This is an optimization exercise on Yosys and OpenROAD, whose aim is small area, not a production implementation.
The RTL was checked by simulation tests, not by an equivalence proof against the original design.
Some runs may be left out. An edit can pass the tests and still lose a function that they never use.

[config.mk]
export PLATFORM = sky130hd
export DESIGN_NAME = keypad_password_system
export DESIGN_NICKNAME = keypad_password_system
export VERILOG_FILES = /design/flow/design.v
export SDC_FILE = /design/flow/constraint.sdc
export NUM_CORES = 4
export LEC_CHECK = 0
export CAP_MARGIN = 20
export CORE_MARGIN = 2
export CORE_UTILIZATION = 40
export SLEW_MARGIN = 20
[constraint.sdc]
create_clock -name core_clock -period 10.0 [get_ports {clk}]
set_input_delay 2.0000 -clock core_clock [delete_from_list [all_inputs] [get_ports {clk}]]
set_output_delay 2.0000 -clock core_clock [all_outputs]
set_load 0.01 [all_outputs]
[design.v]
module hex_to_7seg (
    input [3:0] hex_in,
    output reg [6:0] seg_out   
);
    always @(*) begin
        case (hex_in)
            4'h0: seg_out = 7'b0111111;   
            4'h1: seg_out = 7'b0000110;   
            4'h2: seg_out = 7'b1011011;   
            4'h3: seg_out = 7'b1001111;   
            4'h4: seg_out = 7'b1100110;   
            4'h5: seg_out = 7'b1101101;   
            4'h6: seg_out = 7'b1111101;   
            4'h7: seg_out = 7'b0000111;   
            4'h8: seg_out = 7'b1111111;   
            4'h9: seg_out = 7'b1101111;   
            4'hA: seg_out = 7'b1110111;   
            4'hB: seg_out = 7'b1110011;   
            4'hC: seg_out = 7'b1101101;   
            4'hD: seg_out = 7'b1110001;   
            4'hE: seg_out = 7'b0111000;   
            4'hF: seg_out = 7'b1000000;   
            default: seg_out = 7'b0000000;   
        endcase
    end
endmodule
module keypad_scanner (
    input wire clk,               
    input wire reset,             
    input wire [3:0] rows,        
    output reg [3:0] cols,        
    output reg [3:0] key_value,   
    output reg key_valid          
);
    reg [5:0] scan_timer;
    reg [1:0] scan_index;
    wire scan_tick;
    assign scan_tick = (scan_timer == 6'd49);
    always @(posedge clk or posedge reset) begin
        if (reset) begin
            scan_timer <= 6'd0;
            scan_index <= 2'd0;
        end else if (scan_tick) begin
            scan_timer <= 6'd0;
            scan_index <= scan_index + 2'd1;
        end else begin
            scan_timer <= scan_timer + 6'd1;
        end
    end
    always @(*) begin
        case (scan_index)
            2'b00: cols = 4'b1110; 
            2'b01: cols = 4'b1101; 
            2'b10: cols = 4'b1011; 
            2'b11: cols = 4'b0111; 
            default: cols = 4'b1111;
        endcase
    end
    reg [3:0] row_sync1, row_sync2;
    always @(posedge clk) begin
        row_sync1 <= rows;
        row_sync2 <= row_sync1;
    end
    reg [2:0] debounce_counter;
    reg [3:0] row_stable;
    reg [3:0] rows_debounced;
    always @(posedge clk or posedge reset) begin
        if (reset) begin
            debounce_counter <= 3'd0;
            row_stable <= 4'b1111;
            rows_debounced <= 4'b1111;
        end else begin
            if (row_sync2 != row_stable) begin
                debounce_counter <= 3'd0;
                row_stable <= row_sync2;
            end else begin
                if (debounce_counter < 3'd4) begin  
                    debounce_counter <= debounce_counter + 3'd1;
                end else begin
                    rows_debounced <= row_stable;
                end
            end
        end
    end
    wire [3:0] key_code;
    reg [3:0] key_code_reg;
    always @(*) begin
        key_code_reg = 4'hF;
        case (scan_index)
            2'b00: begin
                if (rows_debounced == 4'b1110)      key_code_reg = 4'h1;
                else if (rows_debounced == 4'b1101) key_code_reg = 4'h4;
                else if (rows_debounced == 4'b1011) key_code_reg = 4'h7;
                else if (rows_debounced == 4'b0111) key_code_reg = 4'hE;
            end
            2'b01: begin
                if (rows_debounced == 4'b1110)      key_code_reg = 4'h2;
                else if (rows_debounced == 4'b1101) key_code_reg = 4'h5;
                else if (rows_debounced == 4'b1011) key_code_reg = 4'h8;
                else if (rows_debounced == 4'b0111) key_code_reg = 4'h0;
            end
            2'b10: begin
                if (rows_debounced == 4'b1110)      key_code_reg = 4'h3;
                else if (rows_debounced == 4'b1101) key_code_reg = 4'h6;
                else if (rows_debounced == 4'b1011) key_code_reg = 4'h9;
                else if (rows_debounced == 4'b0111) key_code_reg = 4'hF;
            end
            2'b11: begin
                if (rows_debounced == 4'b1110)      key_code_reg = 4'hA;
                else if (rows_debounced == 4'b1101) key_code_reg = 4'hB;
                else if (rows_debounced == 4'b1011) key_code_reg = 4'hC;
                else if (rows_debounced == 4'b0111) key_code_reg = 4'hD;
            end
        endcase
    end
    assign key_code = key_code_reg;
    localparam IDLE = 2'b00;
    localparam KEY_DETECTED = 2'b01;
    localparam WAIT_RELEASE = 2'b10;
    reg [1:0] state;
    reg [3:0] detected_key;
    reg [11:0] release_timer;
    always @(posedge clk or posedge reset) begin
        if (reset) begin
            state <= IDLE;
            key_valid <= 1'b0;
            key_value <= 4'hF;
            detected_key <= 4'hF;
            release_timer <= 12'd0;
        end else begin
            key_valid <= 1'b0;   
            case (state)
                IDLE: begin
                    if (key_code != 4'hF) begin
                        detected_key <= key_code;
                        state <= KEY_DETECTED;
                        release_timer <= 12'd0;
                    end
                end
                KEY_DETECTED: begin
                    key_valid <= 1'b1;
                    key_value <= detected_key;
                    state <= WAIT_RELEASE;
                end
                WAIT_RELEASE: begin
                    if (key_code == 4'hF) begin
                        if (release_timer < 12'd2500) begin   
                            release_timer <= release_timer + 12'd1;
                        end else begin
                            state <= IDLE;
                            detected_key <= 4'hF;
                            release_timer <= 12'd0;
                        end
                    end else begin
                        release_timer <= 12'd0;
                    end
                end
                default: state <= IDLE;
            endcase
        end
    end
endmodule
module password_fsm (
    input wire clk,
    input wire reset,
    input wire [3:0] key_value,
    input wire key_valid,
    output reg [15:0] display_data
);
    localparam KEY_C = 4'hC;   
    localparam KEY_E = 4'hE;   
    localparam CHAR_A    = 4'hA;
    localparam CHAR_P    = 4'hB;
    localparam CHAR_S    = 4'hC;
    localparam CHAR_F    = 4'hD;
    localparam CHAR_L    = 4'hE;
	 localparam CHAR_I    = 4'h1;
    localparam CHAR_DASH = 4'hF;
    localparam DISP_FAIL = {CHAR_F, CHAR_A, CHAR_I, CHAR_L};   
    localparam DISP_PASS = {CHAR_P, CHAR_A, CHAR_S, CHAR_S};   
    localparam DISP_IDLE = {CHAR_DASH, CHAR_DASH, CHAR_DASH, CHAR_DASH};  
    localparam [15:0] PASSWORD = 16'h1234;   
    localparam S_IDLE     = 2'b00;
    localparam S_ENTERING = 2'b01;
    localparam S_SUCCESS  = 2'b10;
    localparam S_FAIL     = 2'b11;
    reg [1:0] state, next_state;
    reg [15:0] entered_digits;
    reg [1:0] digit_count;
    reg [16:0] timer;
    wire timer_done;
    assign timer_done = (timer == 17'd99999);
    always @(*) begin
        next_state = state;
        case (state)
            S_IDLE: begin
                if (key_valid && (key_value <= 4'd9))
                    next_state = S_ENTERING;
            end
            S_ENTERING: begin
                if (key_valid) begin
                    if (key_value == KEY_C)
                        next_state = S_IDLE;
                    else if (key_value == KEY_E)
                        next_state = (entered_digits == PASSWORD) ? S_SUCCESS : S_FAIL;
                    else if (key_value <= 4'd9 && digit_count == 2'd3)
                        next_state = (({entered_digits[11:0], key_value}) == PASSWORD) ? S_SUCCESS : S_FAIL;
                end
            end
            S_SUCCESS: begin
                if (timer_done)
                    next_state = S_IDLE;
            end
            S_FAIL: begin
                if (timer_done)
                    next_state = S_IDLE;
            end
        endcase
    end
    always @(posedge clk or posedge reset) begin
        if (reset) begin
            state <= S_IDLE;
            entered_digits <= 16'd0;
            digit_count <= 2'd0;
            display_data <= DISP_IDLE;
            timer <= 17'd0;
        end else begin
            state <= next_state;
            if (next_state != state)
                timer <= 17'd0;
            else if (!timer_done)
                timer <= timer + 17'd1;
            case (next_state)
                S_IDLE: begin
                    display_data <= DISP_IDLE;
                    entered_digits <= 16'd0;
                    digit_count <= 2'd0;
                end
                S_ENTERING: begin
                    if (state == S_IDLE && key_valid && (key_value <= 4'd9)) begin
                        entered_digits <= {12'hFFF, key_value};
                        display_data <= {12'hFFF, key_value};
                        digit_count <= 2'd1;
                    end else if (state == S_ENTERING && key_valid && (key_value <= 4'd9) && (digit_count < 3)) begin
                        entered_digits <= {entered_digits[11:0], key_value};
                        display_data <= {entered_digits[11:0], key_value};
                        digit_count <= digit_count + 2'd1;
                    end
                end
                S_SUCCESS: begin
                    display_data <= DISP_PASS;
                    entered_digits <= 16'd0;
                    digit_count <= 2'd0;
                end
                S_FAIL: begin
                    display_data <= DISP_FAIL;
                    entered_digits <= 16'd0;
                    digit_count <= 2'd0;
                end
            endcase
        end
    end
endmodule
module seven_seg_driver (
    input wire clk,               
    input wire reset,             
    input wire [15:0] digits,     
    output reg [6:0] seg_out,     
    output reg [3:0] digit_sel    
);
    reg [7:0] refresh_counter;  
    reg [1:0] current_digit_s1;  
    always @(posedge clk or posedge reset) begin
        if (reset) begin
            refresh_counter <= 8'd0; 
            current_digit_s1 <= 2'b0;
        end else begin
            refresh_counter <= refresh_counter + 8'd1; 
            current_digit_s1 <= refresh_counter[7:6];
        end
    end
    reg [3:0] current_hex_s2; 
    always @(posedge clk or posedge reset) begin
        if (reset) begin
            current_hex_s2 <= 4'hF;
        end else begin
            case (current_digit_s1)
                2'b00: current_hex_s2 <= digits[15:12];  
                2'b01: current_hex_s2 <= digits[11:8];   
                2'b10: current_hex_s2 <= digits[7:4];    
                2'b11: current_hex_s2 <= digits[3:0];    
            endcase
        end
    end
    reg [6:0] decoded_segments_s3; 
    wire [6:0] decoded_segments_comb;
    hex_to_7seg decoder_inst (
        .hex_in(current_hex_s2),
        .seg_out(decoded_segments_comb)
    );
    always @(posedge clk or posedge reset) begin
        if (reset) begin
            decoded_segments_s3 <= 7'b0000000;
        end else begin
            decoded_segments_s3 <= decoded_segments_comb;
        end
    end
    reg [1:0] current_digit_s2;
    reg [1:0] current_digit_s3;
    always @(posedge clk or posedge reset) begin
        if (reset) begin
            current_digit_s2 <= 2'b0;
            current_digit_s3 <= 2'b0;
        end else begin
            current_digit_s2 <= current_digit_s1;  
            current_digit_s3 <= current_digit_s2;  
        end
    end
    always @(posedge clk or posedge reset) begin
        if (reset) begin
            seg_out <= 7'b0000000;
            digit_sel <= 4'b1111;  
        end else begin
            seg_out <= decoded_segments_s3;
            case (current_digit_s3)
                2'b00: digit_sel <= 4'b0111;  
                2'b01: digit_sel <= 4'b1011;  
                2'b10: digit_sel <= 4'b1101;  
                2'b11: digit_sel <= 4'b1110;  
            endcase
        end
    end
endmodule
module keypad_password_system (
    input wire clk,            
    input wire reset_n,        
    input wire [3:0] keypad_rows,     
    output wire [3:0] keypad_cols,    
    output wire [6:0] seg_out,        
    output wire [3:0] digit_sel       
);
    wire reset;
    assign reset = ~reset_n;
    wire [3:0] w_key_value;
    wire w_key_valid;
    wire [15:0] w_display_data;  
    keypad_scanner u_keypad (
        .clk(clk),
        .reset(reset),
        .rows(keypad_rows),
        .cols(keypad_cols),
        .key_value(w_key_value),
        .key_valid(w_key_valid)
    );
    password_fsm u_fsm (
        .clk(clk),
        .reset(reset),
        .key_value(w_key_value),
        .key_valid(w_key_valid),
        .display_data(w_display_data)
    );
    seven_seg_driver u_display (
        .clk(clk),
        .reset(reset),
        .digits(w_display_data),  
        .seg_out(seg_out),
        .digit_sel(digit_sel)
    );
endmodule
[run.sh]
#!/bin/bash
# synth_recipe.tcl (not shown) runs the flow's synth.tcl, then flattens the netlist and writes it again
# the make line also repeats each setting of config.mk as NAME=value (left out here)
make -C /OpenROAD-flow-scripts/flow DESIGN_CONFIG=/design/flow/config.mk WORK_HOME=/design/flow/orfs CLKGATE_MAP_FILE= SYNTH_SCRIPT=/design/flow/synth_recipe.tcl finish
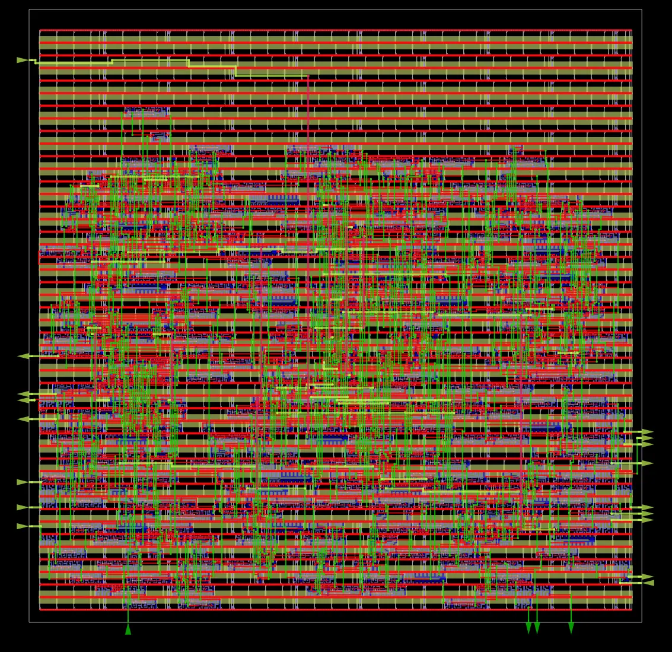
**Above:** run 1 (signal routing as the flow saved it).
wire per inst: 14.98 um
WL met1: 5783 um
met2 WL: 5987 um

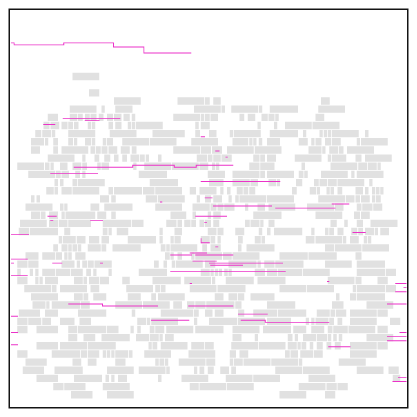
**Above:** run 1 (met3 routing).
Drawn at 3 px/um. Cells faint in the background.
main direction: horizontal
nets with wire on the layer: 39
longest straight run: 38.2 um
wire length on this layer: 538 um
wirelength, routed: 12590 um
routing usage on met3: 4.229%
Vias: 4424

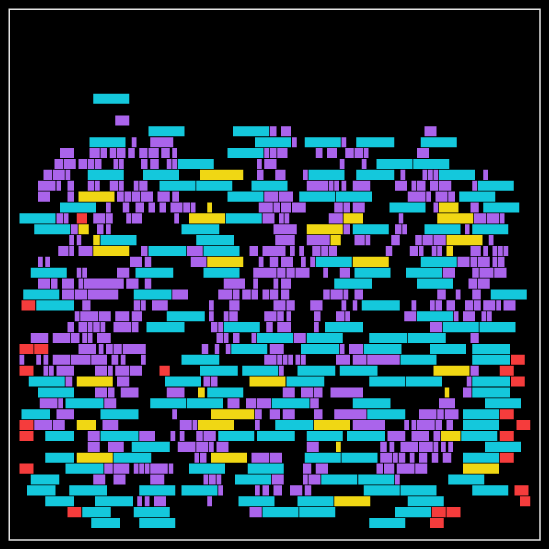
**Above:** run 1 (cell classes on the final placement).
Drawn at 4 px/um.
legend:
  sequential cells:
    colour: cyan
    cells: 139
    share_of_their_area: 48%
  combinational and other logic:
    colour: purple
    cells: 433
    share_of_their_area: 41%
  clock drivers and dummy loads:
    colour: yellow
    cells: 31
    share_of_their_area: 8.1%
  remaining buffers and delay cells:
    colour: red
    cells: 22
    share_of_their_area: 2.9%
sequential cell area share: 46.55%
final instance area: 7493 um^2
utilization after layout: 46.83%

==> flow_summary.json, run 1 <==
{
  "cts_tree": "built",
  "h-tree-depth": 4,
  "synth_common_cells": "91 x dfrtp_1, 75 x nand2_1, 43 x nor2_1",
  "io_buffers": 20,
  "synth_compound_area_share_pct": 12.23,
  "report.final.hold_viol_count": 0,
  "cts_buffer_depth": 2,
  "area_delta_synth_final_pct": 13.75,
  "arrival_ns": 2.03,
  "synth_area_leader_cell": "dfrtp_1",
  "setup_viol_count_final": 0,
  "rows": 46,
  "synth_fp_nets": 625,
  "crit_start": "u_keypad.scan_index[0]",
  "synth_edf_count": 0,
  "synthCells": 599,
  "crit_fanout": 8,
  "status": "complete, no violations",
  "grt_setup_unrepaired": "no",
  "fp.dieH_um": 132.3,
  "worstPathRequired_ns": 8.00,
  "synth_fa_ha_area_share_pct": 3.799,
  "io_pins": 21,
  "antenna_cells": 0,
  "r2r_end": "u_keypad.release_timer[6]",
  "max-cap-violations": 0,
  "timing.rr.start": "u_keypad.scan_index[0]",
  "synthTopCellsByArea": "dfrtp_1 35%, dfstp_2 16%, nand2_1 4.3%",
  "ys.flop_type": "dfrtp_1",
  "hold_path.class": "reg2reg",
  "antenna_found_initial": 0,
  "worst_pin_slew_ns": 1.040,
  "finalCritPeriodShare_pct": 40.29,
  "antenna_left": 0,
  "synthArstFlopShare_pct": 94.24,
  "grt_pass1_vias": 4292,
  "syn_avg_cell_area_um2": 11.00,
  "fin_worst_skew_ns": 0.007600,
  "drcViolationCount": 0,
  "globalRoute.totalOverflow": 0,
  "fin_crit_ns": 4.030,
  "drt_first_iter_violations": 236,
  "min-delay-start": "u_keypad.row_sync2[3]",
  "ys.warnings.count": 4,
  "numCtsBuffers": 17,
  "synth_mux_area_share_pct": 3.818,
  "cts_resized": 0,
  "hold_path_end": "u_keypad.row_stable[3]",
  "hold_buffers": 0,
  "ys_ff_latch": 139,
  "yosysSeqAreaShare_pct": 52.95,
  "cts_setup_buffers": 0,
  "dieArea_um2": 17510,
  "nets": 639,
  "grt_use_total_pct": 15.23
}
[run 1: cell usage in the layout (no fill, tap or decap), types with 19 or more instances in the layout]
master,netlist,layout
nand2_1,75,75
xor2_1,19,19
ha_1,20,20
o21ai_0,21,21
dfstp_2,40,40
clkdlybuf4s50_1,0,19
nor2_1,43,43
inv_1,24,24
nand3_1,27,27
dfrtp_1,91,91
[run 1: logic make-up after synthesis]
| family | count (synthesis) |
|---|---|
| AOI/OAI and AO/OA | 104 |
| xor gates and xnor gates | 36 |
| adders and majority gates | 20 |
| buffers and inverters | 51 |
| DFF | 139 |
| muxes | 19 |
| and+or+nand+nor | 230 |
[run 1: flip-flops by register name, summed over array words and instances, names as in the netlist, 3 cells and up]
| signal | count |
|---|---|
| u_fsm.timer | 17 |
| u_fsm.display_data | 16 |
| u_fsm.entered_digits | 16 |
| u_keypad.release_timer | 12 |
| u_display.refresh_counter | 8 |
| u_display.decoded_segments_s3 | 7 |
| u_display.seg_out | 7 |
| u_keypad.scan_timer | 6 |
| u_display.current_hex_s2 | 4 |
| u_display.digit_sel | 4 |
| u_keypad.detected_key | 4 |
| u_keypad.key_value | 4 |
| u_keypad.row_stable | 4 |
| u_keypad.row_sync1 | 4 |
| u_keypad.row_sync2 | 4 |
| u_keypad.rows_debounced | 4 |
| u_keypad.debounce_counter | 3 |
[run 1: worst max-delay path, stage by stage, from the launching register on]
cell	delay [ns]
dfrtp_1	0.44
inv_1	0.13
ha_1	0.32
inv_1	0.16
clkdlybuf4s50_1	0.55
[run 1: through the flow]
stage | utilization (%) | setup slack [ns] | hold slack [ns] | std cells
after floorplan | - | 7.041 | 0.3096 | 599
after global placement | 43.13 | 6.516 | 0.3108 | 810
after detailed placement | 43.13 | 6.415 | 0.3157 | 810
after CTS | 46.76 | 5.948 | 0.3263 | 841
after global routing | 46.83 | 5.857 | 0.3301 | 841
final | 46.83 | 5.971 | 0.3249 | 841
[run 1: final cells by class]
cell class | instances | area, um^2
fillers | 1501 | 8507
flip-flops and latches | 139 | 3488
multi-input cells | 409 | 2850
clock buffers | 24 | 491.7
well taps | 216 | 270.3
repair buffers | 22 | 212.7
clock inverters | 7 | 90.09
inverters | 24 | 90.09
[run 1: how the worst max path moves through the flow]
stage / to / slack, ns / cells after the start
6_report: keypad_cols[0] / 5.97 / 4
5_1_grt: keypad_cols[0] / 5.86 / 4
4_1_cts: keypad_cols[0] / 5.95 / 4
3_5_place_dp: keypad_cols[0] / 6.42 / 4
3_3_place_gp: u_display.seg_out[3] / 6.52 / 2
2_1_floorplan: keypad_cols[0] / 7.04 / 4
[run 1: per-layer routing]
layer / vias to the layer above / wire (um) / track usage [%]
met4: 0 / 284 / 7.945
met2: 86 / 5987 / 23.92
met1: 2171 / 5783 / 19.23
met3: 20 / 538 / 4.229
li1: 2147 / - / -
met5: - / 0 / 0
**Run 1: clock network drawn from the DEF**

Drawn at 4 px/um.
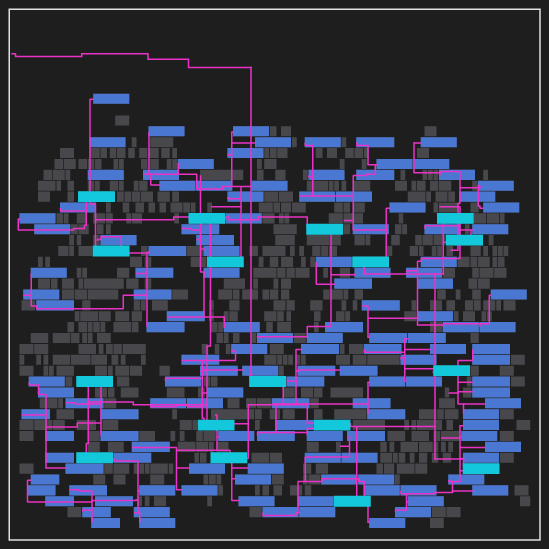

## Run 2: files that changed since run 1, shown whole
==> design.v <==
module hex_to_7seg (
    input  wire [4:0] code,
    output reg  [6:0] seg_out   
);
    reg [3:0] hex;
    always @(*) begin
        if (code[4])
            hex = code[3:0];
        else
            case (code[3:0])
                4'b0000: hex = 4'h1; 4'b0001: hex = 4'h4; 4'b0010: hex = 4'h7; 4'b0011: hex = 4'hE;
                4'b0100: hex = 4'h2; 4'b0101: hex = 4'h5; 4'b0110: hex = 4'h8; 4'b0111: hex = 4'h0;
                4'b1000: hex = 4'h3; 4'b1001: hex = 4'h6; 4'b1010: hex = 4'h9; 4'b1011: hex = 4'hF;
                4'b1100: hex = 4'hA; 4'b1101: hex = 4'hB; 4'b1110: hex = 4'hC; default: hex = 4'hD;
            endcase
        case (hex)
            4'h0: seg_out = 7'b0111111;
            4'h1: seg_out = 7'b0000110;
            4'h2: seg_out = 7'b1011011;
            4'h3: seg_out = 7'b1001111;
            4'h4: seg_out = 7'b1100110;
            4'h5: seg_out = 7'b1101101;
            4'h6: seg_out = 7'b1111101;
            4'h7: seg_out = 7'b0000111;
            4'h8: seg_out = 7'b1111111;
            4'h9: seg_out = 7'b1101111;
            4'hA: seg_out = 7'b1110111;   
            4'hB: seg_out = 7'b1110011;   
            4'hC: seg_out = 7'b1101101;   
            4'hD: seg_out = 7'b1110001;   
            4'hE: seg_out = 7'b0111000;   
            default: seg_out = 7'b1000000;   
        endcase
    end
endmodule
module keypad_scanner (
    input  wire       clk,
    input  wire       reset,
    input  wire [3:0] rows,
    output wire [3:0] cols,
    output wire [3:0] key_pos,     
    output wire       key_apply    
);
    reg [5:0] scan_timer;
    reg [1:0] scan_index;
    wire scan_tick = (scan_timer == 6'd49);
    always @(posedge clk or posedge reset) begin
        if (reset) begin
            scan_timer <= 6'd0;
            scan_index <= 2'd0;
        end else if (scan_tick) begin
            scan_timer <= 6'd0;
            scan_index <= scan_index + 2'd1;
        end else begin
            scan_timer <= scan_timer + 6'd1;
        end
    end
    assign cols = ~(4'b0001 << scan_index);
    reg [3:0] row_sync1, row_sync2;
    always @(posedge clk) begin
        row_sync1 <= rows;
        row_sync2 <= row_sync1;
    end
    reg row_changed;
    always @(posedge clk)
        row_changed <= reset ? (row_sync1 != 4'b1111) : (row_sync1 != row_sync2);
    reg [2:0] debounce_counter;
    reg       deb_valid;
    reg [1:0] deb_row;
    wire       one_low = (row_sync2 == 4'b1110) | (row_sync2 == 4'b1101) |
                         (row_sync2 == 4'b1011) | (row_sync2 == 4'b0111);
    wire [1:0] low_row = {~row_sync2[2] | ~row_sync2[3], ~row_sync2[1] | ~row_sync2[3]};
    always @(posedge clk or posedge reset) begin
        if (reset) begin
            debounce_counter <= 3'd0;
            deb_valid <= 1'b0;
        end else if (row_changed) begin
            debounce_counter <= 3'd0;
        end else if (debounce_counter < 3'd4) begin
            debounce_counter <= debounce_counter + 3'd1;
        end else begin
            deb_valid <= one_low;
        end
    end
    always @(posedge clk)
        if (!row_changed && debounce_counter == 3'd4)
            deb_row <= low_row;
    wire key_found = deb_valid & ~(scan_index == 2'd2 & deb_row == 2'd3);
    reg [2:0] state;
    reg [3:0] detected_key;
    reg [11:0] release_timer;
    wire waiting = (state >= 3'd2);
    always @(posedge clk or posedge reset) begin
        if (reset) begin
            state <= 3'd0;
        end else begin
            case (state)
                3'd0: if (key_found) state <= 3'd1;
                3'd6: if (!key_found && release_timer == 12'd2500) state <= 3'd0;
                default: state <= state + 3'd1;
            endcase
        end
    end
    always @(posedge clk) begin
        if (state == 3'd0)
            detected_key <= {scan_index, deb_row};
        release_timer <= (waiting && !key_found) ? release_timer + 12'd1 : 12'd0;
    end
    assign key_pos = detected_key;
    assign key_apply = (state == 3'd5);
endmodule
module password_fsm (
    input  wire        clk,
    input  wire        reset,
    input  wire [3:0]  key_pos,
    input  wire        key_apply,
    output reg  [1:0]  state,
    output reg  [11:0] digits
);
    localparam S_IDLE     = 2'b00;
    localparam S_ENTERING = 2'b01;
    localparam S_SUCCESS  = 2'b10;
    localparam S_FAIL     = 2'b11;
    localparam [3:0] P_EMPTY = 4'b1011;   
    localparam [3:0] P_1 = 4'b0000, P_2 = 4'b0100, P_3 = 4'b1000, P_4 = 4'b0001;
    localparam [3:0] P_C = 4'b1110, P_E = 4'b0011;
    wire is_digit = (key_pos[3:2] != 2'd3) & ~(key_pos[1:0] == 2'd3 & key_pos[3:2] != 2'd1);
    wire is_clear = (key_pos == P_C);
    wire is_enter = (key_pos == P_E);
    wire full = (digits[11:8] != P_EMPTY);
    wire pass = (digits == {P_1, P_2, P_3}) & (key_pos == P_4);
    reg [16:0] timer;
    wire timer_done = (timer == 17'd99999);
    always @(posedge clk or posedge reset) begin
        if (reset) begin
            state <= S_IDLE;
        end else begin
            case (state)
                S_IDLE:
                    if (key_apply && is_digit) state <= S_ENTERING;
                S_ENTERING:
                    if (key_apply) begin
                        if (is_clear) state <= S_IDLE;
                        else if (is_enter) state <= S_FAIL;
                        else if (is_digit && full) state <= pass ? S_SUCCESS : S_FAIL;
                    end
                default:
                    if (timer_done) state <= S_IDLE;
            endcase
        end
    end
    always @(posedge clk) begin
        timer <= state[1] ? timer + 17'd1 : 17'd0;
        if (key_apply && is_digit) begin
            if (state == S_IDLE)
                digits <= {P_EMPTY, P_EMPTY, key_pos};
            else if (state == S_ENTERING)
                digits <= {digits[7:0], key_pos};
        end
    end
endmodule
module seven_seg_driver (
    input  wire        clk,
    input  wire        reset,
    input  wire [1:0]  state,
    input  wire [11:0] digits,
    output wire [6:0]  seg_out,
    output wire [3:0]  digit_sel
);
    reg [7:0] counter;
    reg       started;
    always @(posedge clk or posedge reset) begin
        if (reset) begin
            counter <= 8'd252;
            started <= 1'b0;
        end else begin
            counter <= counter + 8'd1;
            started <= started | (counter[1] & counter[0]);
        end
    end
    wire [1:0] idx = started ? counter[7:6] : 2'd0;
    reg  [4:0] ch;    
    always @(*) begin
        case (state)
            2'b00: ch = 5'h1F;                        
            2'b01: case (idx)                         
                       2'd0: ch = 5'h1F;
                       2'd1: ch = {1'b0, digits[11:8]};
                       2'd2: ch = {1'b0, digits[7:4]};
                       default: ch = {1'b0, digits[3:0]};
                   endcase
            2'b10: case (idx)                         
                       2'd0: ch = 5'h1B;
                       2'd1: ch = 5'h1A;
                       default: ch = 5'h1C;
                   endcase
            default: case (idx)                       
                       2'd0: ch = 5'h1D;
                       2'd1: ch = 5'h1A;
                       2'd2: ch = 5'h11;
                       default: ch = 5'h1E;
                   endcase
        endcase
    end
    wire [6:0] seg;
    hex_to_7seg decoder_inst (.code(ch), .seg_out(seg));
    assign seg_out = (!started && !counter[1]) ? 7'b0000000 : seg;
    assign digit_sel = (!started && counter[1:0] == 2'd0) ? 4'b1111 : ~(4'b1000 >> idx);
endmodule
module keypad_password_system (
    input  wire       clk,
    input  wire       reset_n,
    input  wire [3:0] keypad_rows,
    output wire [3:0] keypad_cols,
    output wire [6:0] seg_out,
    output wire [3:0] digit_sel
);
    wire reset = ~reset_n;
    wire       key_apply;    
    wire [3:0] key_pos;      
    wire [1:0] fsm_state;
    wire [11:0] fsm_digits;
    keypad_scanner u_keypad (
        .clk(clk),
        .reset(reset),
        .rows(keypad_rows),
        .cols(keypad_cols),
        .key_pos(key_pos),
        .key_apply(key_apply)
    );
    password_fsm u_fsm (
        .clk(clk),
        .reset(reset),
        .key_pos(key_pos),
        .key_apply(key_apply),
        .state(fsm_state),
        .digits(fsm_digits)
    );
    seven_seg_driver u_display (
        .clk(clk),
        .reset(reset),
        .state(fsm_state),
        .digits(fsm_digits),
        .seg_out(seg_out),
        .digit_sel(digit_sel)
    );
endmodule
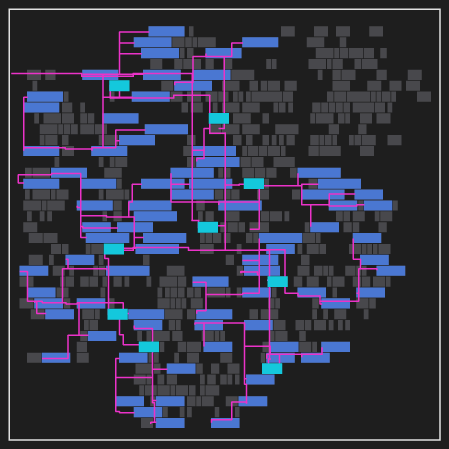
**Above:** run 2 (clock network drawn from the DEF).
Drawn at 4 px/um.
legend:
  clock drivers:
    colour: cyan
    count: 9
  flip-flops:
    colour: blue
    count: 82
  clock wires:
    colour: magenta
    length: 997 um
flops lie: all over the die
routed clock nets: 10

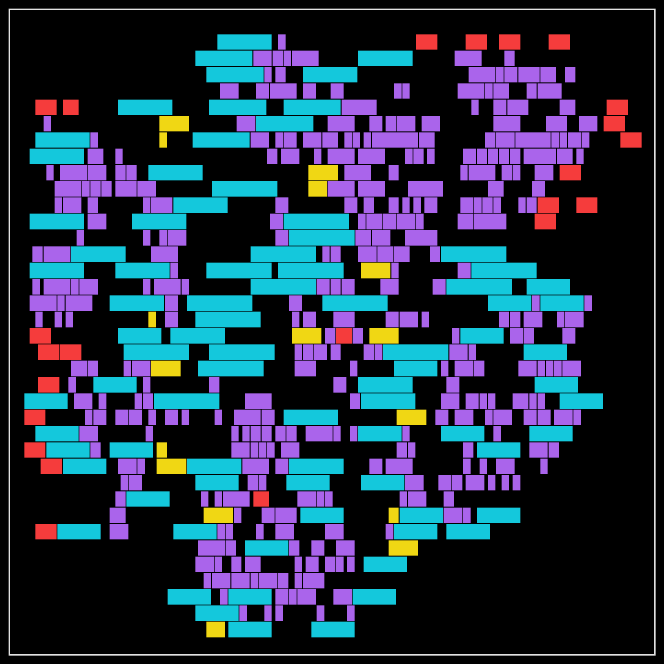
**Above:** run 2 (cell classes on the final placement).
Drawn at 6 px/um.
final instance area: 4753 um^2
core area: 10370 um^2
utilization after layout: 45.84%

==> run 2 against run 1 <==
  * Still clean
  * Die area decreased by 34%
  * Via count decreased by 32%
  * Worst setup slack got worse by 2.1 ns
  * Routed wire length decreased by 42%
  * Fmax decreased by 34%
  * Critical path depth increased by 9
  * Flip-flop and latch count decreased by 57
  * Non-clock buffer count increased by 1
  * Clock-buffer cell count decreased by 12
  * Worst hold slack improved by 0.045 ns
  * Largest cell class is now multi-input combinational cells
==> flow_summary.json, run 2 <==
{
  "status": "complete, no violations",
  "synthArstFlopShare_pct": 31.71,
  "globalRoute.totalOverflow": 0,
  "syn_avg_cell_area_um2": 9.797,
  "min-delay-start": "u_keypad.row_sync1[0]",
  "r2r_end": "u_fsm.timer[11]",
  "synth_area_leader_cell": "dfxtp_1",
  "top_regs": "u_fsm.timer (17), u_fsm.digits (12), u_keypad.release_timer (12)",
  "synth_common_cells": "58 x nor2_1, 38 x dfxtp_1, 32 x inv_1, 32 x nand2_1, 28 x ha_1",
  "hold_buffers": 0,
  "arrival_ns": 4.13,
  "rows": 37,
  "nets": 496,
  "final_common_cell": "nor2_1",
  "cts_resized": 0,
  "crit_fanout": 6,
  "cts_tree": "built",
  "cts_setup_buffers": 0,
  "ys.flop_type": "dfxtp_1",
  "vias": 3001,
  "largest_register": "u_fsm.timer",
  "worst_pin_slew_ns": 0.7481,
  "ys_ff_latch": 82,
  "area_delta_synth_final_pct": 11.28,
  "io_buffers": 20,
  "timing.rr.start": "u_fsm.timer[2]",
  "grt_use_total_pct": 13.52,
  "drcViolationCount": 0,
  "synth_fp_nets": 470,
  "cts_buffer_depth": 2,
  "hold_path_end": "u_keypad.row_sync2[0]",
  "setup_viol_count_final": 0,
  "routed_wl_um": 7342,
  "synth_edf_count": 18,
  "fin_crit_ns": 6.126,
  "finalCritPeriodShare_pct": 61.26,
  "synthTopCellsByArea": "dfxtp_1 18%, edfxtp_1 13%, dfrtp_1 12%",
  "synthCells": 436,
  "drt_first_iter_violations": 130,
  "synth_top_area_share_pct": 17.81,
  "report.final.hold_viol_count": 0,
  "grt_pass1_vias": 2825,
  "numCtsBuffers": 9,
  "h-tree-depth": 3,
  "antenna_found_initial": 0,
  "syn_area_um2": 4272,
  "grt_setup_unrepaired": "no",
  "dieArea_um2": 11520,
  "fp.dieH_um": 107.3,
  "yosysSeqAreaShare_pct": 45.87,
  "path_clk_slew_ns": 0.08,
  "fin_worst_skew_ns": 0.01011,
  "largest_reg_flops": 17,
  "layout_common_cells": "58 x nor2_1, 38 x dfxtp_1, 32 x inv_1, 32 x nand2_1, 28 x ha_1"
}
[run 2: layout make-up]
class                   instances  area, um^2
fillers                       993        5617
well taps                     136       170.2
clock inverters                 4       27.53
repair buffers                 23       222.7
multi-input cells             313        2105
inverters                      33       123.9
clock buffers                  12       145.1
flip-flops and latches         82        1959
[run 2: worst max path at each step]
stage	start	slack, ns	to	cells after the start
2_1_floorplan	u_display.counter[6]	5.03	seg_out[1]	12
3_3_place_gp	u_display.counter[6]	4.40	seg_out[3]	13
3_5_place_dp	u_display.counter[6]	4.26	seg_out[3]	13
4_1_cts	u_display.counter[6]	3.85	seg_out[3]	13
5_1_grt	u_display.counter[7]	3.42	seg_out[4]	12
6_report	u_display.counter[6]	3.87	seg_out[3]	13
[run 2: cell families after synthesis]
| logic type | share of synthesized area (%) |
|---|---|
| AO/OA/AOI/OAI | 11.83 |
| XOR/XNOR | 7.791 |
| AND/OR/NAND/NOR | 20.24 |
| buffers and inverters | 4.862 |
| multiplexers | 1.201 |
| flip-flops | 45.87 |
| adder cells (fa/ha/maj) | 8.202 |
[run 2: metrics by stage]
step           util, %  instances  setup WS [ns]  hold slack (ns)  cell area [um^2]
2_1_floorplan        -        436          5.025           0.3510              4272
3_3_place_gp     44.17        587          4.405           0.3603              4581
3_5_place_dp     44.17        587          4.256           0.3594              4581
4_1_cts          45.84        603          3.846           0.3708              4753
5_1_grt          45.84        603          3.424           0.3796              4753
6_report         45.84        603          3.874           0.3698              4753
[run 2: metal layers]
metal	vias up	global-route usage (%)	share of wire, %
li1	1560	-	-
met1	1390	18.15	50
met2	42	20.80	45
met3	9	3.632	3.5
met4	0	5.311	1.3
met5	-	0	0
[run 2: worst max-delay path: stages, from the launching register on]
cell,delay [ns]
dfstp_2,0.56
nand2_1,0.12
ha_1,0.31
nor4b_2,0.46
a32oi_1,0.20
nand2_1,0.18
a21oi_1,0.08
o21ai_0,0.17
o31a_1,0.27
inv_1,0.11
ha_1,0.31
mux2i_1,0.12
a221oi_1,0.32
clkdlybuf4s50_1,0.58
**Run 2: gate families picked out**

Drawn at 6 px/um.
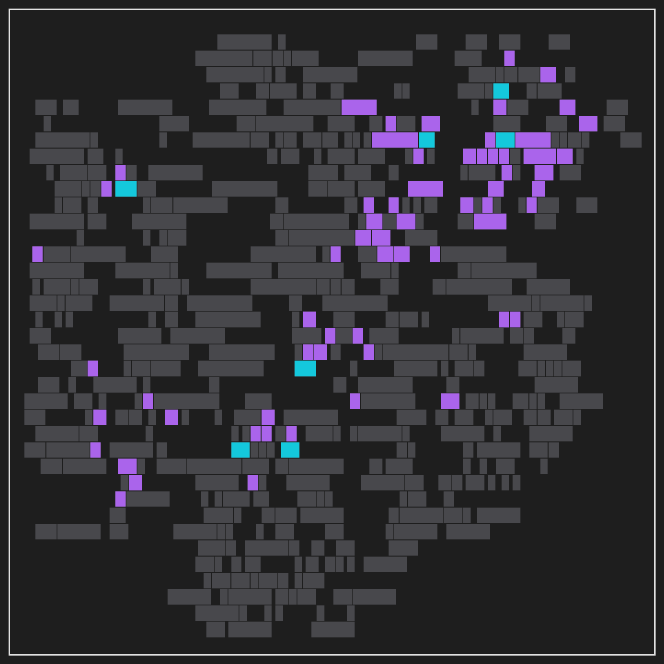

## Run 3: what changed since run 2
--- a/design.v
+++ b/design.v
@@ -43,7 +43,7 @@
 );
     reg [5:0] scan_timer;
     reg [1:0] scan_index;
-    wire scan_tick = (scan_timer == 6'd49);
+    wire scan_tick = (scan_timer == 6'b001001);
     always @(posedge clk or posedge reset) begin
         if (reset) begin
             scan_timer <= 6'd0;
@@ -52,7 +52,7 @@
             scan_timer <= 6'd0;
             scan_index <= scan_index + 2'd1;
         end else begin
-            scan_timer <= scan_timer + 6'd1;
+            scan_timer <= {scan_timer[4:0], ~(scan_timer[5] ^ scan_timer[4])};
         end
     end
     assign cols = ~(4'b0001 << scan_index);
@@ -89,6 +89,7 @@
     reg [2:0] state;
     reg [3:0] detected_key;
     reg [11:0] release_timer;
+    localparam [11:0] RELEASE_END = 12'b010000001101;   
     wire waiting = (state >= 3'd2);
     always @(posedge clk or posedge reset) begin
         if (reset) begin
@@ -96,7 +97,7 @@
         end else begin
             case (state)
                 3'd0: if (key_found) state <= 3'd1;
-                3'd6: if (!key_found && release_timer == 12'd2500) state <= 3'd0;
+                3'd6: if (!key_found && release_timer == RELEASE_END) state <= 3'd0;
                 default: state <= state + 3'd1;
             endcase
         end
@@ -104,7 +105,8 @@
     always @(posedge clk) begin
         if (state == 3'd0)
             detected_key <= {scan_index, deb_row};
-        release_timer <= (waiting && !key_found) ? release_timer + 12'd1 : 12'd0;
+        release_timer <= (waiting && !key_found) ?
+            {release_timer[10:0], ~(release_timer[11] ^ release_timer[5] ^ release_timer[3] ^ release_timer[0])} : 12'd0;
     end
     assign key_pos = detected_key;
     assign key_apply = (state == 3'd5);
@@ -130,7 +132,7 @@
     wire full = (digits[11:8] != P_EMPTY);
     wire pass = (digits == {P_1, P_2, P_3}) & (key_pos == P_4);
     reg [16:0] timer;
-    wire timer_done = (timer == 17'd99999);
+    wire timer_done = (timer == 17'b00101010001101011);   
     always @(posedge clk or posedge reset) begin
         if (reset) begin
             state <= S_IDLE;
@@ -150,7 +152,7 @@
         end
     end
     always @(posedge clk) begin
-        timer <= state[1] ? timer + 17'd1 : 17'd0;
+        timer <= state[1] ? {timer[15:0], ~(timer[16] ^ timer[13])} : 17'd0;
         if (key_apply && is_digit) begin
             if (state == S_IDLE)
                 digits <= {P_EMPTY, P_EMPTY, key_pos};
@@ -167,18 +169,25 @@
     output wire [6:0]  seg_out,
     output wire [3:0]  digit_sel
 );
-    reg [7:0] counter;
+    localparam [5:0] PRE_START = 6'b000110;
+    localparam [5:0] PRE_END   = 6'b110001;
+    reg [5:0] prescaler;
+    reg [1:0] idx;
     reg       started;
-    always @(posedge clk or posedge reset) begin
-        if (reset) begin
-            counter <= 8'd252;
+    wire pre_end = (prescaler == PRE_END);
+    always @(posedge clk or posedge reset) begin
+        if (reset) begin
+            prescaler <= PRE_START;
+            idx <= 2'd0;
             started <= 1'b0;
         end else begin
-            counter <= counter + 8'd1;
-            started <= started | (counter[1] & counter[0]);
-        end
-    end
-    wire [1:0] idx = started ? counter[7:6] : 2'd0;
+            prescaler <= {prescaler[4:0], prescaler[5] ^ prescaler[4] ^ (prescaler[4:0] == 5'd0)};
+            if (pre_end) begin
+                started <= 1'b1;
+                if (started) idx <= idx + 2'd1;
+            end
+        end
+    end
     reg  [4:0] ch;    
     always @(*) begin
         case (state)
@@ -204,8 +213,8 @@
     end
     wire [6:0] seg;
     hex_to_7seg decoder_inst (.code(ch), .seg_out(seg));
-    assign seg_out = (!started && !counter[1]) ? 7'b0000000 : seg;
-    assign digit_sel = (!started && counter[1:0] == 2'd0) ? 4'b1111 : ~(4'b1000 >> idx);
+    assign seg_out = (!started && prescaler[2]) ? 7'b0000000 : seg;
+    assign digit_sel = (!started && prescaler[1]) ? 4'b1111 : ~(4'b1000 >> idx);
 endmodule
 module keypad_password_system (
     input  wire       clk,
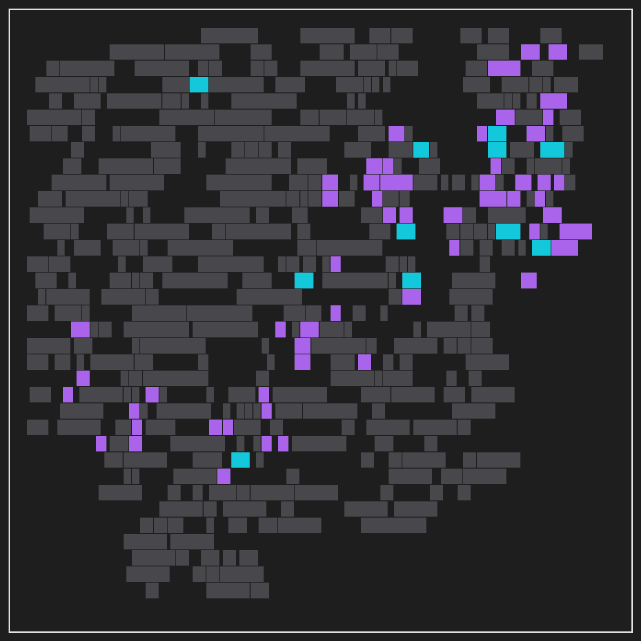
**Above:** run 3 (gate families picked out).
Drawn at 6 px/um.
legend:
  non-inverting ao/oa cells:
    colour: cyan
    cells: 11
  aoi and oai cells:
    colour: purple
    cells: 56
fraction of area in multi-input gates: 40.99%
Layout Cells excl Fill: 534
most common cell after layout, fill and taps aside: dfxtp_1

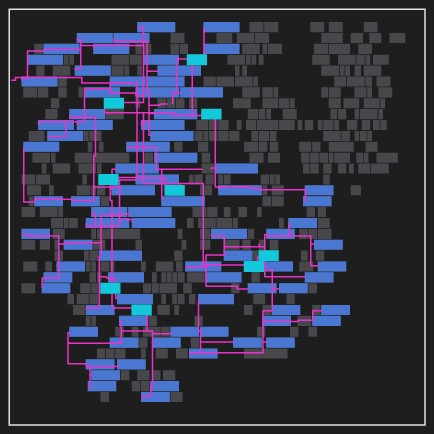
**Above:** run 3 (clock network drawn from the DEF).
Drawn at 4 px/um.
legend:
  clock wires:
    colour: magenta
    length: 966 um
  flip-flops:
    colour: blue
    count: 82
  clock drivers:
    colour: cyan
    count: 9
routed clock nets: 10
clk latency of the worst-skew pair: 0.35 ns

==> run 3 against run 2 <==
  * Critical path depth unchanged
  * Non-clock buffer count decreased by 1
  * Synthesized cell count fell by 14%
  * Fmax shrank 6.5%
  * Sequential share of layout area up 2.1 points
==> flow_summary.json, run 3 <==
{
  "status": "complete, no violations",
  "synth_top_area_share_pct": 19.19,
  "drt_first_iter_violations": 74,
  "synthTopCellsByArea": "dfxtp_1 19%, dfrtp_1 15%, edfxtp_1 14%",
  "cts_sinks": 82,
  "end_kind": "output port",
  "antenna_cells": 0,
  "area_delta_synth_final_pct": 13.70,
  "io_buffers": 20,
  "max_freq_mhz": 152.6,
  "finalSetupTns_ns": 0,
  "finalCritPeriodShare_pct": 65.52,
  "max-cap-violations": 0,
  "cts_setup_buffers": 0,
  "dieArea_um2": 10720,
  "ys.warnings.count": 4,
  "synth.most_common_cell": "dfxtp_1",
  "fin_crit_ns": 6.552,
  "final-max-slew-violation-count": 0,
  "clockRootBuffer": "clkbuf_8",
  "syn_avg_cell_area_um2": 10.52,
  "vias": 2718,
  "hold_path.class": "reg2reg",
  "drcViolationCount": 0,
  "grt_use_total_pct": 13.87,
  "whs_ns": 0.3794,
  "synth_edf_count": 18,
  "top_regs": "u_fsm.timer (17), u_fsm.digits (12), u_keypad.release_timer (12)",
  "critPathTopFamily": "compound AO/OA/AOI/OAI gates",
  "synth_fp_nets": 407,
  "gp_congestion": 0.8406,
  "ys.flop_type": "dfxtp_1",
  "grt_max_degree": 33,
  "setup_viol_count_final": 0,
  "worstPathRequired_ns": 8.00,
  "crit_fanout": 11,
  "cts_resized": 0,
  "crit_path_cell_trace": "inv_1 > ha_1 > nor2_1 > a221oi_2 > nor2_1 > o21ai_0 > a211oi_1 > ha_1 > nand4_1 > o21ai_0 > a22o_1 > a221oi_1 > clkdlybuf4s50_1",
  "route.detailed.wl_per_inst_um": 13.12,
  "grt_pass1_vias": 2608,
  "hold_buffers": 0,
  "relSlewSlack_pct": 45.84,
  "grt_setup_unrepaired": "no",
  "start_util_pct": 40.94,
  "path_clk_slew_ns": 0.09,
  "fin_worst_skew_ns": 0.01160,
  "worstSetupStartpointType": "flop",
  "synthCells": 377,
  "cts_buffer_depth": 2,
  "synthArstFlopShare_pct": 31.71,
  "fill_cells": 905,
  "syn_area_um2": 3965,
  "dp_hpwl_um": 5108,
  "dp.cells": 518,
  "yosysSeqAreaShare_pct": 49.29,
  "largest_reg_flops": 17,
  "report.final.hold_viol_count": 0,
  "largest_register": "u_fsm.timer",
  "ys_types": 67,
  "slowest_stage": "nor2_1",
  "synth_common_cells": "38 x dfxtp_1, 34 x and2_1, 26 x nand2_1",
  "worst_pin_slew_ns": 0.8124,
  "vias_per_cell": 5.090,
  "ys_ff_latch": 82,
  "antenna_found_initial": 0,
  "antenna_left": 0,
  "nets": 426,
  "h-tree-depth": 3,
  "numCtsBuffers": 9,
  "drive_above_1_share_pct": 12.47,
  "rows": 36,
  "die_x_um": 103.6,
  "cp_slowest_stage_delay_ns": 0.61,
  "dr.pass1.iters": 4,
  "cts_tree": "built",
  "cp_num_buf_inv": 2,
  "fp.dieH_um": 103.6,
  "routed_wl_um": 7006,
  "arrival_ns": 4.55,
  "globalRoute.totalOverflow": 0,
  "layout_common_cells": "38 x dfxtp_1, 34 x and2_1, 26 x nand2_1, 25 x nor2_1",
  "fp.coreArea_um2": 9684,
  "crit_type": "reg2out",
  "io_pins": 21,
  "synth_area_leader_cell": "dfxtp_1",
  "grt_pass1_wl_um": 12420
}
run 3: cell types whose count changed after synthesis, moves of 7 or more:
cell / before / now
xnor2_1: 18 / 5
and2_1: 3 / 34
nor2_1: 58 / 25
a21oi_1: 16 / 9
nand3_1: 19 / 6
xor2_1: 20 / 6
inv_1: 32 / 23
run 3: final timing paths:
kind / startpoint / to / slack, ns / cells after the start
max: u_display.idx[0] / seg_out[3] / 3.45 / 13
min: u_display.prescaler[3] / u_display.prescaler[4] / 0.38 / 0
max reg2reg: u_fsm.state[0] / u_fsm.state[1] / 8.02 / 6
min reg2reg: u_display.prescaler[3] / u_display.prescaler[4] / 0.38 / 0
max in group asynchronous: reset_n / u_display.prescaler[2] / 7.65 / 2
min in group asynchronous: reset_n / u_keypad.scan_timer[0] / 2.03 / 2
run 3: metal layers:
metal	track usage, %	wire length (um)	share of wire [%]	vias up
met5	0	0	0	-
met4	3.764	65	0.93	0
met3	3.713	211	3.0	8
met2	22.19	3347	48	45
met1	18.67	3383	48	1296
li1	-	-	-	1369
run 3: area by class of cell:
class                           count  area, um^2  share of cell area [%]
Sequential cell                    82        1954                   43.35
Multi-Input combinational cell    257        1848                   40.99
Timing Repair Buffer               22       215.2                   4.774
Tap cell                          133       166.4                   3.691
Clock buffer                       10       148.9                   3.303
Inverter                           24       90.09                   1.998
Clock inverter                      6       85.08                   1.887
run 3: cell families (layout without fill, tap and decap cells):
logic type	after synthesis	count (layout)	share of synthesized area (%)
mux	9	9	2.619
simple gates	146	146	21.27
compound gates	67	67	12.72
fa+ha+maj	24	24	7.573
flops	82	82	49.29
buf+inv	38	62	4.102
xor+xnor	11	11	2.430
run 3: metrics by stage:
step                      instance area [um^2]  utilization (%)  worst slack, ns
after floorplan                           3965                -            5.022
after global placement                    4274            44.13            4.026
after detailed placement                  4274            44.13            3.813
after CTS                                 4508            46.55            3.416
after global routing                      4508            46.55            3.103
final                                     4508            46.55            3.448
**Run 3: cell classes on the final placement**

Drawn at 6 px/um.
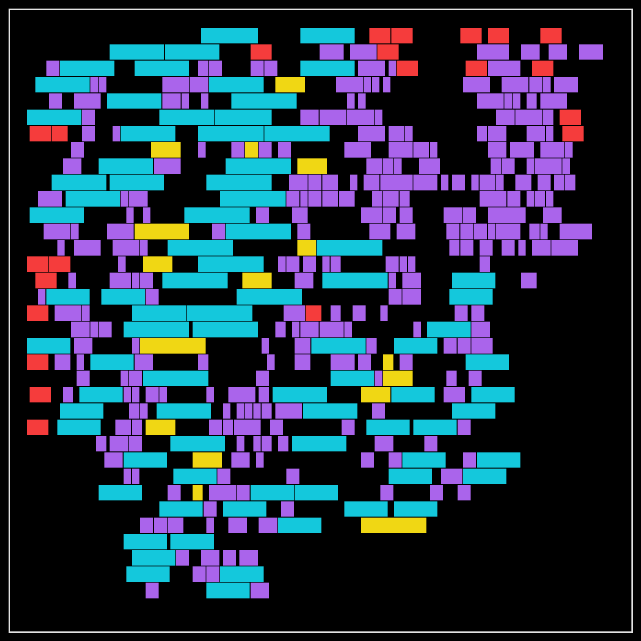

--- run 4 (changed files replaced; the others as in run 3) ---
==> design.v <==
module hex_to_7seg (
    input  wire [3:0] hex_in,
    output wire [6:0] seg_out   
);
    localparam [15:0] T_A = 16'b0111011111111100;
    localparam [15:0] T_B = 16'b0101010111011111;
    localparam [15:0] T_C = 16'b0110011111101111;
    localparam [15:0] T_D = 16'b0111011111110000;
    localparam [15:0] T_E = 16'b0110001011010000;
    localparam [15:0] T_F = 16'b0110011011100010;
    localparam [15:0] T_G = 16'b0000111101111010;
    assign seg_out = {T_G[hex_in], T_F[hex_in], T_E[hex_in], T_D[hex_in],
                      T_C[hex_in], T_B[hex_in], T_A[hex_in]};
endmodule
module keypad_scanner (
    input  wire       clk,
    input  wire       reset,
    input  wire [3:0] rows,
    output wire [3:0] cols,
    output wire [3:0] key_pos,     
    output wire       key_apply    
);
    localparam [5:0] SCAN_END = 6'b000111;
    reg [5:0] scan_timer;
    reg [1:0] scan_index;
    wire scan_tick = (scan_timer == SCAN_END);
    always @(posedge clk or posedge reset) begin
        if (reset) begin
            scan_timer <= 6'd0;
            scan_index <= 2'd0;
        end else begin
            scan_timer <= scan_tick ? 6'd0 : {~scan_timer[4:0], ~(scan_timer[5] ^ scan_timer[4])};
            if (scan_tick)
                scan_index <= scan_index + 2'd1;
        end
    end
    assign cols = ~(4'b0001 << scan_index);
    reg [3:0] row_sync1, row_sync2;
    always @(posedge clk) begin
        row_sync1 <= rows;
        row_sync2 <= row_sync1;
    end
    reg row_changed;
    always @(posedge clk)
        row_changed <= reset ? (row_sync1 != 4'b1111) : (row_sync1 != row_sync2);
    reg [2:0] debounce_counter;
    reg       deb_valid;
    reg [1:0] deb_row;
    wire       one_low = (row_sync2 == 4'b1110) | (row_sync2 == 4'b1101) |
                         (row_sync2 == 4'b1011) | (row_sync2 == 4'b0111);
    wire [1:0] low_row = {~row_sync2[2] | ~row_sync2[3], ~row_sync2[1] | ~row_sync2[3]};
    always @(posedge clk or posedge reset) begin
        if (reset) begin
            debounce_counter <= 3'd0;
            deb_valid <= 1'b0;
        end else if (row_changed) begin
            debounce_counter <= 3'd0;
        end else if (debounce_counter < 3'd4) begin
            debounce_counter <= debounce_counter + 3'd1;
        end else begin
            deb_valid <= one_low;
        end
    end
    always @(posedge clk)
        if (!row_changed && debounce_counter == 3'd4)
            deb_row <= low_row;
    wire key_found = deb_valid & ~(scan_index == 2'd2 & deb_row == 2'd3);
    reg [2:0] state;
    reg [3:0] detected_key;
    reg [11:0] release_timer;
    localparam [11:0] RELEASE_END = 12'b001110010011;   
    wire waiting = (state >= 3'd2);
    always @(posedge clk or posedge reset) begin
        if (reset) begin
            state <= 3'd0;
        end else begin
            case (state)
                3'd0: if (key_found) state <= 3'd1;
                3'd6: if (!key_found && release_timer == RELEASE_END) state <= 3'd0;
                default: state <= state + 3'd1;
            endcase
        end
    end
    always @(posedge clk) begin
        if (state == 3'd0)
            detected_key <= {scan_index, deb_row};
        release_timer <= (waiting && !key_found) ?
            {~release_timer[10:0], ~(release_timer[11] ^ release_timer[0])} : 12'd0;
    end
    assign key_pos = detected_key;
    assign key_apply = (state == 3'd5);
endmodule
module password_fsm (
    input  wire        clk,
    input  wire        reset,
    input  wire [3:0]  key_pos,
    input  wire        key_apply,
    output reg  [1:0]  state,
    output reg  [11:0] digits
);
    localparam S_IDLE     = 2'b00;
    localparam S_ENTERING = 2'b01;
    localparam S_SUCCESS  = 2'b10;
    localparam S_FAIL     = 2'b11;
    localparam [3:0] P_EMPTY = 4'b1011;   
    localparam [3:0] P_1 = 4'b0000, P_2 = 4'b0100, P_3 = 4'b1000, P_4 = 4'b0001;
    localparam [3:0] P_C = 4'b1110, P_E = 4'b0011;
    localparam [16:0] TIMER_END = {5'b00000, 12'b101010101110};
    wire is_digit = (key_pos[3:2] != 2'd3) & ~(key_pos[1:0] == 2'd3 & key_pos[3:2] != 2'd1);
    wire is_clear = (key_pos == P_C);
    wire is_enter = (key_pos == P_E);
    wire full = (digits[11:8] != P_EMPTY);
    wire pass = (digits == {P_1, P_2, P_3}) & (key_pos == P_4);
    reg [4:0] timer;
    wire in_result = state[1];
    wire timer_done = ({timer, digits} == TIMER_END);
    always @(posedge clk or posedge reset) begin
        if (reset) begin
            state <= S_IDLE;
        end else begin
            case (state)
                S_IDLE:
                    if (key_apply && is_digit) state <= S_ENTERING;
                S_ENTERING:
                    if (key_apply) begin
                        if (is_clear) state <= S_IDLE;
                        else if (is_enter) state <= S_FAIL;
                        else if (is_digit && full) state <= pass ? S_SUCCESS : S_FAIL;
                    end
                default:
                    if (timer_done) state <= S_IDLE;
            endcase
        end
    end
    wire load = key_apply & ((state == S_IDLE & is_digit) |
                             (state == S_ENTERING & (is_enter | (is_digit & full))));
    wire shift = in_result | (key_apply & state == S_ENTERING & is_digit);
    wire from_timer = in_result | (state[0] & (full | is_enter));
    always @(posedge clk) begin
        timer <= in_result ? {~digits[11:8], ~(timer[4] ^ digits[3])} : 5'd0;
        if (load | shift) begin
            digits[11:4] <= load ? {P_EMPTY, P_EMPTY} : digits[7:0];
            digits[3:0] <= from_timer ? timer[3:0] : key_pos;
        end
    end
endmodule
module seven_seg_driver (
    input  wire        clk,
    input  wire        reset,
    input  wire [1:0]  state,
    input  wire [11:0] digits,
    output wire [6:0]  seg_out,
    output wire [3:0]  digit_sel
);
    localparam [5:0] PRE_START = 6'b000110;
    localparam [5:0] PRE_END   = 6'b110001;
    reg [5:0] prescaler;
    reg [1:0] idx;
    reg       started;
    wire pre_end = (prescaler == PRE_END);
    always @(posedge clk or posedge reset) begin
        if (reset) begin
            prescaler <= PRE_START;
            idx <= 2'd0;
            started <= 1'b0;
        end else begin
            prescaler <= {prescaler[4:0], prescaler[5] ^ prescaler[4] ^ (prescaler[4:0] == 5'd0)};
            if (pre_end) begin
                started <= 1'b1;
                if (started) idx <= idx + 2'd1;
            end
        end
    end
    wire show_digit = (state == 2'b01) & (idx != 2'd0);
    wire [3:0] nib = idx[1] ? (idx[0] ? digits[3:0] : digits[7:4]) : digits[11:8];
    wire [6:0] digit_seg;
    hex_to_7seg decoder_inst (.hex_in(nib), .seg_out(digit_seg));
    reg [6:0] char_seg;
    always @(*) begin
        case ({state, idx})
            4'b10_00: char_seg = 7'b1110011;   
            4'b10_01: char_seg = 7'b1110111;   
            4'b10_10: char_seg = 7'b1101101;   
            4'b10_11: char_seg = 7'b1101101;   
            4'b11_00: char_seg = 7'b1110001;   
            4'b11_01: char_seg = 7'b1110111;   
            4'b11_10: char_seg = 7'b0000110;   
            4'b11_11: char_seg = 7'b0111000;   
            default:  char_seg = 7'b1000000;   
        endcase
    end
    wire [6:0] seg = show_digit ? digit_seg : char_seg;
    assign seg_out = (!started && prescaler[2]) ? 7'b0000000 : seg;
    assign digit_sel = (!started && prescaler[1]) ? 4'b1111 : ~(4'b1000 >> idx);
endmodule
module keypad_password_system (
    input  wire       clk,
    input  wire       reset_n,
    input  wire [3:0] keypad_rows,
    output wire [3:0] keypad_cols,
    output wire [6:0] seg_out,
    output wire [3:0] digit_sel
);
    wire reset = ~reset_n;
    wire       key_apply;    
    wire [3:0] key_pos;      
    wire [1:0] fsm_state;
    wire [11:0] fsm_digits;
    keypad_scanner u_keypad (
        .clk(clk),
        .reset(reset),
        .rows(keypad_rows),
        .cols(keypad_cols),
        .key_pos(key_pos),
        .key_apply(key_apply)
    );
    password_fsm u_fsm (
        .clk(clk),
        .reset(reset),
        .key_pos(key_pos),
        .key_apply(key_apply),
        .state(fsm_state),
        .digits(fsm_digits)
    );
    seven_seg_driver u_display (
        .clk(clk),
        .reset(reset),
        .state(fsm_state),
        .digits(fsm_digits),
        .seg_out(seg_out),
        .digit_sel(digit_sel)
    );
endmodule
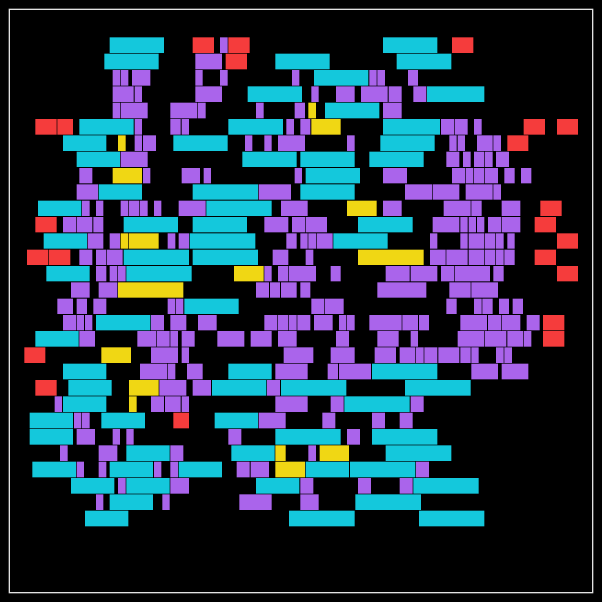
**Above:** run 4 (cell classes on the final placement).
Drawn at 6 px/um.
legend:
  sequential cells:
    colour: cyan
    cells: 70
    share_of_their_area: 45%
  combinational and other logic:
    colour: purple
    cells: 247
    share_of_their_area: 44%
  clock drivers and dummy loads:
    colour: yellow
    cells: 16
    share_of_their_area: 5.4%
  remaining buffers and delay cells:
    colour: red
    cells: 22
    share_of_their_area: 5.6%

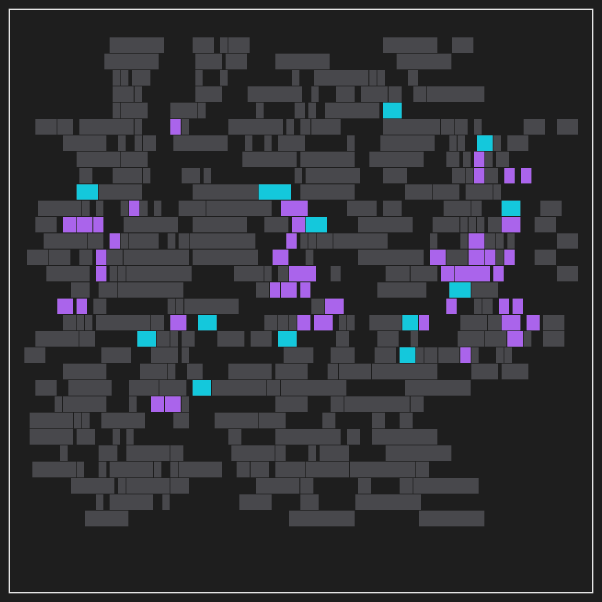
**Above:** run 4 (gate families picked out).
Drawn at 6 px/um.
legend:
  non-inverting ao/oa cells:
    colour: cyan
    cells: 13
  aoi and oai cells:
    colour: purple
    cells: 45
    where: a band across the middle
most common cell after layout, fill and taps aside: nor2_1
Layout Cells excl Fill: 460
fraction of area in multi-input gates: 40.27%

==> run 4 against run 3 <==
  * Still clean
  * Die area fell by 12%
  * Clock skew is 0.0022 ns lower
  * Fmax rose by 26%
  * Register-to-register slack gained 0.15 ns
  * Via count down 12%
  * Final cell count is 14% lower
  * Synthesized area decreased by 13%
  * Global-route usage barely moved
  * Clock-buffer cell count unchanged
  * Routed wire length shrank 15%
  * Flip-flop and latch count shrank 12
==> flow_summary.json, run 4 <==
{
  "yosysSeqAreaShare_pct": 49.57,
  "fp.dieH_um": 96.98,
  "final-max-slew-violation-count": 0,
  "synth_area_leader_cell": "dfrtp_1",
  "fin_util_pct": 47.50,
  "vias_per_cell": 5.176,
  "r2r_setup_slack_ns": 8.17,
  "path_clk_slew_ns": 0.07,
  "report.final.hold_viol_count": 0,
  "grt_pass1_vias": 2414,
  "dieArea_um2": 9405,
  "timing.rr.start": "u_fsm.digits[11]",
  "slowest_stage": "dfrtp_1",
  "antenna_cells": 0,
  "synth_compound_area_share_pct": 12.12,
  "synthXorXnorAreaFrac_pct": 1.773,
  "ys_types": 66,
  "grt_use_total_pct": 13.84,
  "fp.coreArea_um2": 8299,
  "status": "complete, no violations",
  "max-cap-violations": 0,
  "route.detailed.wl_per_inst_um": 13.00,
  "clockRootBuffer": "clkbuf_8",
  "clk_latency_ns": 0.33,
  "layout_common_cells": "40 x nor2_1, 26 x dfxtp_1, 24 x inv_1, 24 x dfrtp_1, 22 x ha_1",
  "synth.most_common_cell": "nor2_1",
  "globalRoute.totalOverflow": 0,
  "worstPathRequired_ns": 8.00,
  "ys.flop_type": "dfxtp_1",
  "finalCritPeriodShare_pct": 51.85,
  "cpMostUsedCell": "a21oi_1",
  "place_ws_ns": 5.160,
  "synth_top_area_share_pct": 17.37,
  "fill_cells": 760,
  "synth_edf_count": 18,
  "die_x_um": 96.98,
  "cts_sinks": 70,
  "ys_ff_latch": 70,
  "io_pins": 21,
  "crit_type": "reg2out",
  "max_freq_mhz": 192.9,
  "arrival_ns": 3.19,
  "dp.cells": 444,
  "finalSetupTns_ns": 0,
  "drive_above_1_share_pct": 10.42,
  "grt_pass1_wl_um": 10710,
  "area_delta_synth_final_pct": 14.00,
  "routed_wl_um": 5982,
  "worstSetupStartpointType": "flop",
  "grt_setup_unrepaired": "no",
  "dr.pass1.iters": 6,
  "start_util_pct": 41.67,
  "cp_num_buf_inv": 2,
  "ys.warnings.count": 3,
  "dp_hpwl_um": 4309,
  "hold_path.class": "reg2reg",
  "setup_viol_count_final": 0,
  "setup_slack_ns": 4.815,
  "hold_path_end": "u_keypad.row_sync2[0]",
  "vias": 2381,
  "gp_congestion": 0.7987,
  "crit_fanout": 18,
  "critPathTopFamily": "compound AO/OA/AOI/OAI gates",
  "syn_area_um2": 3458,
  "fin_worst_skew_ns": 0.009427,
  "rows": 33,
  "numCtsBuffers": 9,
  "cts_tree": "built"
}
run 4: cell types whose count changed in the layout (fill, tap and decap cells not counted), moves of 4 or more:
cell / delta
xor2_1: -4
and2_1: -27
nand2b_1: +9
or2_2: -5
mux2_4: +4
a22oi_1: -5
a221oi_1: -4
nor4bb_1: -5
nor2b_1: -4
mux2i_1: +5
nor2_1: +15
nand2_1: -7
a21boi_0: +4
dfxtp_1: -12
run 4: metrics by stage:
step	area, um^2
2_1_floorplan	3458
3_3_place_gp	3739
3_5_place_dp	3739
4_1_cts	3943
5_1_grt	3943
6_report	3943
run 4: how the worst max path moves through the flow:
| stage | startpoint | slack (ns) | end | cells past startpoint |
|---|---|---|---|---|
| final | u_display.idx[1] | 4.81 | seg_out[5] | 9 |
| after global routing | u_display.idx[1] | 4.51 | seg_out[5] | 9 |
| after CTS | u_display.idx[1] | 4.80 | seg_out[5] | 9 |
| after detailed placement | u_display.idx[1] | 5.16 | seg_out[5] | 9 |
| after global placement | u_display.idx[1] | 5.27 | seg_out[5] | 9 |
| after floorplan | u_display.idx[1] | 5.88 | seg_out[5] | 9 |
run 4: logic make-up after synthesis:
logic type                 count (synthesis)
muxes                                     15
buffers and inverters                     36
adders and majority gates                 22
and+or+nand+nor                          121
xor gates and xnor gates                   7
AOI/OAI and AO/OA                         58
DFF                                       70
run 4: routing by layer:
| layer | vias up | share of wire, % | global-route usage (%) |
|---|---|---|---|
| li1 | 1188 | - | - |
| met1 | 1122 | 45 | 16.95 |
| met2 | 55 | 48 | 22.97 |
| met3 | 16 | 3.8 | 2.890 |
| met4 | 0 | 2.7 | 7.151 |
| met5 | - | 0 | 0 |
run 4: cell type report:
cell class	instances	area [um^2]	share of cell area (%)
Clock buffer	10	127.6	3.237
Timing Repair Buffer	22	215.2	5.459
Multi-Input combinational cell	223	1588	40.27
Clock inverter	6	76.32	1.936
Sequential cell	70	1714	43.48
Inverter	24	90.09	2.285
Tap cell	105	131.4	3.332
**Run 4: clock network drawn from the DEF**

Drawn at 4 px/um.
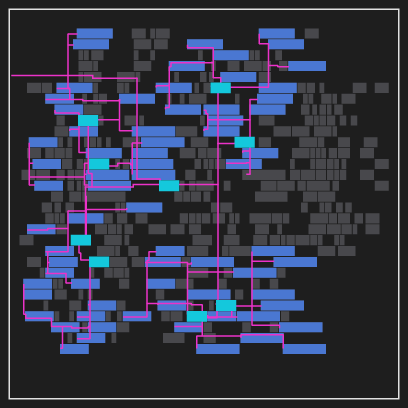

==> run 5: a larger rewrite; changed files in full <==
removed: run.sh
==> design.v <==
module hex_to_7seg (
    input  wire [3:0] hex_in,
    output wire [6:0] seg_out   
);
    localparam [15:0] T_A = 16'b0111010011111100;
    localparam [15:0] T_B = 16'b0101010111011111;
    localparam [15:0] T_C = 16'b0111011111101111;
    localparam [15:0] T_D = 16'b0111000011110000;
    localparam [15:0] T_E = 16'b0010001011010000;
    localparam [15:0] T_F = 16'b0110011011101010;
    localparam [15:0] T_G = 16'b1111111101111010;
    assign seg_out = {T_G[hex_in], T_F[hex_in], T_E[hex_in], T_D[hex_in],
                      T_C[hex_in], T_B[hex_in], T_A[hex_in]};
endmodule
module keypad_scanner (
    input  wire       clk,
    input  wire       reset,
    input  wire [3:0] rows,
    output wire [3:0] cols,
    output wire [3:0] key_pos,     
    output wire       key_apply    
);
    localparam [5:0] SCAN_END = 6'b000111;
    reg [5:0] scan_timer;
    reg [1:0] scan_index;
    wire scan_tick = (scan_timer == SCAN_END);
    always @(posedge clk or posedge reset) begin
        if (reset) begin
            scan_timer <= 6'd0;
            scan_index <= 2'd0;
        end else begin
            scan_timer <= scan_tick ? 6'd0 : {~scan_timer[4:0], ~(scan_timer[5] ^ scan_timer[4])};
            if (scan_tick)
                scan_index <= {scan_index[0], ~scan_index[1]};
        end
    end
    assign cols = {~(scan_index == 2'b10), ~(scan_index == 2'b11),
                   ~(scan_index == 2'b01), ~(scan_index == 2'b00)};
    reg [3:0] row_sync1, row_sync2;
    always @(posedge clk) begin
        row_sync1 <= rows;
        row_sync2 <= row_sync1;
    end
    reg row_changed;
    always @(posedge clk)
        row_changed <= reset ? (row_sync1 != 4'b1111) : (row_sync1 != row_sync2);
    reg [2:0] debounce_counter;
    reg       deb_valid;
    reg [1:0] deb_row;
    wire       one_low = (row_sync2 == 4'b1110) | (row_sync2 == 4'b1101) |
                         (row_sync2 == 4'b1011) | (row_sync2 == 4'b0111);
    wire [1:0] low_row = {~row_sync2[2] | ~row_sync2[3], ~row_sync2[1] | ~row_sync2[3]};
    localparam [2:0] DEB_DONE = 3'b110;
    wire deb_update = !row_changed && debounce_counter == DEB_DONE;
    always @(posedge clk or posedge reset) begin
        if (reset) begin
            debounce_counter <= 3'b000;
            deb_valid <= 1'b0;
        end else if (row_changed) begin
            debounce_counter <= 3'b000;
        end else begin
            case (debounce_counter)
                3'b000: debounce_counter <= 3'b001;
                3'b001: debounce_counter <= 3'b011;
                3'b011: debounce_counter <= 3'b111;
                default: debounce_counter <= DEB_DONE;
            endcase
            if (debounce_counter == DEB_DONE)
                deb_valid <= one_low;
        end
    end
    always @(posedge clk)
        if (deb_update)
            deb_row <= low_row;
    wire key_found = deb_valid & ~(scan_index == 2'b11 & deb_row == 2'd3);
    localparam [2:0] K_IDLE = 3'b000, K_DET = 3'b001, K_W1 = 3'b011, K_W2 = 3'b111,
                     K_W3 = 3'b110, K_W4 = 3'b101, K_W = 3'b010;
    reg [2:0] state;
    reg [3:0] detected_key;
    reg [11:0] release_timer;
    localparam [11:0] RELEASE_END = 12'b001110010011;   
    wire waiting = (state != K_IDLE) & (state != K_DET);
    always @(posedge clk or posedge reset) begin
        if (reset) begin
            state <= K_IDLE;
        end else begin
            case (state)
                K_IDLE: if (key_found) state <= K_DET;
                K_DET:  state <= K_W1;
                K_W1:   state <= K_W2;
                K_W2:   state <= K_W3;
                K_W3:   state <= K_W4;
                K_W4:   state <= K_W;
                K_W:    if (!key_found && release_timer == RELEASE_END) state <= K_IDLE;
                default: state <= K_IDLE;
            endcase
        end
    end
    always @(posedge clk) begin
        if (state == K_IDLE)
            detected_key <= {scan_index, deb_row};
        release_timer <= (waiting && !key_found) ?
            {~release_timer[10:0], ~(release_timer[11] ^ release_timer[0])} : 12'd0;
    end
    assign key_pos = detected_key;
    assign key_apply = (state == K_W4);
endmodule
module password_fsm (
    input  wire        clk,
    input  wire        reset,
    input  wire [3:0]  key_pos,
    input  wire        key_apply,
    output reg  [1:0]  state,
    output reg  [11:0] digits
);
    localparam S_IDLE     = 2'b00;
    localparam S_ENTERING = 2'b01;
    localparam S_SUCCESS  = 2'b10;
    localparam S_FAIL     = 2'b11;
    localparam [3:0] P_EMPTY = 4'b1111;   
    localparam [3:0] P_1 = 4'b0000, P_2 = 4'b0100, P_3 = 4'b1100, P_4 = 4'b0001;
    localparam [3:0] P_C = 4'b1010, P_E = 4'b0011;
    localparam [16:0] TIMER_END = {5'b11011, 12'b101011011011};
    wire is_digit = (key_pos[3:2] != 2'b10) & ~(key_pos[1:0] == 2'd3 & key_pos[3:2] != 2'b01);
    wire is_clear = (key_pos == P_C);
    wire is_enter = (key_pos == P_E);
    wire full = (digits[11:8] != P_EMPTY);
    wire pass = (digits == {P_1, P_2, P_3}) & (key_pos == P_4);
    reg [4:0] timer;
    wire in_result = state[1];
    wire timer_done = ({timer, digits} == TIMER_END);
    always @(posedge clk or posedge reset) begin
        if (reset) begin
            state <= S_IDLE;
        end else begin
            case (state)
                S_IDLE:
                    if (key_apply && is_digit) state <= S_ENTERING;
                S_ENTERING:
                    if (key_apply) begin
                        if (is_clear) state <= S_IDLE;
                        else if (is_enter) state <= S_FAIL;
                        else if (is_digit && full) state <= pass ? S_SUCCESS : S_FAIL;
                    end
                default:
                    if (timer_done) state <= S_IDLE;
            endcase
        end
    end
    wire load = key_apply & ((state == S_IDLE & is_digit) |
                             (state == S_ENTERING & (is_enter | (is_digit & full))));
    wire shift = in_result | (key_apply & state == S_ENTERING & is_digit);
    wire from_timer = in_result | (state[0] & (full | is_enter));
    always @(posedge clk) begin
        timer <= in_result ? {~digits[11:8], ~(timer[4] ^ digits[3])} : 5'd0;
        if (load | shift) begin
            digits[11:4] <= load ? {P_EMPTY, P_EMPTY} : digits[7:0];
            digits[3:0] <= from_timer ? timer[3:0] : key_pos;
        end
    end
endmodule
module seven_seg_driver (
    input  wire        clk,
    input  wire        reset,
    input  wire [1:0]  state,
    input  wire [11:0] digits,
    output wire [6:0]  seg_out,
    output wire [3:0]  digit_sel
);
    localparam [5:0] PRE_START = 6'b000110;
    localparam [5:0] PRE_END   = 6'b110001;
    reg [5:0] prescaler;
    reg [1:0] idx;
    reg       started;
    wire pre_end = (prescaler == PRE_END);
    always @(posedge clk or posedge reset) begin
        if (reset) begin
            prescaler <= PRE_START;
            idx <= 2'd0;
            started <= 1'b0;
        end else begin
            prescaler <= {prescaler[4:0], prescaler[5] ^ prescaler[4] ^ (prescaler[4:0] == 5'd0)};
            if (pre_end) begin
                started <= 1'b1;
                if (started) idx <= {idx[0], ~idx[1]};
            end
        end
    end
    wire show_digit = (state == 2'b01) & (idx != 2'b00);
    wire [3:0] nib = idx[1] ? (idx[0] ? digits[7:4] : digits[3:0]) : digits[11:8];
    wire [6:0] digit_seg;
    hex_to_7seg decoder_inst (.hex_in(nib), .seg_out(digit_seg));
    reg [6:0] char_seg;
    always @(*) begin
        case ({state, idx})
            4'b10_00: char_seg = 7'b1110011;   
            4'b10_01: char_seg = 7'b1110111;   
            4'b10_11: char_seg = 7'b1101101;   
            4'b10_10: char_seg = 7'b1101101;   
            4'b11_00: char_seg = 7'b1110001;   
            4'b11_01: char_seg = 7'b1110111;   
            4'b11_11: char_seg = 7'b0000110;   
            4'b11_10: char_seg = 7'b0111000;   
            default:  char_seg = 7'b1000000;   
        endcase
    end
    wire [6:0] seg = show_digit ? digit_seg : char_seg;
    assign seg_out = (!started && prescaler[2]) ? 7'b0000000 : seg;
    assign digit_sel = (!started && prescaler[1]) ? 4'b1111 :
                       {~(idx == 2'b00), ~(idx == 2'b01), ~(idx == 2'b11), ~(idx == 2'b10)};
endmodule
module keypad_password_system (
    input  wire       clk,
    input  wire       reset_n,
    input  wire [3:0] keypad_rows,
    output wire [3:0] keypad_cols,
    output wire [6:0] seg_out,
    output wire [3:0] digit_sel
);
    wire reset = ~reset_n;
    wire       key_apply;    
    wire [3:0] key_pos;      
    wire [1:0] fsm_state;
    wire [11:0] fsm_digits;
    keypad_scanner u_keypad (
        .clk(clk),
        .reset(reset),
        .rows(keypad_rows),
        .cols(keypad_cols),
        .key_pos(key_pos),
        .key_apply(key_apply)
    );
    password_fsm u_fsm (
        .clk(clk),
        .reset(reset),
        .key_pos(key_pos),
        .key_apply(key_apply),
        .state(fsm_state),
        .digits(fsm_digits)
    );
    seven_seg_driver u_display (
        .clk(clk),
        .reset(reset),
        .state(fsm_state),
        .digits(fsm_digits),
        .seg_out(seg_out),
        .digit_sel(digit_sel)
    );
endmodule
==> flow/run.sh <==
#!/bin/bash
# Layout flow: the standard ORFS flow (standard.sh, unchanged synthesis),
# with two settings changed:
#  - clock tree synthesis without dummy load cells,
#  - the smallest buffer (buf_1) for the input and output port buffers.
# The whole make output goes to flow_standard.log in the work folder.
set -euo pipefail
export CTS_ARGS="-sink_clustering_enable -repair_clock_nets -dont_use_dummy_load"
export BUFFER_PORTS_ARGS="-buffer_cell sky130_fd_sc_hd__buf_1"
bash standard.sh > flow_standard.log 2>&1
==> standard.sh <==
#!/bin/bash
# synth_recipe.tcl (not shown) runs the flow's synth.tcl, then flattens the netlist and writes it again
# the make line also repeats each setting of config.mk as NAME=value (left out here)
make -C /OpenROAD-flow-scripts/flow DESIGN_CONFIG=/design/flow/config.mk WORK_HOME=/design/flow/orfs CLKGATE_MAP_FILE= SYNTH_SCRIPT=/design/flow/synth_recipe.tcl "${@:-finish}"
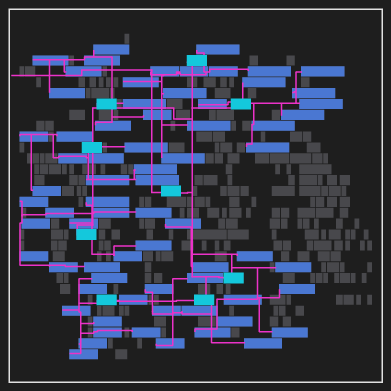
**Above:** run 5 (clock network drawn from the DEF).
Drawn at 4 px/um.
clk latency of the worst-skew pair: 0.34 ns
worst-case clock skew: 0.01722 ns

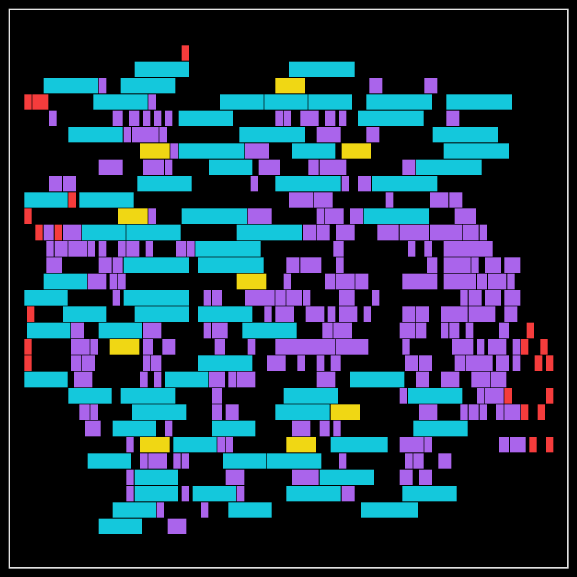
**Above:** run 5 (cell classes on the final placement).
Drawn at 6 px/um.
legend:
  combinational and other logic:
    colour: purple
    cells: 213
    share_of_their_area: 42%
  remaining buffers and delay cells:
    colour: red
    cells: 21
    share_of_their_area: 2.5%
  sequential cells:
    colour: cyan
    cells: 70
    share_of_their_area: 52%
  clock drivers:
    colour: yellow
    cells: 9
    share_of_their_area: 3.8%
final instance area: 3422 um^2
Core Rows: 32
utilization after layout: 44.52%
sequential cell area share: 50.09%

==> run 5 against run 4 <==
  * Worst hold slack better by 0.0086 ns
  * Synthesized cell count is 9.7% lower
  * Critical path depth is 1 lower
  * Synthesized area is 8.7% lower
  * Worst setup slack better by 0.50 ns
  * Clock-buffer cell count is 1 lower
  * Utilization is 3.0 points lower
==> flow_summary.json, run 5 <==
{
  "yosysSeqAreaShare_pct": 54.28,
  "cp_num_buf_inv": 2,
  "synthArstFlopShare_pct": 37.14,
  "max_freq_mhz": 213.3,
  "synth.most_common_cell": "nor2_1",
  "io_buffers": 20,
  "timing.rr.start": "u_fsm.state[0]",
  "worstPathRequired_ns": 8.00,
  "drcViolationCount": 0,
  "hold_path_end": "u_keypad.row_sync2[2]",
  "dr.pass1.iters": 4,
  "synth_top_area_share_pct": 19.02,
  "drive_above_1_share_pct": 9.265,
  "final-max-slew-violation-count": 0,
  "synth_common_cells": "44 x nor2_1, 26 x dfxtp_1, 24 x dfrtp_1",
  "globalRoute.totalOverflow": 0,
  "synth_compound_area_share_pct": 11.77,
  "top_regs": "u_fsm.digits (12), u_keypad.release_timer (12)",
  "synth_fp_nets": 309,
  "worstSetupStartpointType": "flop",
  "synthXorXnorAreaFrac_pct": 1.664,
  "grt_use_total_pct": 14.72,
  "start_util_pct": 41.08,
  "synthTopCellsByArea": "dfrtp_1 19%, edfxtp_1 17%, dfxtp_1 16%",
  "synth_area_leader_cell": "dfrtp_1",
  "whs_ns": 0.3699,
  "r2r_setup_slack_ns": 8.06,
  "crit_path_cell_trace": "mux2i_1 > a21o_1 > inv_1 > ha_1 > a2111oi_0 > a31oi_1 > nor2_1 > buf_1",
  "path_clk_slew_ns": 0.07,
  "min-delay-start": "u_keypad.row_sync1[2]",
  "status": "complete, no violations",
  "ys_ff_latch": 70,
  "grt_pass1_wl_um": 9832,
  "numCtsBuffers": 9,
  "finalCritPeriodShare_pct": 46.88,
  "cts_tree": "built",
  "hold_buffers": 0,
  "worst_pin_slew_ns": 1.060,
  "setup_slack_ns": 5.312,
  "die_x_um": 92.86,
  "relSlewSlack_pct": 28.21,
  "report.final.hold_viol_count": 0,
  "synthCells": 297,
  "fp.coreArea_um2": 7687,
  "crit_type": "reg2out",
  "finalSetupTns_ns": 0,
  "r2r_end": "u_fsm.digits[9]",
  "gp_congestion": 0.7855,
  "synth_edf_count": 18,
  "route.detailed.wl_per_inst_um": 14.07,
  "antenna_found_initial": 0,
  "fin_crit_ns": 4.688,
  "syn_avg_cell_area_um2": 10.63,
  "ys.warnings.count": 3,
  "synthSimpleGateAreaFrac_pct": 20.60,
  "grt_max_degree": 33,
  "reg2reg_depth": 2,
  "hold_path.class": "reg2reg",
  "antenna_cells": 0,
  "nets": 327,
  "clockRootBuffer": "clkbuf_8",
  "synth_mux_area_share_pct": 5.190,
  "dp_hpwl_um": 3995,
  "h-tree-depth": 3,
  "io_pins": 21,
  "crit_fanout": 15,
  "synth_fa_ha_area_share_pct": 2.377,
  "area_delta_synth_final_pct": 8.360,
  "cts_sinks": 70,
  "vias_per_cell": 5.183,
  "synth_top_family_by_area": "simple AND/OR/NAND/NOR gates",
  "end_kind": "output port",
  "ys_types": 72
}
==> run 5: worst max-delay path by stage <==
stage	from	to	slack [ns]	cells after the start
after detailed placement	u_display.idx[1]	seg_out[5]	5.75	8
after floorplan	u_display.idx[0]	seg_out[5]	6.30	8
after CTS	u_display.idx[0]	seg_out[3]	5.37	8
final	u_display.idx[0]	seg_out[3]	5.31	8
after global routing	u_display.idx[0]	seg_out[3]	5.06	8
after global placement	u_display.idx[1]	seg_out[5]	5.85	8
==> run 5: worst reg2reg max path: cells and delay by family (launching register included) <==
family	cells	cell delay (ns)
flops	1	0.54
simple gates	1	0.13
compound gates	1	0.97
==> run 5: cell families after synthesis <==
| group | count (synthesis) |
|---|---|
| AO/OA/AOI/OAI | 48 |
| XOR/XNOR | 6 |
| adder cells (fa/ha/maj) | 6 |
| buffers and inverters | 30 |
| flip-flops | 70 |
| multiplexers | 13 |
| AND/OR/NAND/NOR | 124 |
==> run 5: per-layer routing <==
| metal | part of all wire [%] | vias to the layer above | GRT usage [%] |
|---|---|---|---|
| met3 | 4.5 | 10 | 3.662 |
| li1 | - | 1075 | - |
| met2 | 47 | 48 | 24.09 |
| met4 | 1.9 | 0 | 6.618 |
| met1 | 46 | 1018 | 18.34 |
| met5 | 0 | - | 0 |
==> run 5: area by class of cell <==
class | count | area [um^2] | area share [%]
tap | 102 | 127.6 | 3.729
sequential | 70 | 1714 | 50.09
inverter | 16 | 60.06 | 1.755
timing repair buffer | 21 | 82.58 | 2.413
clock buffer | 9 | 123.9 | 3.620
multi-input combinational | 197 | 1314 | 38.39
==> run 5: per-stage QoR <==
| step | instances | util (%) |
|---|---|---|
| after floorplan | 297 | - |
| after global placement | 406 | 42.90 |
| after detailed placement | 406 | 42.90 |
| after CTS | 415 | 44.52 |
| after global routing | 415 | 44.52 |
| final | 415 | 44.52 |
**Run 5: gate families picked out**

Drawn at 6 px/um.
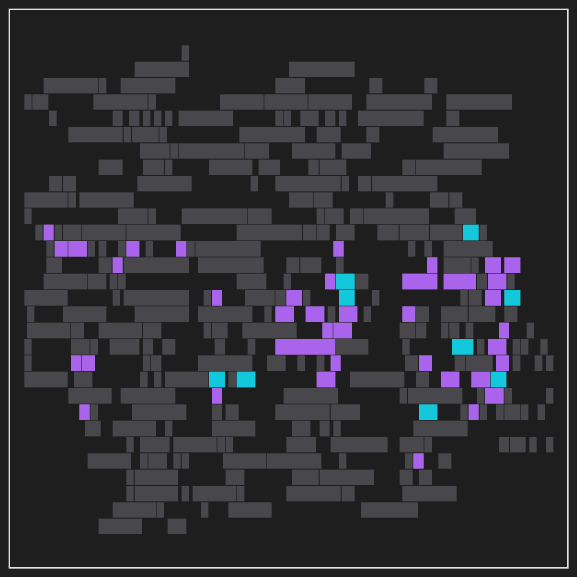

## Run 6: what changed since run 5
--- a/flow/run.sh
+++ b/flow/run.sh
@@ -5,6 +5,6 @@
 #  - the smallest buffer (buf_1) for the input and output port buffers.
 # The whole make output goes to flow_standard.log in the work folder.
 set -euo pipefail
-export CTS_ARGS="-sink_clustering_enable -repair_clock_nets -dont_use_dummy_load"
+export CTS_ARGS="-sink_clustering_enable -repair_clock_nets -dont_use_dummy_load -buf_list sky130_fd_sc_hd__clkbuf_4"
 export BUFFER_PORTS_ARGS="-buffer_cell sky130_fd_sc_hd__buf_1"
 bash standard.sh > flow_standard.log 2>&1
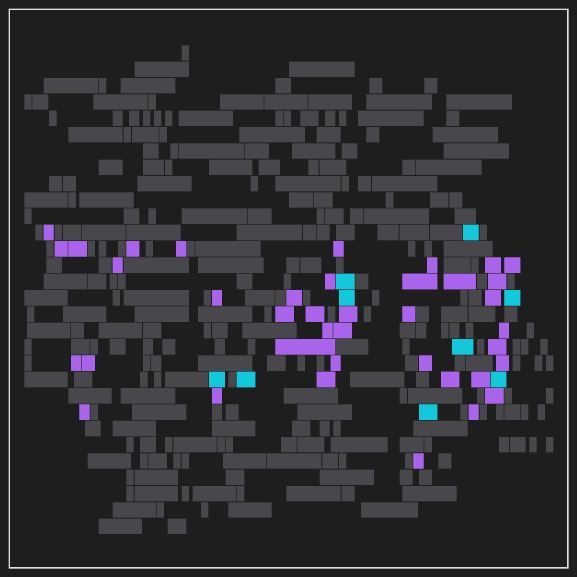
**Above:** run 6 (gate families picked out).
Drawn at 6 px/um.
legend:
  aoi and oai cells:
    colour: purple
    cells: 39
  non-inverting ao/oa cells:
    colour: cyan
    cells: 9
Layout Cells excl Fill: 415
fraction of area in multi-input gates: 39.03%

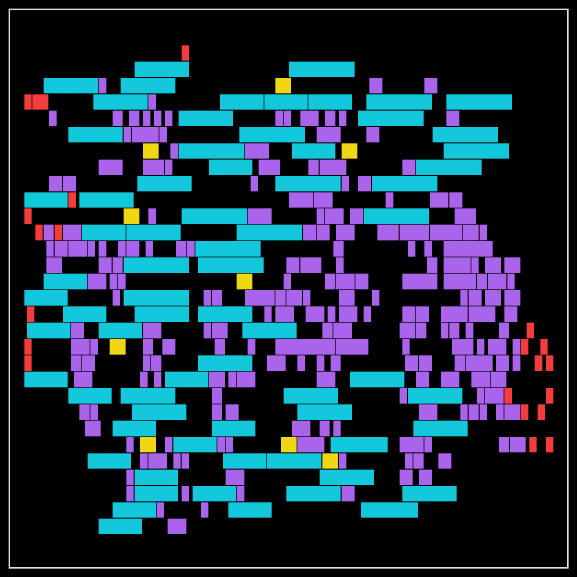
**Above:** run 6 (cell classes on the final placement).
Drawn at 6 px/um.
final instance area: 3366 um^2
utilization after layout: 43.78%
sequential cell area share: 50.93%

==> run 6 against run 5 <==
  * Clock-buffer cell count unchanged
  * Still clean on timing, DRC and antenna
  * Register-to-register slack about the same
  * Global-route usage about the same
  * Clock skew increased by 0.013 ns
  * Largest cell class unchanged
  * Utilization decreased by 0.73 points
  * Synthesized area unchanged
==> flow_summary.json, run 6 <==
{
  "layout_common_cells": "44 x nor2_1, 26 x dfxtp_1, 24 x dfrtp_1, 20 x buf_1, 19 x nand2_1",
  "synth_top_area_share_pct": 19.02,
  "relSlewSlack_pct": 28.55,
  "area_delta_synth_final_pct": 6.577,
  "synthTopCellsByArea": "dfrtp_1 19%, edfxtp_1 17%, dfxtp_1 16%",
  "dp_hpwl_um": 3995,
  "drcViolationCount": 0,
  "report.final.hold_viol_count": 0,
  "setup_slack_ns": 5.253,
  "worstSetupStartpointType": "flop",
  "grt_pass1_vias": 2087,
  "end_kind": "output port",
  "dieArea_um2": 8622,
  "antenna_left": 0,
  "fp.dieH_um": 92.86,
  "hold_path.class": "reg2reg",
  "r2r_setup_slack_ns": 8.06,
  "cts_buffer_depth": 2,
  "synth_area_leader_cell": "dfrtp_1",
  "finalCritPeriodShare_pct": 47.47,
  "gp_congestion": 0.7855,
  "synthArstFlopShare_pct": 37.14,
  "globalRoute.totalOverflow": 0,
  "final_common_cell": "nor2_1",
  "max-cap-violations": 0,
  "final-max-slew-violation-count": 0,
  "synth_edf_count": 18,
  "synthCells": 297,
  "hold_depth": 0,
  "routed_wl_um": 5771,
  "placed_area_um2": 3298,
  "clk_latency_ns": 0.40,
  "syn_area_um2": 3158,
  "start_util_pct": 41.08,
  "grt_use_total_pct": 14.68,
  "yosysSeqAreaShare_pct": 54.28,
  "nets": 327,
  "fin_crit_ns": 4.747,
  "worst_pin_slew_ns": 1.055,
  "whs_ns": 0.3752,
  "ys_types": 72,
  "hold_path_end": "u_display.prescaler[1]",
  "arrival_ns": 2.75,
  "setup_viol_count_final": 0,
  "route.detailed.wl_per_inst_um": 13.91,
  "cts_resized": 0,
  "reg2reg_depth": 2,
  "ys_ff_latch": 70,
  "io_pins": 21,
  "cts_sinks": 70,
  "grt_setup_unrepaired": "no",
  "numCtsBuffers": 9,
  "vias_per_cell": 5.161,
  "fp.coreArea_um2": 7687,
  "hold_buffers": 0,
  "place_ws_ns": 5.747,
  "crit_type": "reg2out",
  "h-tree-depth": 3,
  "dr.pass1.iters": 4,
  "min-delay-start": "u_display.prescaler[0]",
  "r2r_end": "u_fsm.digits[9]",
  "worstPathRequired_ns": 8.00,
  "io_buffers": 20,
  "drt_first_iter_violations": 86,
  "rows": 32,
  "ys.flop_type": "dfxtp_1",
  "syn_avg_cell_area_um2": 10.63,
  "cts_setup_buffers": 0,
  "timing.rr.start": "u_fsm.state[0]",
  "synth_fp_nets": 309,
  "synth_common_cells": "44 x nor2_1, 26 x dfxtp_1, 24 x dfrtp_1",
  "grt_max_degree": 33,
  "synth.most_common_cell": "nor2_1",
  "path_clk_slew_ns": 0.10,
  "fin_worst_skew_ns": 0.03049,
  "vias": 2142,
  "antenna_cells": 0,
  "max_freq_mhz": 210.7,
  "antenna_found_initial": 0,
  "status": "complete, no violations",
  "crit_fanout": 15,
  "cts_tree": "built",
  "grt_pass1_wl_um": 9770,
  "ys.warnings.count": 3,
  "die_x_um": 92.86,
  "finalSetupTns_ns": 0,
  "drive_above_1_share_pct": 9.265,
  "clockRootBuffer": "clkbuf_4",
  "crit_start": "u_display.idx[0]",
  "top_regs": "u_fsm.digits (12), u_keypad.release_timer (12)"
}
==> run 6: cell types whose count changed in the layout (fill, tap and decap cells not counted) <==
cell and change:
clkbuf_4 +9, clkbuf_8 -9
==> run 6: critical path: stages (launching register included) <==
cell and delay (ns):
dfrtp_1 0.69, mux2i_1 0.25, a21o_1 0.21, inv_1 0.10, ha_1 0.23, a2111oi_0 0.52, a31oi_1 0.08, nor2_1 0.12
buf_1 0.16
==> run 6: layer usage <==
metal  part of all wire, %  GRT usage, %
met1                    47         18.13
met2                    48         24.03
met3                   4.1         4.150
met4                   1.4         6.250
met5                     0             0
==> run 6: cells by family after synthesis <==
logic type / after synthesis / synth area share [%]
xor gates and xnor gates: 6 / 1.664
adders and majority gates: 6 / 2.377
and+or+nand+nor: 124 / 20.60
AOI/OAI and AO/OA: 48 / 11.77
buffers and inverters: 30 / 4.120
muxes: 13 / 5.190
DFF: 70 / 54.28
==> run 6: area by class of cell <==
cell class | count | area [um^2]
well taps | 102 | 127.6
inverters | 16 | 60.06
flip-flops and latches | 70 | 1714
fillers | 760 | 4322
multi-input cells | 197 | 1314
clock buffers | 9 | 67.56
repair buffers | 21 | 82.58
==> run 6: stage by stage <==
stage	util, %	instances
floorplan	-	297
global placement	42.90	406
detailed placement	42.90	406
CTS	43.78	415
global route	43.78	415
finish	43.78	415
==> run 6: how the worst max path moves through the flow <==
| stage | to |
|---|---|
| after CTS | seg_out[3] |
| final | seg_out[3] |
| after detailed placement | seg_out[5] |
| after global routing | seg_out[3] |
| after floorplan | seg_out[5] |
| after global placement | seg_out[5] |
**Run 6: clock network drawn from the DEF**

Drawn at 4 px/um.
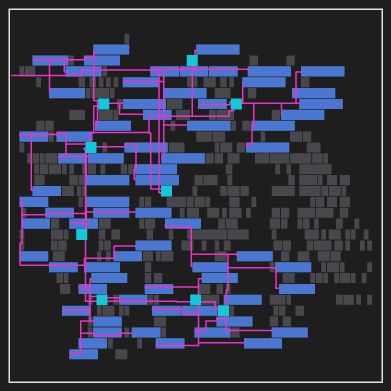

## Run 7: what changed since run 6
--- a/config.mk
+++ b/config.mk
@@ -7,5 +7,5 @@
 export LEC_CHECK = 0
 export CAP_MARGIN = 20
 export CORE_MARGIN = 2
-export CORE_UTILIZATION = 40
+export CORE_UTILIZATION = 55
 export SLEW_MARGIN = 20
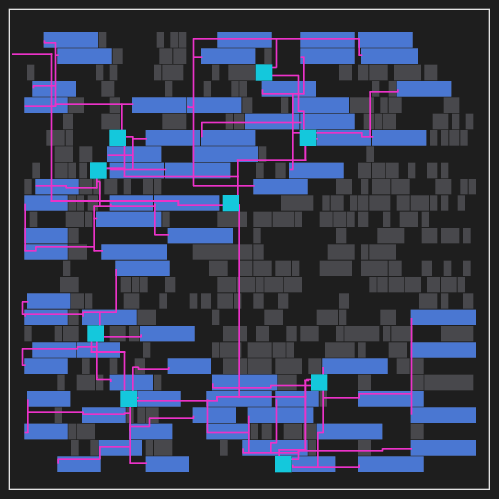
**Above:** run 7 (clock network drawn from the DEF).
Drawn at 6 px/um.
clk latency of the worst-skew pair: 0.40 ns
worst-case clock skew: 0.02052 ns

==> run 7 against run 6 <==
  * Fmax increased by 1.4%
  * Utilization grew 16 points
  * Final cell count is 7.5% lower
  * Synthesized cell count did not move
  * Flip-flop and latch count is the same
  * Final area decreased by 1.3%
  * Sequential share of layout area up 0.67 points
  * Synthesized area stayed put
==> flow_summary.json, run 7 <==
{
  "io_buffers": 20,
  "globalRoute.totalOverflow": 0,
  "ys_types": 72,
  "final-max-slew-violation-count": 0,
  "cts_buffer_depth": 2,
  "setup_viol_count_final": 0,
  "finalSetupTns_ns": 0,
  "drt_first_iter_violations": 94,
  "layout_common_cells": "44 x nor2_1, 26 x dfxtp_1, 24 x dfrtp_1, 19 x nand2_1, 19 x buf_1",
  "synth_edf_count": 18,
  "yosysSeqAreaShare_pct": 54.28,
  "io_pins": 21,
  "grt_pass1_wl_um": 9522,
  "antenna_found_initial": 0,
  "timing.rr.start": "u_keypad.detected_key[1]",
  "vias_per_cell": 5.693,
  "cts_sinks": 70,
  "crit_fanout": 21,
  "hold_buffers": 0,
  "drcViolationCount": 0,
  "gp_congestion": 0.8055,
  "crit_start": "u_display.idx[1]",
  "arrival_ns": 2.68,
  "synthTopCellsByArea": "dfrtp_1 19%, edfxtp_1 17%, dfxtp_1 16%",
  "finalCritPeriodShare_pct": 46.81,
  "relSlewSlack_pct": 26.47,
  "numCtsBuffers": 9,
  "synthCells": 297,
  "reg2reg_depth": 5,
  "path_clk_slew_ns": 0.10,
  "start_util_pct": 57.00,
  "ys.warnings.count": 3,
  "h-tree-depth": 3,
  "syn_area_um2": 3158,
  "crit_type": "reg2out",
  "fin_crit_ns": 4.681,
  "nets": 326,
  "dr.pass1.iters": 5,
  "cts_tree": "built",
  "syn_avg_cell_area_um2": 10.63,
  "end_kind": "output port",
  "top_regs": "u_fsm.digits (12), u_keypad.release_timer (12)",
  "hold_depth": 0,
  "clockRootBuffer": "clkbuf_4",
  "antenna_left": 0,
  "grt_max_degree": 33,
  "use_met2_pct": 31.93,
  "report.final.hold_viol_count": 0,
  "grt_use_total_pct": 19.68,
  "antenna_cells": 0,
  "hold_path.class": "reg2reg",
  "top_usage_layer": "met2",
  "synth.most_common_cell": "nor2_1",
  "vias": 2186,
  "worst_pin_slew_ns": 1.086,
  "synth_top_area_share_pct": 19.02,
  "area_delta_synth_final_pct": 5.190,
  "dp_hpwl_um": 3780,
  "dieArea_um2": 6364,
  "grt_setup_unrepaired": "no",
  "synthArstFlopShare_pct": 37.14,
  "status": "complete, no violations",
  "max_freq_mhz": 213.6,
  "synth_common_cells": "44 x nor2_1, 26 x dfxtp_1, 24 x dfrtp_1",
  "route.detailed.wl_per_inst_um": 14.39,
  "worstPathRequired_ns": 8.00,
  "drive_above_1_share_pct": 9.295,
  "min-delay-start": "u_display.prescaler[1]",
  "grt_use_met3_pct": 4.751,
  "final_common_cell": "nor2_1",
  "cts_resized": 0,
  "ys_ff_latch": 70,
  "met1_usage_pct": 24.14,
  "fp.dieH_um": 79.78,
  "grt_pass1_vias": 2072,
  "ys.flop_type": "dfxtp_1",
  "routed_wl_um": 5527,
  "synth_area_leader_cell": "dfrtp_1",
  "cts_setup_buffers": 0,
  "worstSetupStartpointType": "flop",
  "die_x_um": 79.78,
  "max-cap-violations": 0,
  "synth_fp_nets": 309
}
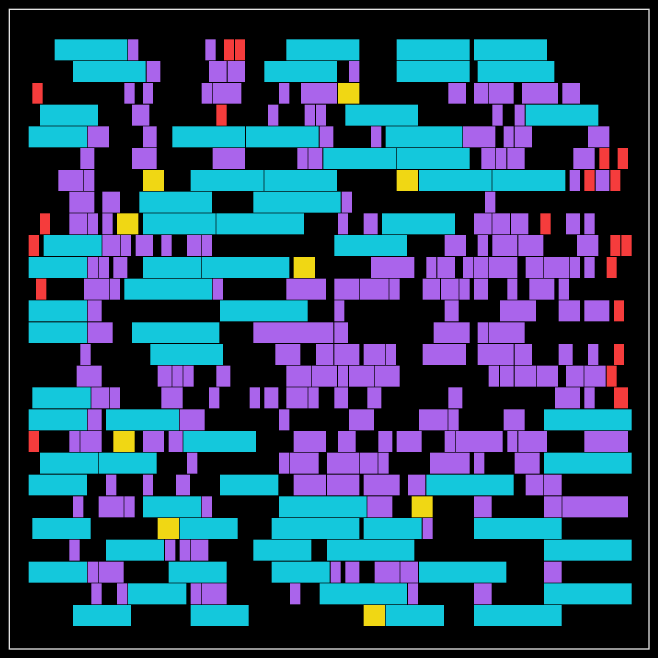
**Above:** run 7 (cell classes on the final placement).
Drawn at 8 px/um.
utilization after layout: 59.96%
final instance area: 3322 um^2
Core Rows: 27
core area: 5540 um^2
sequential cell area share: 51.60%

run 7: cell types whose count changed in the layout (fill, tap and decap cells not counted):
cell      before  now
clkbuf_2       0    1
buf_1         20   19
buf_4          1    0
run 7: logic make-up after synthesis:
group / Yosys count / synth area share [%]
xor gates and xnor gates: 6 / 1.664
buffers and inverters: 30 / 4.120
and+or+nand+nor: 124 / 20.60
DFF: 70 / 54.28
AOI/OAI and AO/OA: 48 / 11.77
adders and majority gates: 6 / 2.377
muxes: 13 / 5.190
run 7: critical path, cell delays in order (launching register included):
cell and delay [ns]:
dfrtp_1 0.82, nor2_1 0.11, a21oi_1 0.37, inv_1 0.12, ha_1 0.30, nor2b_1 0.04
o31ai_1 0.19, and3_1 0.18, buf_1 0.14
run 7: final timing paths:
check	end	slack, ns
max	seg_out[5]	5.32
min in group asynchronous	u_display.prescaler[0]	1.65
min	u_display.prescaler[2]	0.37
max reg2reg	u_fsm.digits[10]	8.06
min reg2reg	u_display.prescaler[2]	0.37
max in group asynchronous	u_keypad.debounce_counter[1]	7.87
run 7: per-layer routing:
layer / vias to the layer above / share of wire, %
li1: 1078 / -
met1: 1034 / 46
met2: 63 / 47
met3: 11 / 5.1
met4: 0 / 1.6
met5: - / 0
run 7: per-stage QoR:
stage | setup WS [ns] | std cells | hold WS, ns | area, um^2
global placement | 5.840 | 375 | 0.3554 | 3254
finish | 5.319 | 384 | 0.3693 | 3322
global route | 5.008 | 384 | 0.3832 | 3322
CTS | 5.279 | 384 | 0.3758 | 3322
detailed placement | 5.751 | 375 | 0.3631 | 3254
floorplan | 6.302 | 297 | 0.3461 | 3158
run 7: area by class of cell:
class / instances / area (um^2)
Sequential cell: 70 / 1714
Tap cell: 72 / 90.09
Fill cell: 489 / 2218
Timing Repair Buffer: 20 / 76.32
Inverter: 16 / 60.06
Clock buffer: 9 / 67.56
Multi-Input combinational cell: 197 / 1314
**Run 7: met3 routing**

Drawn at 4 px/um. Cells faint in the background.
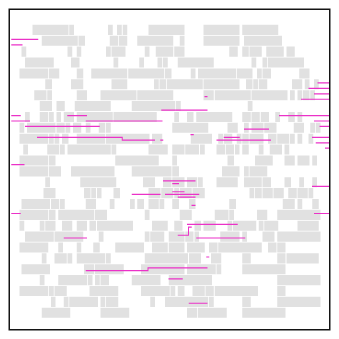

## Run 8: what changed since run 7
==> flow/run.sh (replaced) <==
#!/bin/bash
# Layout flow: the standard ORFS flow (standard.sh, unchanged synthesis),
# with two settings changed:
#  - clock tree synthesis without dummy load cells,
#  - the smallest buffer (buf_1) for the input and output port buffers.
# The whole make output goes to flow_standard.log in the work folder.
set -euo pipefail
export CTS_ARGS="-repair_clock_nets -dont_use_dummy_load -buf_list sky130_fd_sc_hd__clkbuf_4"
export BUFFER_PORTS_ARGS="-buffer_cell sky130_fd_sc_hd__buf_1"
bash standard.sh > flow_standard.log 2>&1
--- a/config.mk
+++ b/config.mk
@@ -7,5 +7,5 @@
 export LEC_CHECK = 0
 export CAP_MARGIN = 20
 export CORE_MARGIN = 2
-export CORE_UTILIZATION = 55
+export CORE_UTILIZATION = 40
 export SLEW_MARGIN = 20
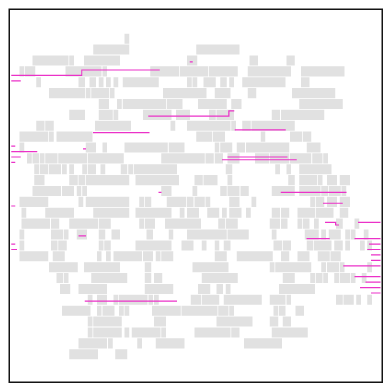
**Above:** run 8 (met3 routing).
Drawn at 4 px/um. Cells faint in the background.
wirelength, routed: 5771 um
routing usage on met3: 4.150%
Vias: 2142

==> run 8 against run 7 <==
  * Non-clock buffer count up 1
  * Clock-buffer cell count stayed put
  * Still clean on timing, DRC and antenna
==> flow_summary.json, run 8 <==
{
  "synth_top_area_share_pct": 19.02,
  "top_regs": "u_fsm.digits (12), u_keypad.release_timer (12)",
  "rows": 32,
  "drt_first_iter_violations": 86,
  "max-cap-violations": 0,
  "crit_path_cell_trace": "mux2i_1 > a21o_1 > inv_1 > ha_1 > a2111oi_0 > a31oi_1 > nor2_1 > buf_1",
  "final-max-slew-violation-count": 0,
  "cts_buffer_depth": 2,
  "synthTopCellsByArea": "dfrtp_1 19%, edfxtp_1 17%, dfxtp_1 16%",
  "syn_avg_cell_area_um2": 10.63,
  "placed_area_um2": 3298,
  "synthCells": 297,
  "globalRoute.totalOverflow": 0,
  "start_util_pct": 41.08,
  "die_x_um": 92.86,
  "ys.flop_type": "dfxtp_1",
  "cp_slowest_stage_delay_ns": 0.69,
  "grt_pass1_wl_um": 9770,
  "synthArstFlopShare_pct": 37.14,
  "ys.warnings.count": 3,
  "vias_per_cell": 5.161,
  "cts_sinks": 70,
  "fp.coreArea_um2": 7687,
  "max_freq_mhz": 210.7,
  "slowest_stage": "dfrtp_1",
  "synth.most_common_cell": "nor2_1",
  "clockRootBuffer": "clkbuf_4",
  "synth_area_leader_cell": "dfrtp_1",
  "worstSetupStartpointType": "flop",
  "fp.dieH_um": 92.86,
  "place_ws_ns": 5.747,
  "grt_use_total_pct": 14.68,
  "synth_edf_count": 18,
  "hold_path.class": "reg2reg",
  "fin_util_pct": 43.78,
  "fin_crit_ns": 4.747,
  "grt_setup_unrepaired": "no",
  "dieArea_um2": 8622,
  "drcViolationCount": 0,
  "worst_pin_slew_ns": 1.055,
  "finalCritPeriodShare_pct": 47.47,
  "final_common_cell": "nor2_1",
  "io_pins": 21,
  "status": "complete, no violations",
  "cts_setup_buffers": 0,
  "cts_resized": 0,
  "end_kind": "output port",
  "synth_common_cells": "44 x nor2_1, 26 x dfxtp_1, 24 x dfrtp_1",
  "ys_types": 72,
  "arrival_ns": 2.75,
  "fill_cells": 760,
  "ys_ff_latch": 70,
  "final_area_um2": 3366,
  "dr.pass1.iters": 4,
  "cp_num_buf_inv": 2,
  "layout_common_cells": "44 x nor2_1, 26 x dfxtp_1, 24 x dfrtp_1, 20 x buf_1, 19 x nand2_1",
  "synth_fp_nets": 309,
  "regArea_um2": 1714,
  "gp_congestion": 0.7855,
  "worstPathRequired_ns": 8.00,
  "path_clk_slew_ns": 0.10,
  "critPathTopFamily": "compound AO/OA/AOI/OAI gates",
  "setup_slack_ns": 5.253,
  "area_delta_synth_final_pct": 6.577,
  "crit_type": "reg2out",
  "clk_latency_ns": 0.40,
  "relSlewSlack_pct": 28.55,
  "antenna_cells": 0,
  "nets": 327,
  "grt_pass1_vias": 2087,
  "fin_worst_skew_ns": 0.03049,
  "multiInputGateArea_um2": 1314,
  "antenna_found_initial": 0,
  "setup_viol_count_final": 0,
  "grt_max_degree": 33,
  "h-tree-depth": 3,
  "finalSetupTns_ns": 0,
  "yosysSeqAreaShare_pct": 54.28,
  "syn_area_um2": 3158,
  "numCtsBuffers": 9,
  "hold_buffers": 0,
  "drive_above_1_share_pct": 9.265,
  "report.final.hold_viol_count": 0,
  "cts_tree": "built",
  "io_buffers": 20,
  "dp_hpwl_um": 3995,
  "antenna_left": 0,
  "crit_fanout": 15
}
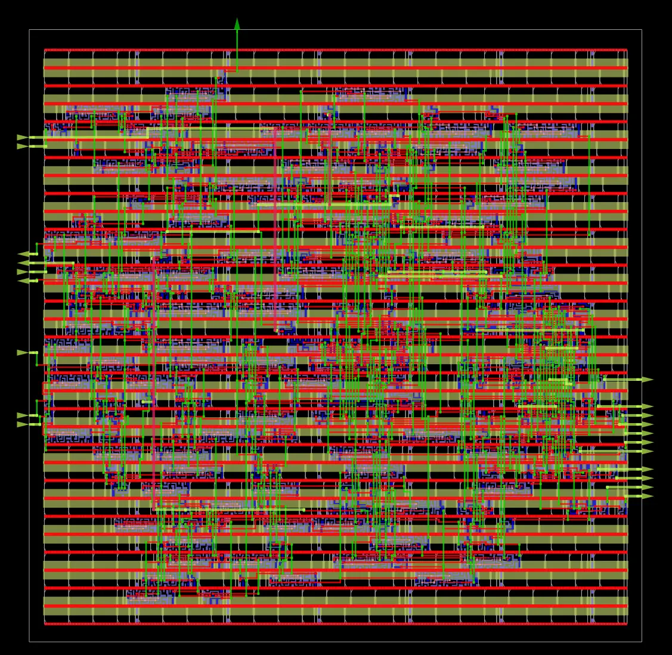
**Above:** run 8 (signal routing as the flow saved it).
wire per inst: 13.91 um
DR WL met3: 236 um

-- run 8: cells by family (layout without fill, tap and decap cells) --
group | count (synthesis) | count (layout) | synth area share [%]
compound gates | 48 | 48 | 11.77
xor+xnor | 6 | 6 | 1.664
fa+ha+maj | 6 | 6 | 2.377
buf+inv | 30 | 46 | 4.120
flops | 70 | 70 | 54.28
mux | 13 | 13 | 5.190
simple gates | 124 | 124 | 20.60
-- run 8: stage by stage --
| step | std cells | hold slack, ns |
|---|---|---|
| 3_3_place_gp | 406 | 0.3575 |
| 6_report | 415 | 0.3752 |
| 3_5_place_dp | 406 | 0.3606 |
| 5_1_grt | 415 | 0.3850 |
| 4_1_cts | 415 | 0.3739 |
| 2_1_floorplan | 297 | 0.3461 |
-- run 8: worst paths after layout --
| path | end | slack [ns] | cells past startpoint | from |
|---|---|---|---|---|
| hold / removal | u_display.prescaler[1] | 0.38 | 0 | u_display.prescaler[0] |
| hold reg to reg | u_display.prescaler[1] | 0.38 | 0 | u_display.prescaler[0] |
| max in group asynchronous | u_display.prescaler[2] | 8.05 | 2 | reset_n |
| min in group asynchronous | u_keypad.debounce_counter[1] | 1.59 | 2 | reset_n |
| setup / recovery | seg_out[3] | 5.25 | 8 | u_display.idx[0] |
| setup reg to reg | u_fsm.digits[9] | 8.06 | 2 | u_fsm.state[0] |
-- run 8: cell type report --
cell class                 instances  area share (%)
clock buffer                       9           2.007
inverter                          16           1.784
multi-input combinational        197           39.03
sequential                        70           50.93
tap                              102           3.792
timing repair buffer              21           2.454
-- run 8: per-layer routing --
layer / track usage [%] / share of wire [%]
met1: 18.13 / 47
met2: 24.03 / 48
met3: 4.150 / 4.1
met4: 6.250 / 1.4
met5: 0 / 0
## Run 9: what changed since run 8
--- a/flow/run.sh
+++ b/flow/run.sh
@@ -5,6 +5,6 @@
 #  - the smallest buffer (buf_1) for the input and output port buffers.
 # The whole make output goes to flow_standard.log in the work folder.
 set -euo pipefail
-export CTS_ARGS="-repair_clock_nets -dont_use_dummy_load -buf_list sky130_fd_sc_hd__clkbuf_4"
+export CTS_ARGS="-sink_clustering_enable -repair_clock_nets -dont_use_dummy_load -buf_list {sky130_fd_sc_hd__clkbuf_2 sky130_fd_sc_hd__clkbuf_4} -sink_clustering_size 20 -sink_clustering_max_diameter 60"
 export BUFFER_PORTS_ARGS="-buffer_cell sky130_fd_sc_hd__buf_1"
 bash standard.sh > flow_standard.log 2>&1
==> run 9 against run 8 <==
  * Utilization stayed put
  * Critical path type unchanged
  * Critical path depth unchanged
  * Routed wire length did not move
  * Critical endpoint unchanged
  * Final area unchanged
  * First-iteration DRC count unchanged
  * Synthesized area is the same
  * Register-to-register slack barely moved
==> flow_summary.json, run 9 <==
{
  "status": "complete, no violations",
  "antenna_found_initial": 0,
  "synth_edf_count": 18,
  "vias": 2142,
  "grt_use_total_pct": 14.68,
  "synth_fp_nets": 309,
  "routed_wl_um": 5771,
  "syn_area_um2": 3158,
  "ys.warnings.count": 3,
  "hold_buffers": 0,
  "synth.most_common_cell": "nor2_1",
  "synthCells": 297,
  "drt_first_iter_violations": 86,
  "start_util_pct": 41.08,
  "drcViolationCount": 0,
  "cts_sinks": 70,
  "max_freq_mhz": 210.7,
  "fp.dieH_um": 92.86,
  "ys_ff_latch": 70,
  "crit_fanout": 15,
  "setup_slack_ns": 5.253,
  "hold_depth": 0,
  "fin_util_pct": 43.78,
  "io_buffers": 20,
  "synthArstFlopShare_pct": 37.14,
  "grt_setup_unrepaired": "no",
  "end_kind": "output port",
  "layout_common_cells": "44 x nor2_1, 26 x dfxtp_1, 24 x dfrtp_1, 20 x buf_1, 19 x nand2_1",
  "grt_max_degree": 33,
  "h-tree-depth": 3,
  "reg2reg_depth": 2,
  "crit_type": "reg2out",
  "final-max-slew-violation-count": 0,
  "path_clk_slew_ns": 0.10,
  "io_pins": 21,
  "fp.coreArea_um2": 7687,
  "cts_buffer_depth": 2,
  "grt_pass1_wl_um": 9770,
  "vias_per_cell": 5.161,
  "area_delta_synth_final_pct": 6.577,
  "finalSetupTns_ns": 0,
  "worstSetupStartpointType": "flop",
  "die_x_um": 92.86,
  "cts_resized": 0,
  "report.final.hold_viol_count": 0,
  "clk_latency_ns": 0.40,
  "hold_path.class": "reg2reg",
  "antenna_cells": 0,
  "dr.pass1.iters": 4,
  "place_ws_ns": 5.747,
  "max-cap-violations": 0,
  "fill_cells": 760,
  "arrival_ns": 2.75,
  "relSlewSlack_pct": 28.55,
  "route.detailed.wl_per_inst_um": 13.91,
  "gp_congestion": 0.7855,
  "globalRoute.totalOverflow": 0,
  "final_common_cell": "nor2_1",
  "clockRootBuffer": "clkbuf_4",
  "synth_common_cells": "44 x nor2_1, 26 x dfxtp_1, 24 x dfrtp_1",
  "antenna_left": 0,
  "synthTopCellsByArea": "dfrtp_1 19%, edfxtp_1 17%, dfxtp_1 16%",
  "ys.flop_type": "dfxtp_1",
  "fin_crit_ns": 4.747,
  "synth_area_leader_cell": "dfrtp_1",
  "drive_above_1_share_pct": 9.265,
  "finalCritPeriodShare_pct": 47.47,
  "numCtsBuffers": 9,
  "setup_viol_count_final": 0,
  "nets": 327,
  "cts_tree": "built",
  "syn_avg_cell_area_um2": 10.63,
  "dp_hpwl_um": 3995,
  "synth_top_area_share_pct": 19.02,
  "worst_pin_slew_ns": 1.055,
  "dieArea_um2": 8622
}
## run 9: cell counts after synthesis
No cell type changed its count.
## run 9: kinds of logic after synthesis
group,synth area share [%]
AO/OA/AOI/OAI,11.77
multiplexers,5.190
XOR/XNOR,1.664
adder cells (fa/ha/maj),2.377
flip-flops,54.28
AND/OR/NAND/NOR,20.60
buffers and inverters,4.120
## run 9: path summary, 6_finish.rpt
kind | start | to | slack (ns)
max | u_display.idx[0] | seg_out[3] | 5.25
max reg2reg | u_fsm.state[0] | u_fsm.digits[9] | 8.06
min reg2reg | u_display.prescaler[0] | u_display.prescaler[1] | 0.38
max in group asynchronous | reset_n | u_display.prescaler[2] | 8.05
min | u_display.prescaler[0] | u_display.prescaler[1] | 0.38
min in group asynchronous | reset_n | u_keypad.debounce_counter[1] | 1.59
## run 9: area by class of cell
class	instances	area (um^2)	share of cell area, %
clock buffer	9	67.56	2.007
inverter	16	60.06	1.784
multi-input combinational	197	1314	39.03
timing repair buffer	21	82.58	2.454
sequential	70	1714	50.93
tap	102	127.6	3.792
## run 9: worst max-delay path: stages, from the launching register on
cell and delay (ns):
dfrtp_1 0.69, mux2i_1 0.25, a21o_1 0.21, inv_1 0.10, ha_1 0.23, a2111oi_0 0.52, a31oi_1 0.08, nor2_1 0.12
buf_1 0.16
## run 9: routing by layer
layer	GRT usage, %	part of all wire, %	up-vias	routed length [um]
met4	6.250	1.4	0	82
met5	0	0	-	0
met2	24.03	48	43	2768
met3	4.150	4.1	7	236
li1	-	-	1077	-
met1	18.13	47	1015	2684
## run 9: per-stage QoR
| stage | std cells | area, um^2 |
|---|---|---|
| 2_1_floorplan | 297 | 3158 |
| 3_3_place_gp | 406 | 3298 |
| 3_5_place_dp | 406 | 3298 |
| 4_1_cts | 415 | 3366 |
| 5_1_grt | 415 | 3366 |
| 6_report | 415 | 3366 |

## Gallery

Met3 routing.
panel A
Drawn at 4 px/um. Cells faint in the background.
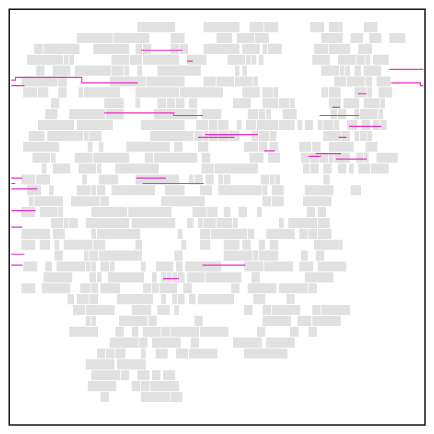
panel B
Drawn at 4 px/um. Cells faint in the background.
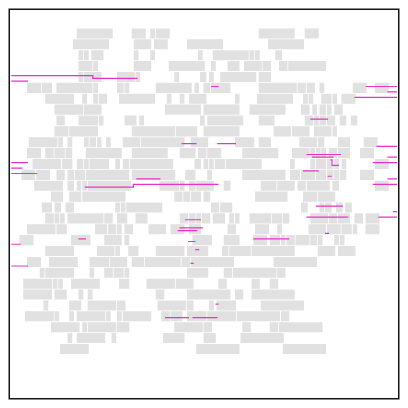
panel C
Drawn at 3 px/um. Cells faint in the background.
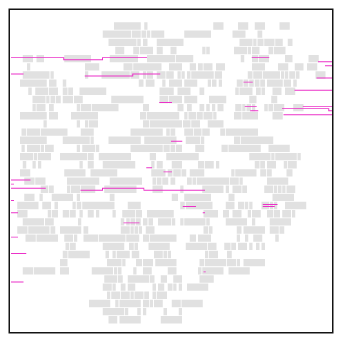
panel D
Drawn at 4 px/um. Cells faint in the background.
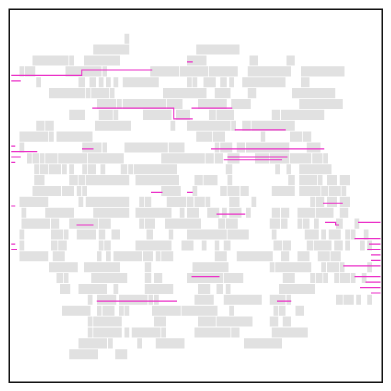
panel B -> run 4
panel A -> run 3
panel D -> run 5
panel C -> run 2

Key to panel A:
nets with wire on the layer: 23
share of all routed wire: 3.0%
longest straight run: 17.2 um


==> screenshots <==
Signal routing as the flow saved it.
Plate I
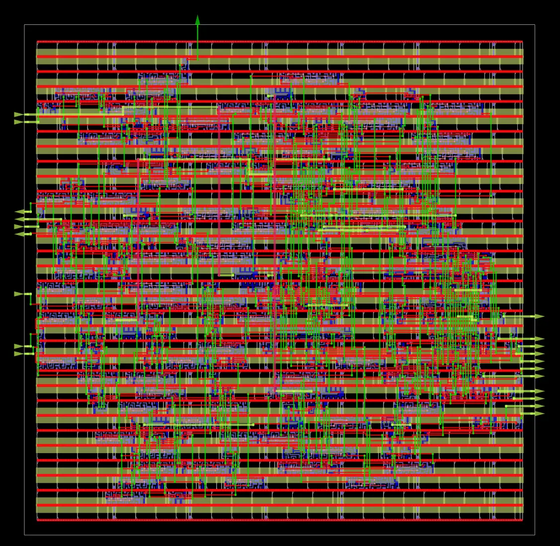
Plate II
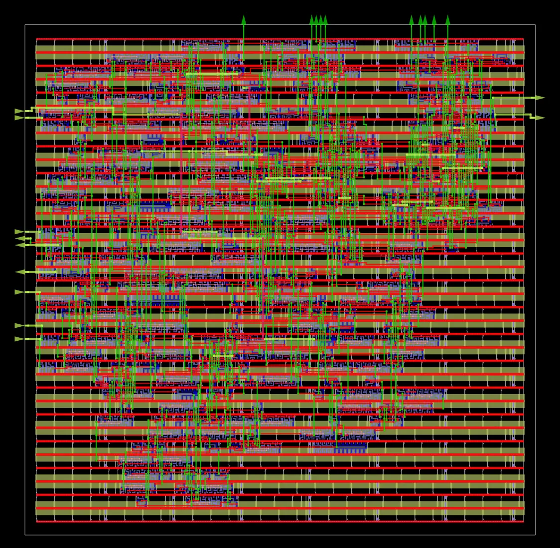
Plate III
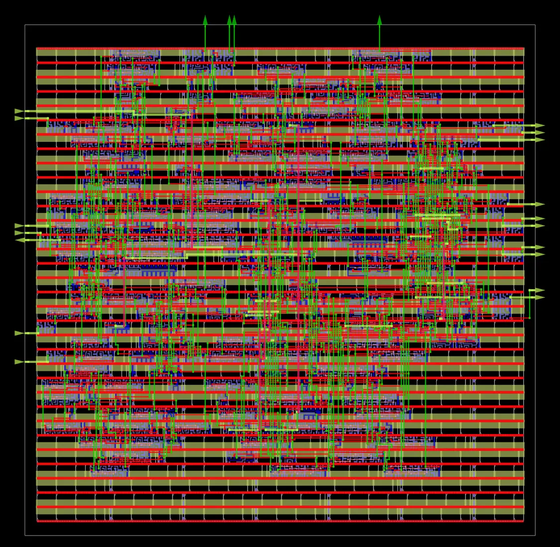
Plate IV
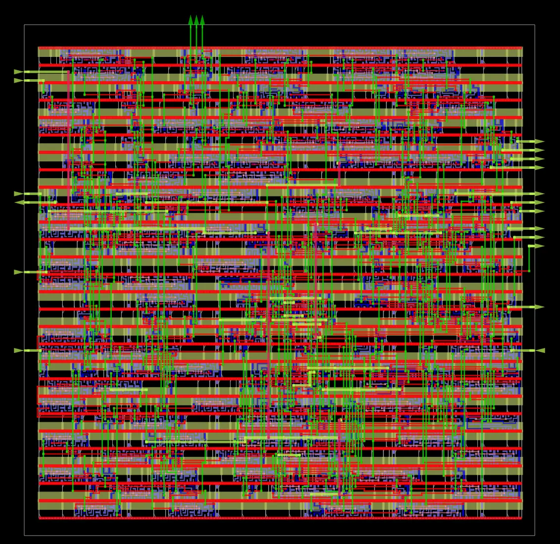
For run 3, see Plate II.
For run 4, see Plate III.
For run 5, see Plate I.
For run 7, see Plate IV.
Of these, most wire: Plate II
Of these, highest track usage: Plate IV

[static timing again, ports no longer ideal]
The flow's constraints put no driver on any port. The routed layouts listed below were extracted and timed again, unchanged, in two steps. Step 1 (the two cells are an assumption about what drives the block):
set clk [get_ports {clk}]
set_driving_cell -lib_cell sky130_fd_sc_hd__clkbuf_16 $clk
set_driving_cell -lib_cell sky130_fd_sc_hd__buf_2 [delete_from_list [all_inputs] $clk]
Step 2 moves the port delays by t, midway between the first and last clock arrival at a register: inputs arrive t later, outputs are due t later. That takes back most of the time a late clock gives input paths. Three values: no drivers, after step 1, after step 2; two values: the first two.
run | t, ns | setup slack, ns | worst hold slack (ns) | latest minus earliest clock arrival (ns) | cell pins on the clock port's net
run 1 | 0.463 | 5.970 / 5.927 / 6.389 | 0.325 / 0.325 / 0.325 | 0.007 / 0.007 | 1
run 2 | 0.376 | 3.874 / 3.842 / 4.218 | 0.370 / 0.370 / 0.370 | 0.012 / 0.012 | 1
run 3 | 0.372 | 3.448 / 3.420 / 3.792 | 0.379 / 0.379 / 0.379 | 0.012 / 0.012 | 1
run 4 | 0.352 | 4.815 / 4.787 / 5.139 | 0.361 / 0.361 / 0.361 | 0.009 / 0.010 | 1
run 5 | 0.363 | 5.312 / 5.285 / 5.648 | 0.370 / 0.370 / 0.370 | 0.018 / 0.019 | 1
run 6 | 0.413 | 5.253 / 5.227 / 5.640 | 0.375 / 0.375 / 0.375 | 0.031 / 0.030 | 1
run 7 | 0.413 | 5.319 / 5.295 / 5.708 | 0.369 / 0.369 / 0.369 | 0.021 / 0.020 | 1
run 8 | 0.413 | 5.253 / 5.227 / 5.640 | 0.375 / 0.375 / 0.375 | 0.031 / 0.030 | 1
run 9 | 0.413 | 5.253 / 5.227 / 5.640 | 0.375 / 0.375 / 0.375 | 0.031 / 0.030 | 1
After both steps setup and hold are still met in every run listed.
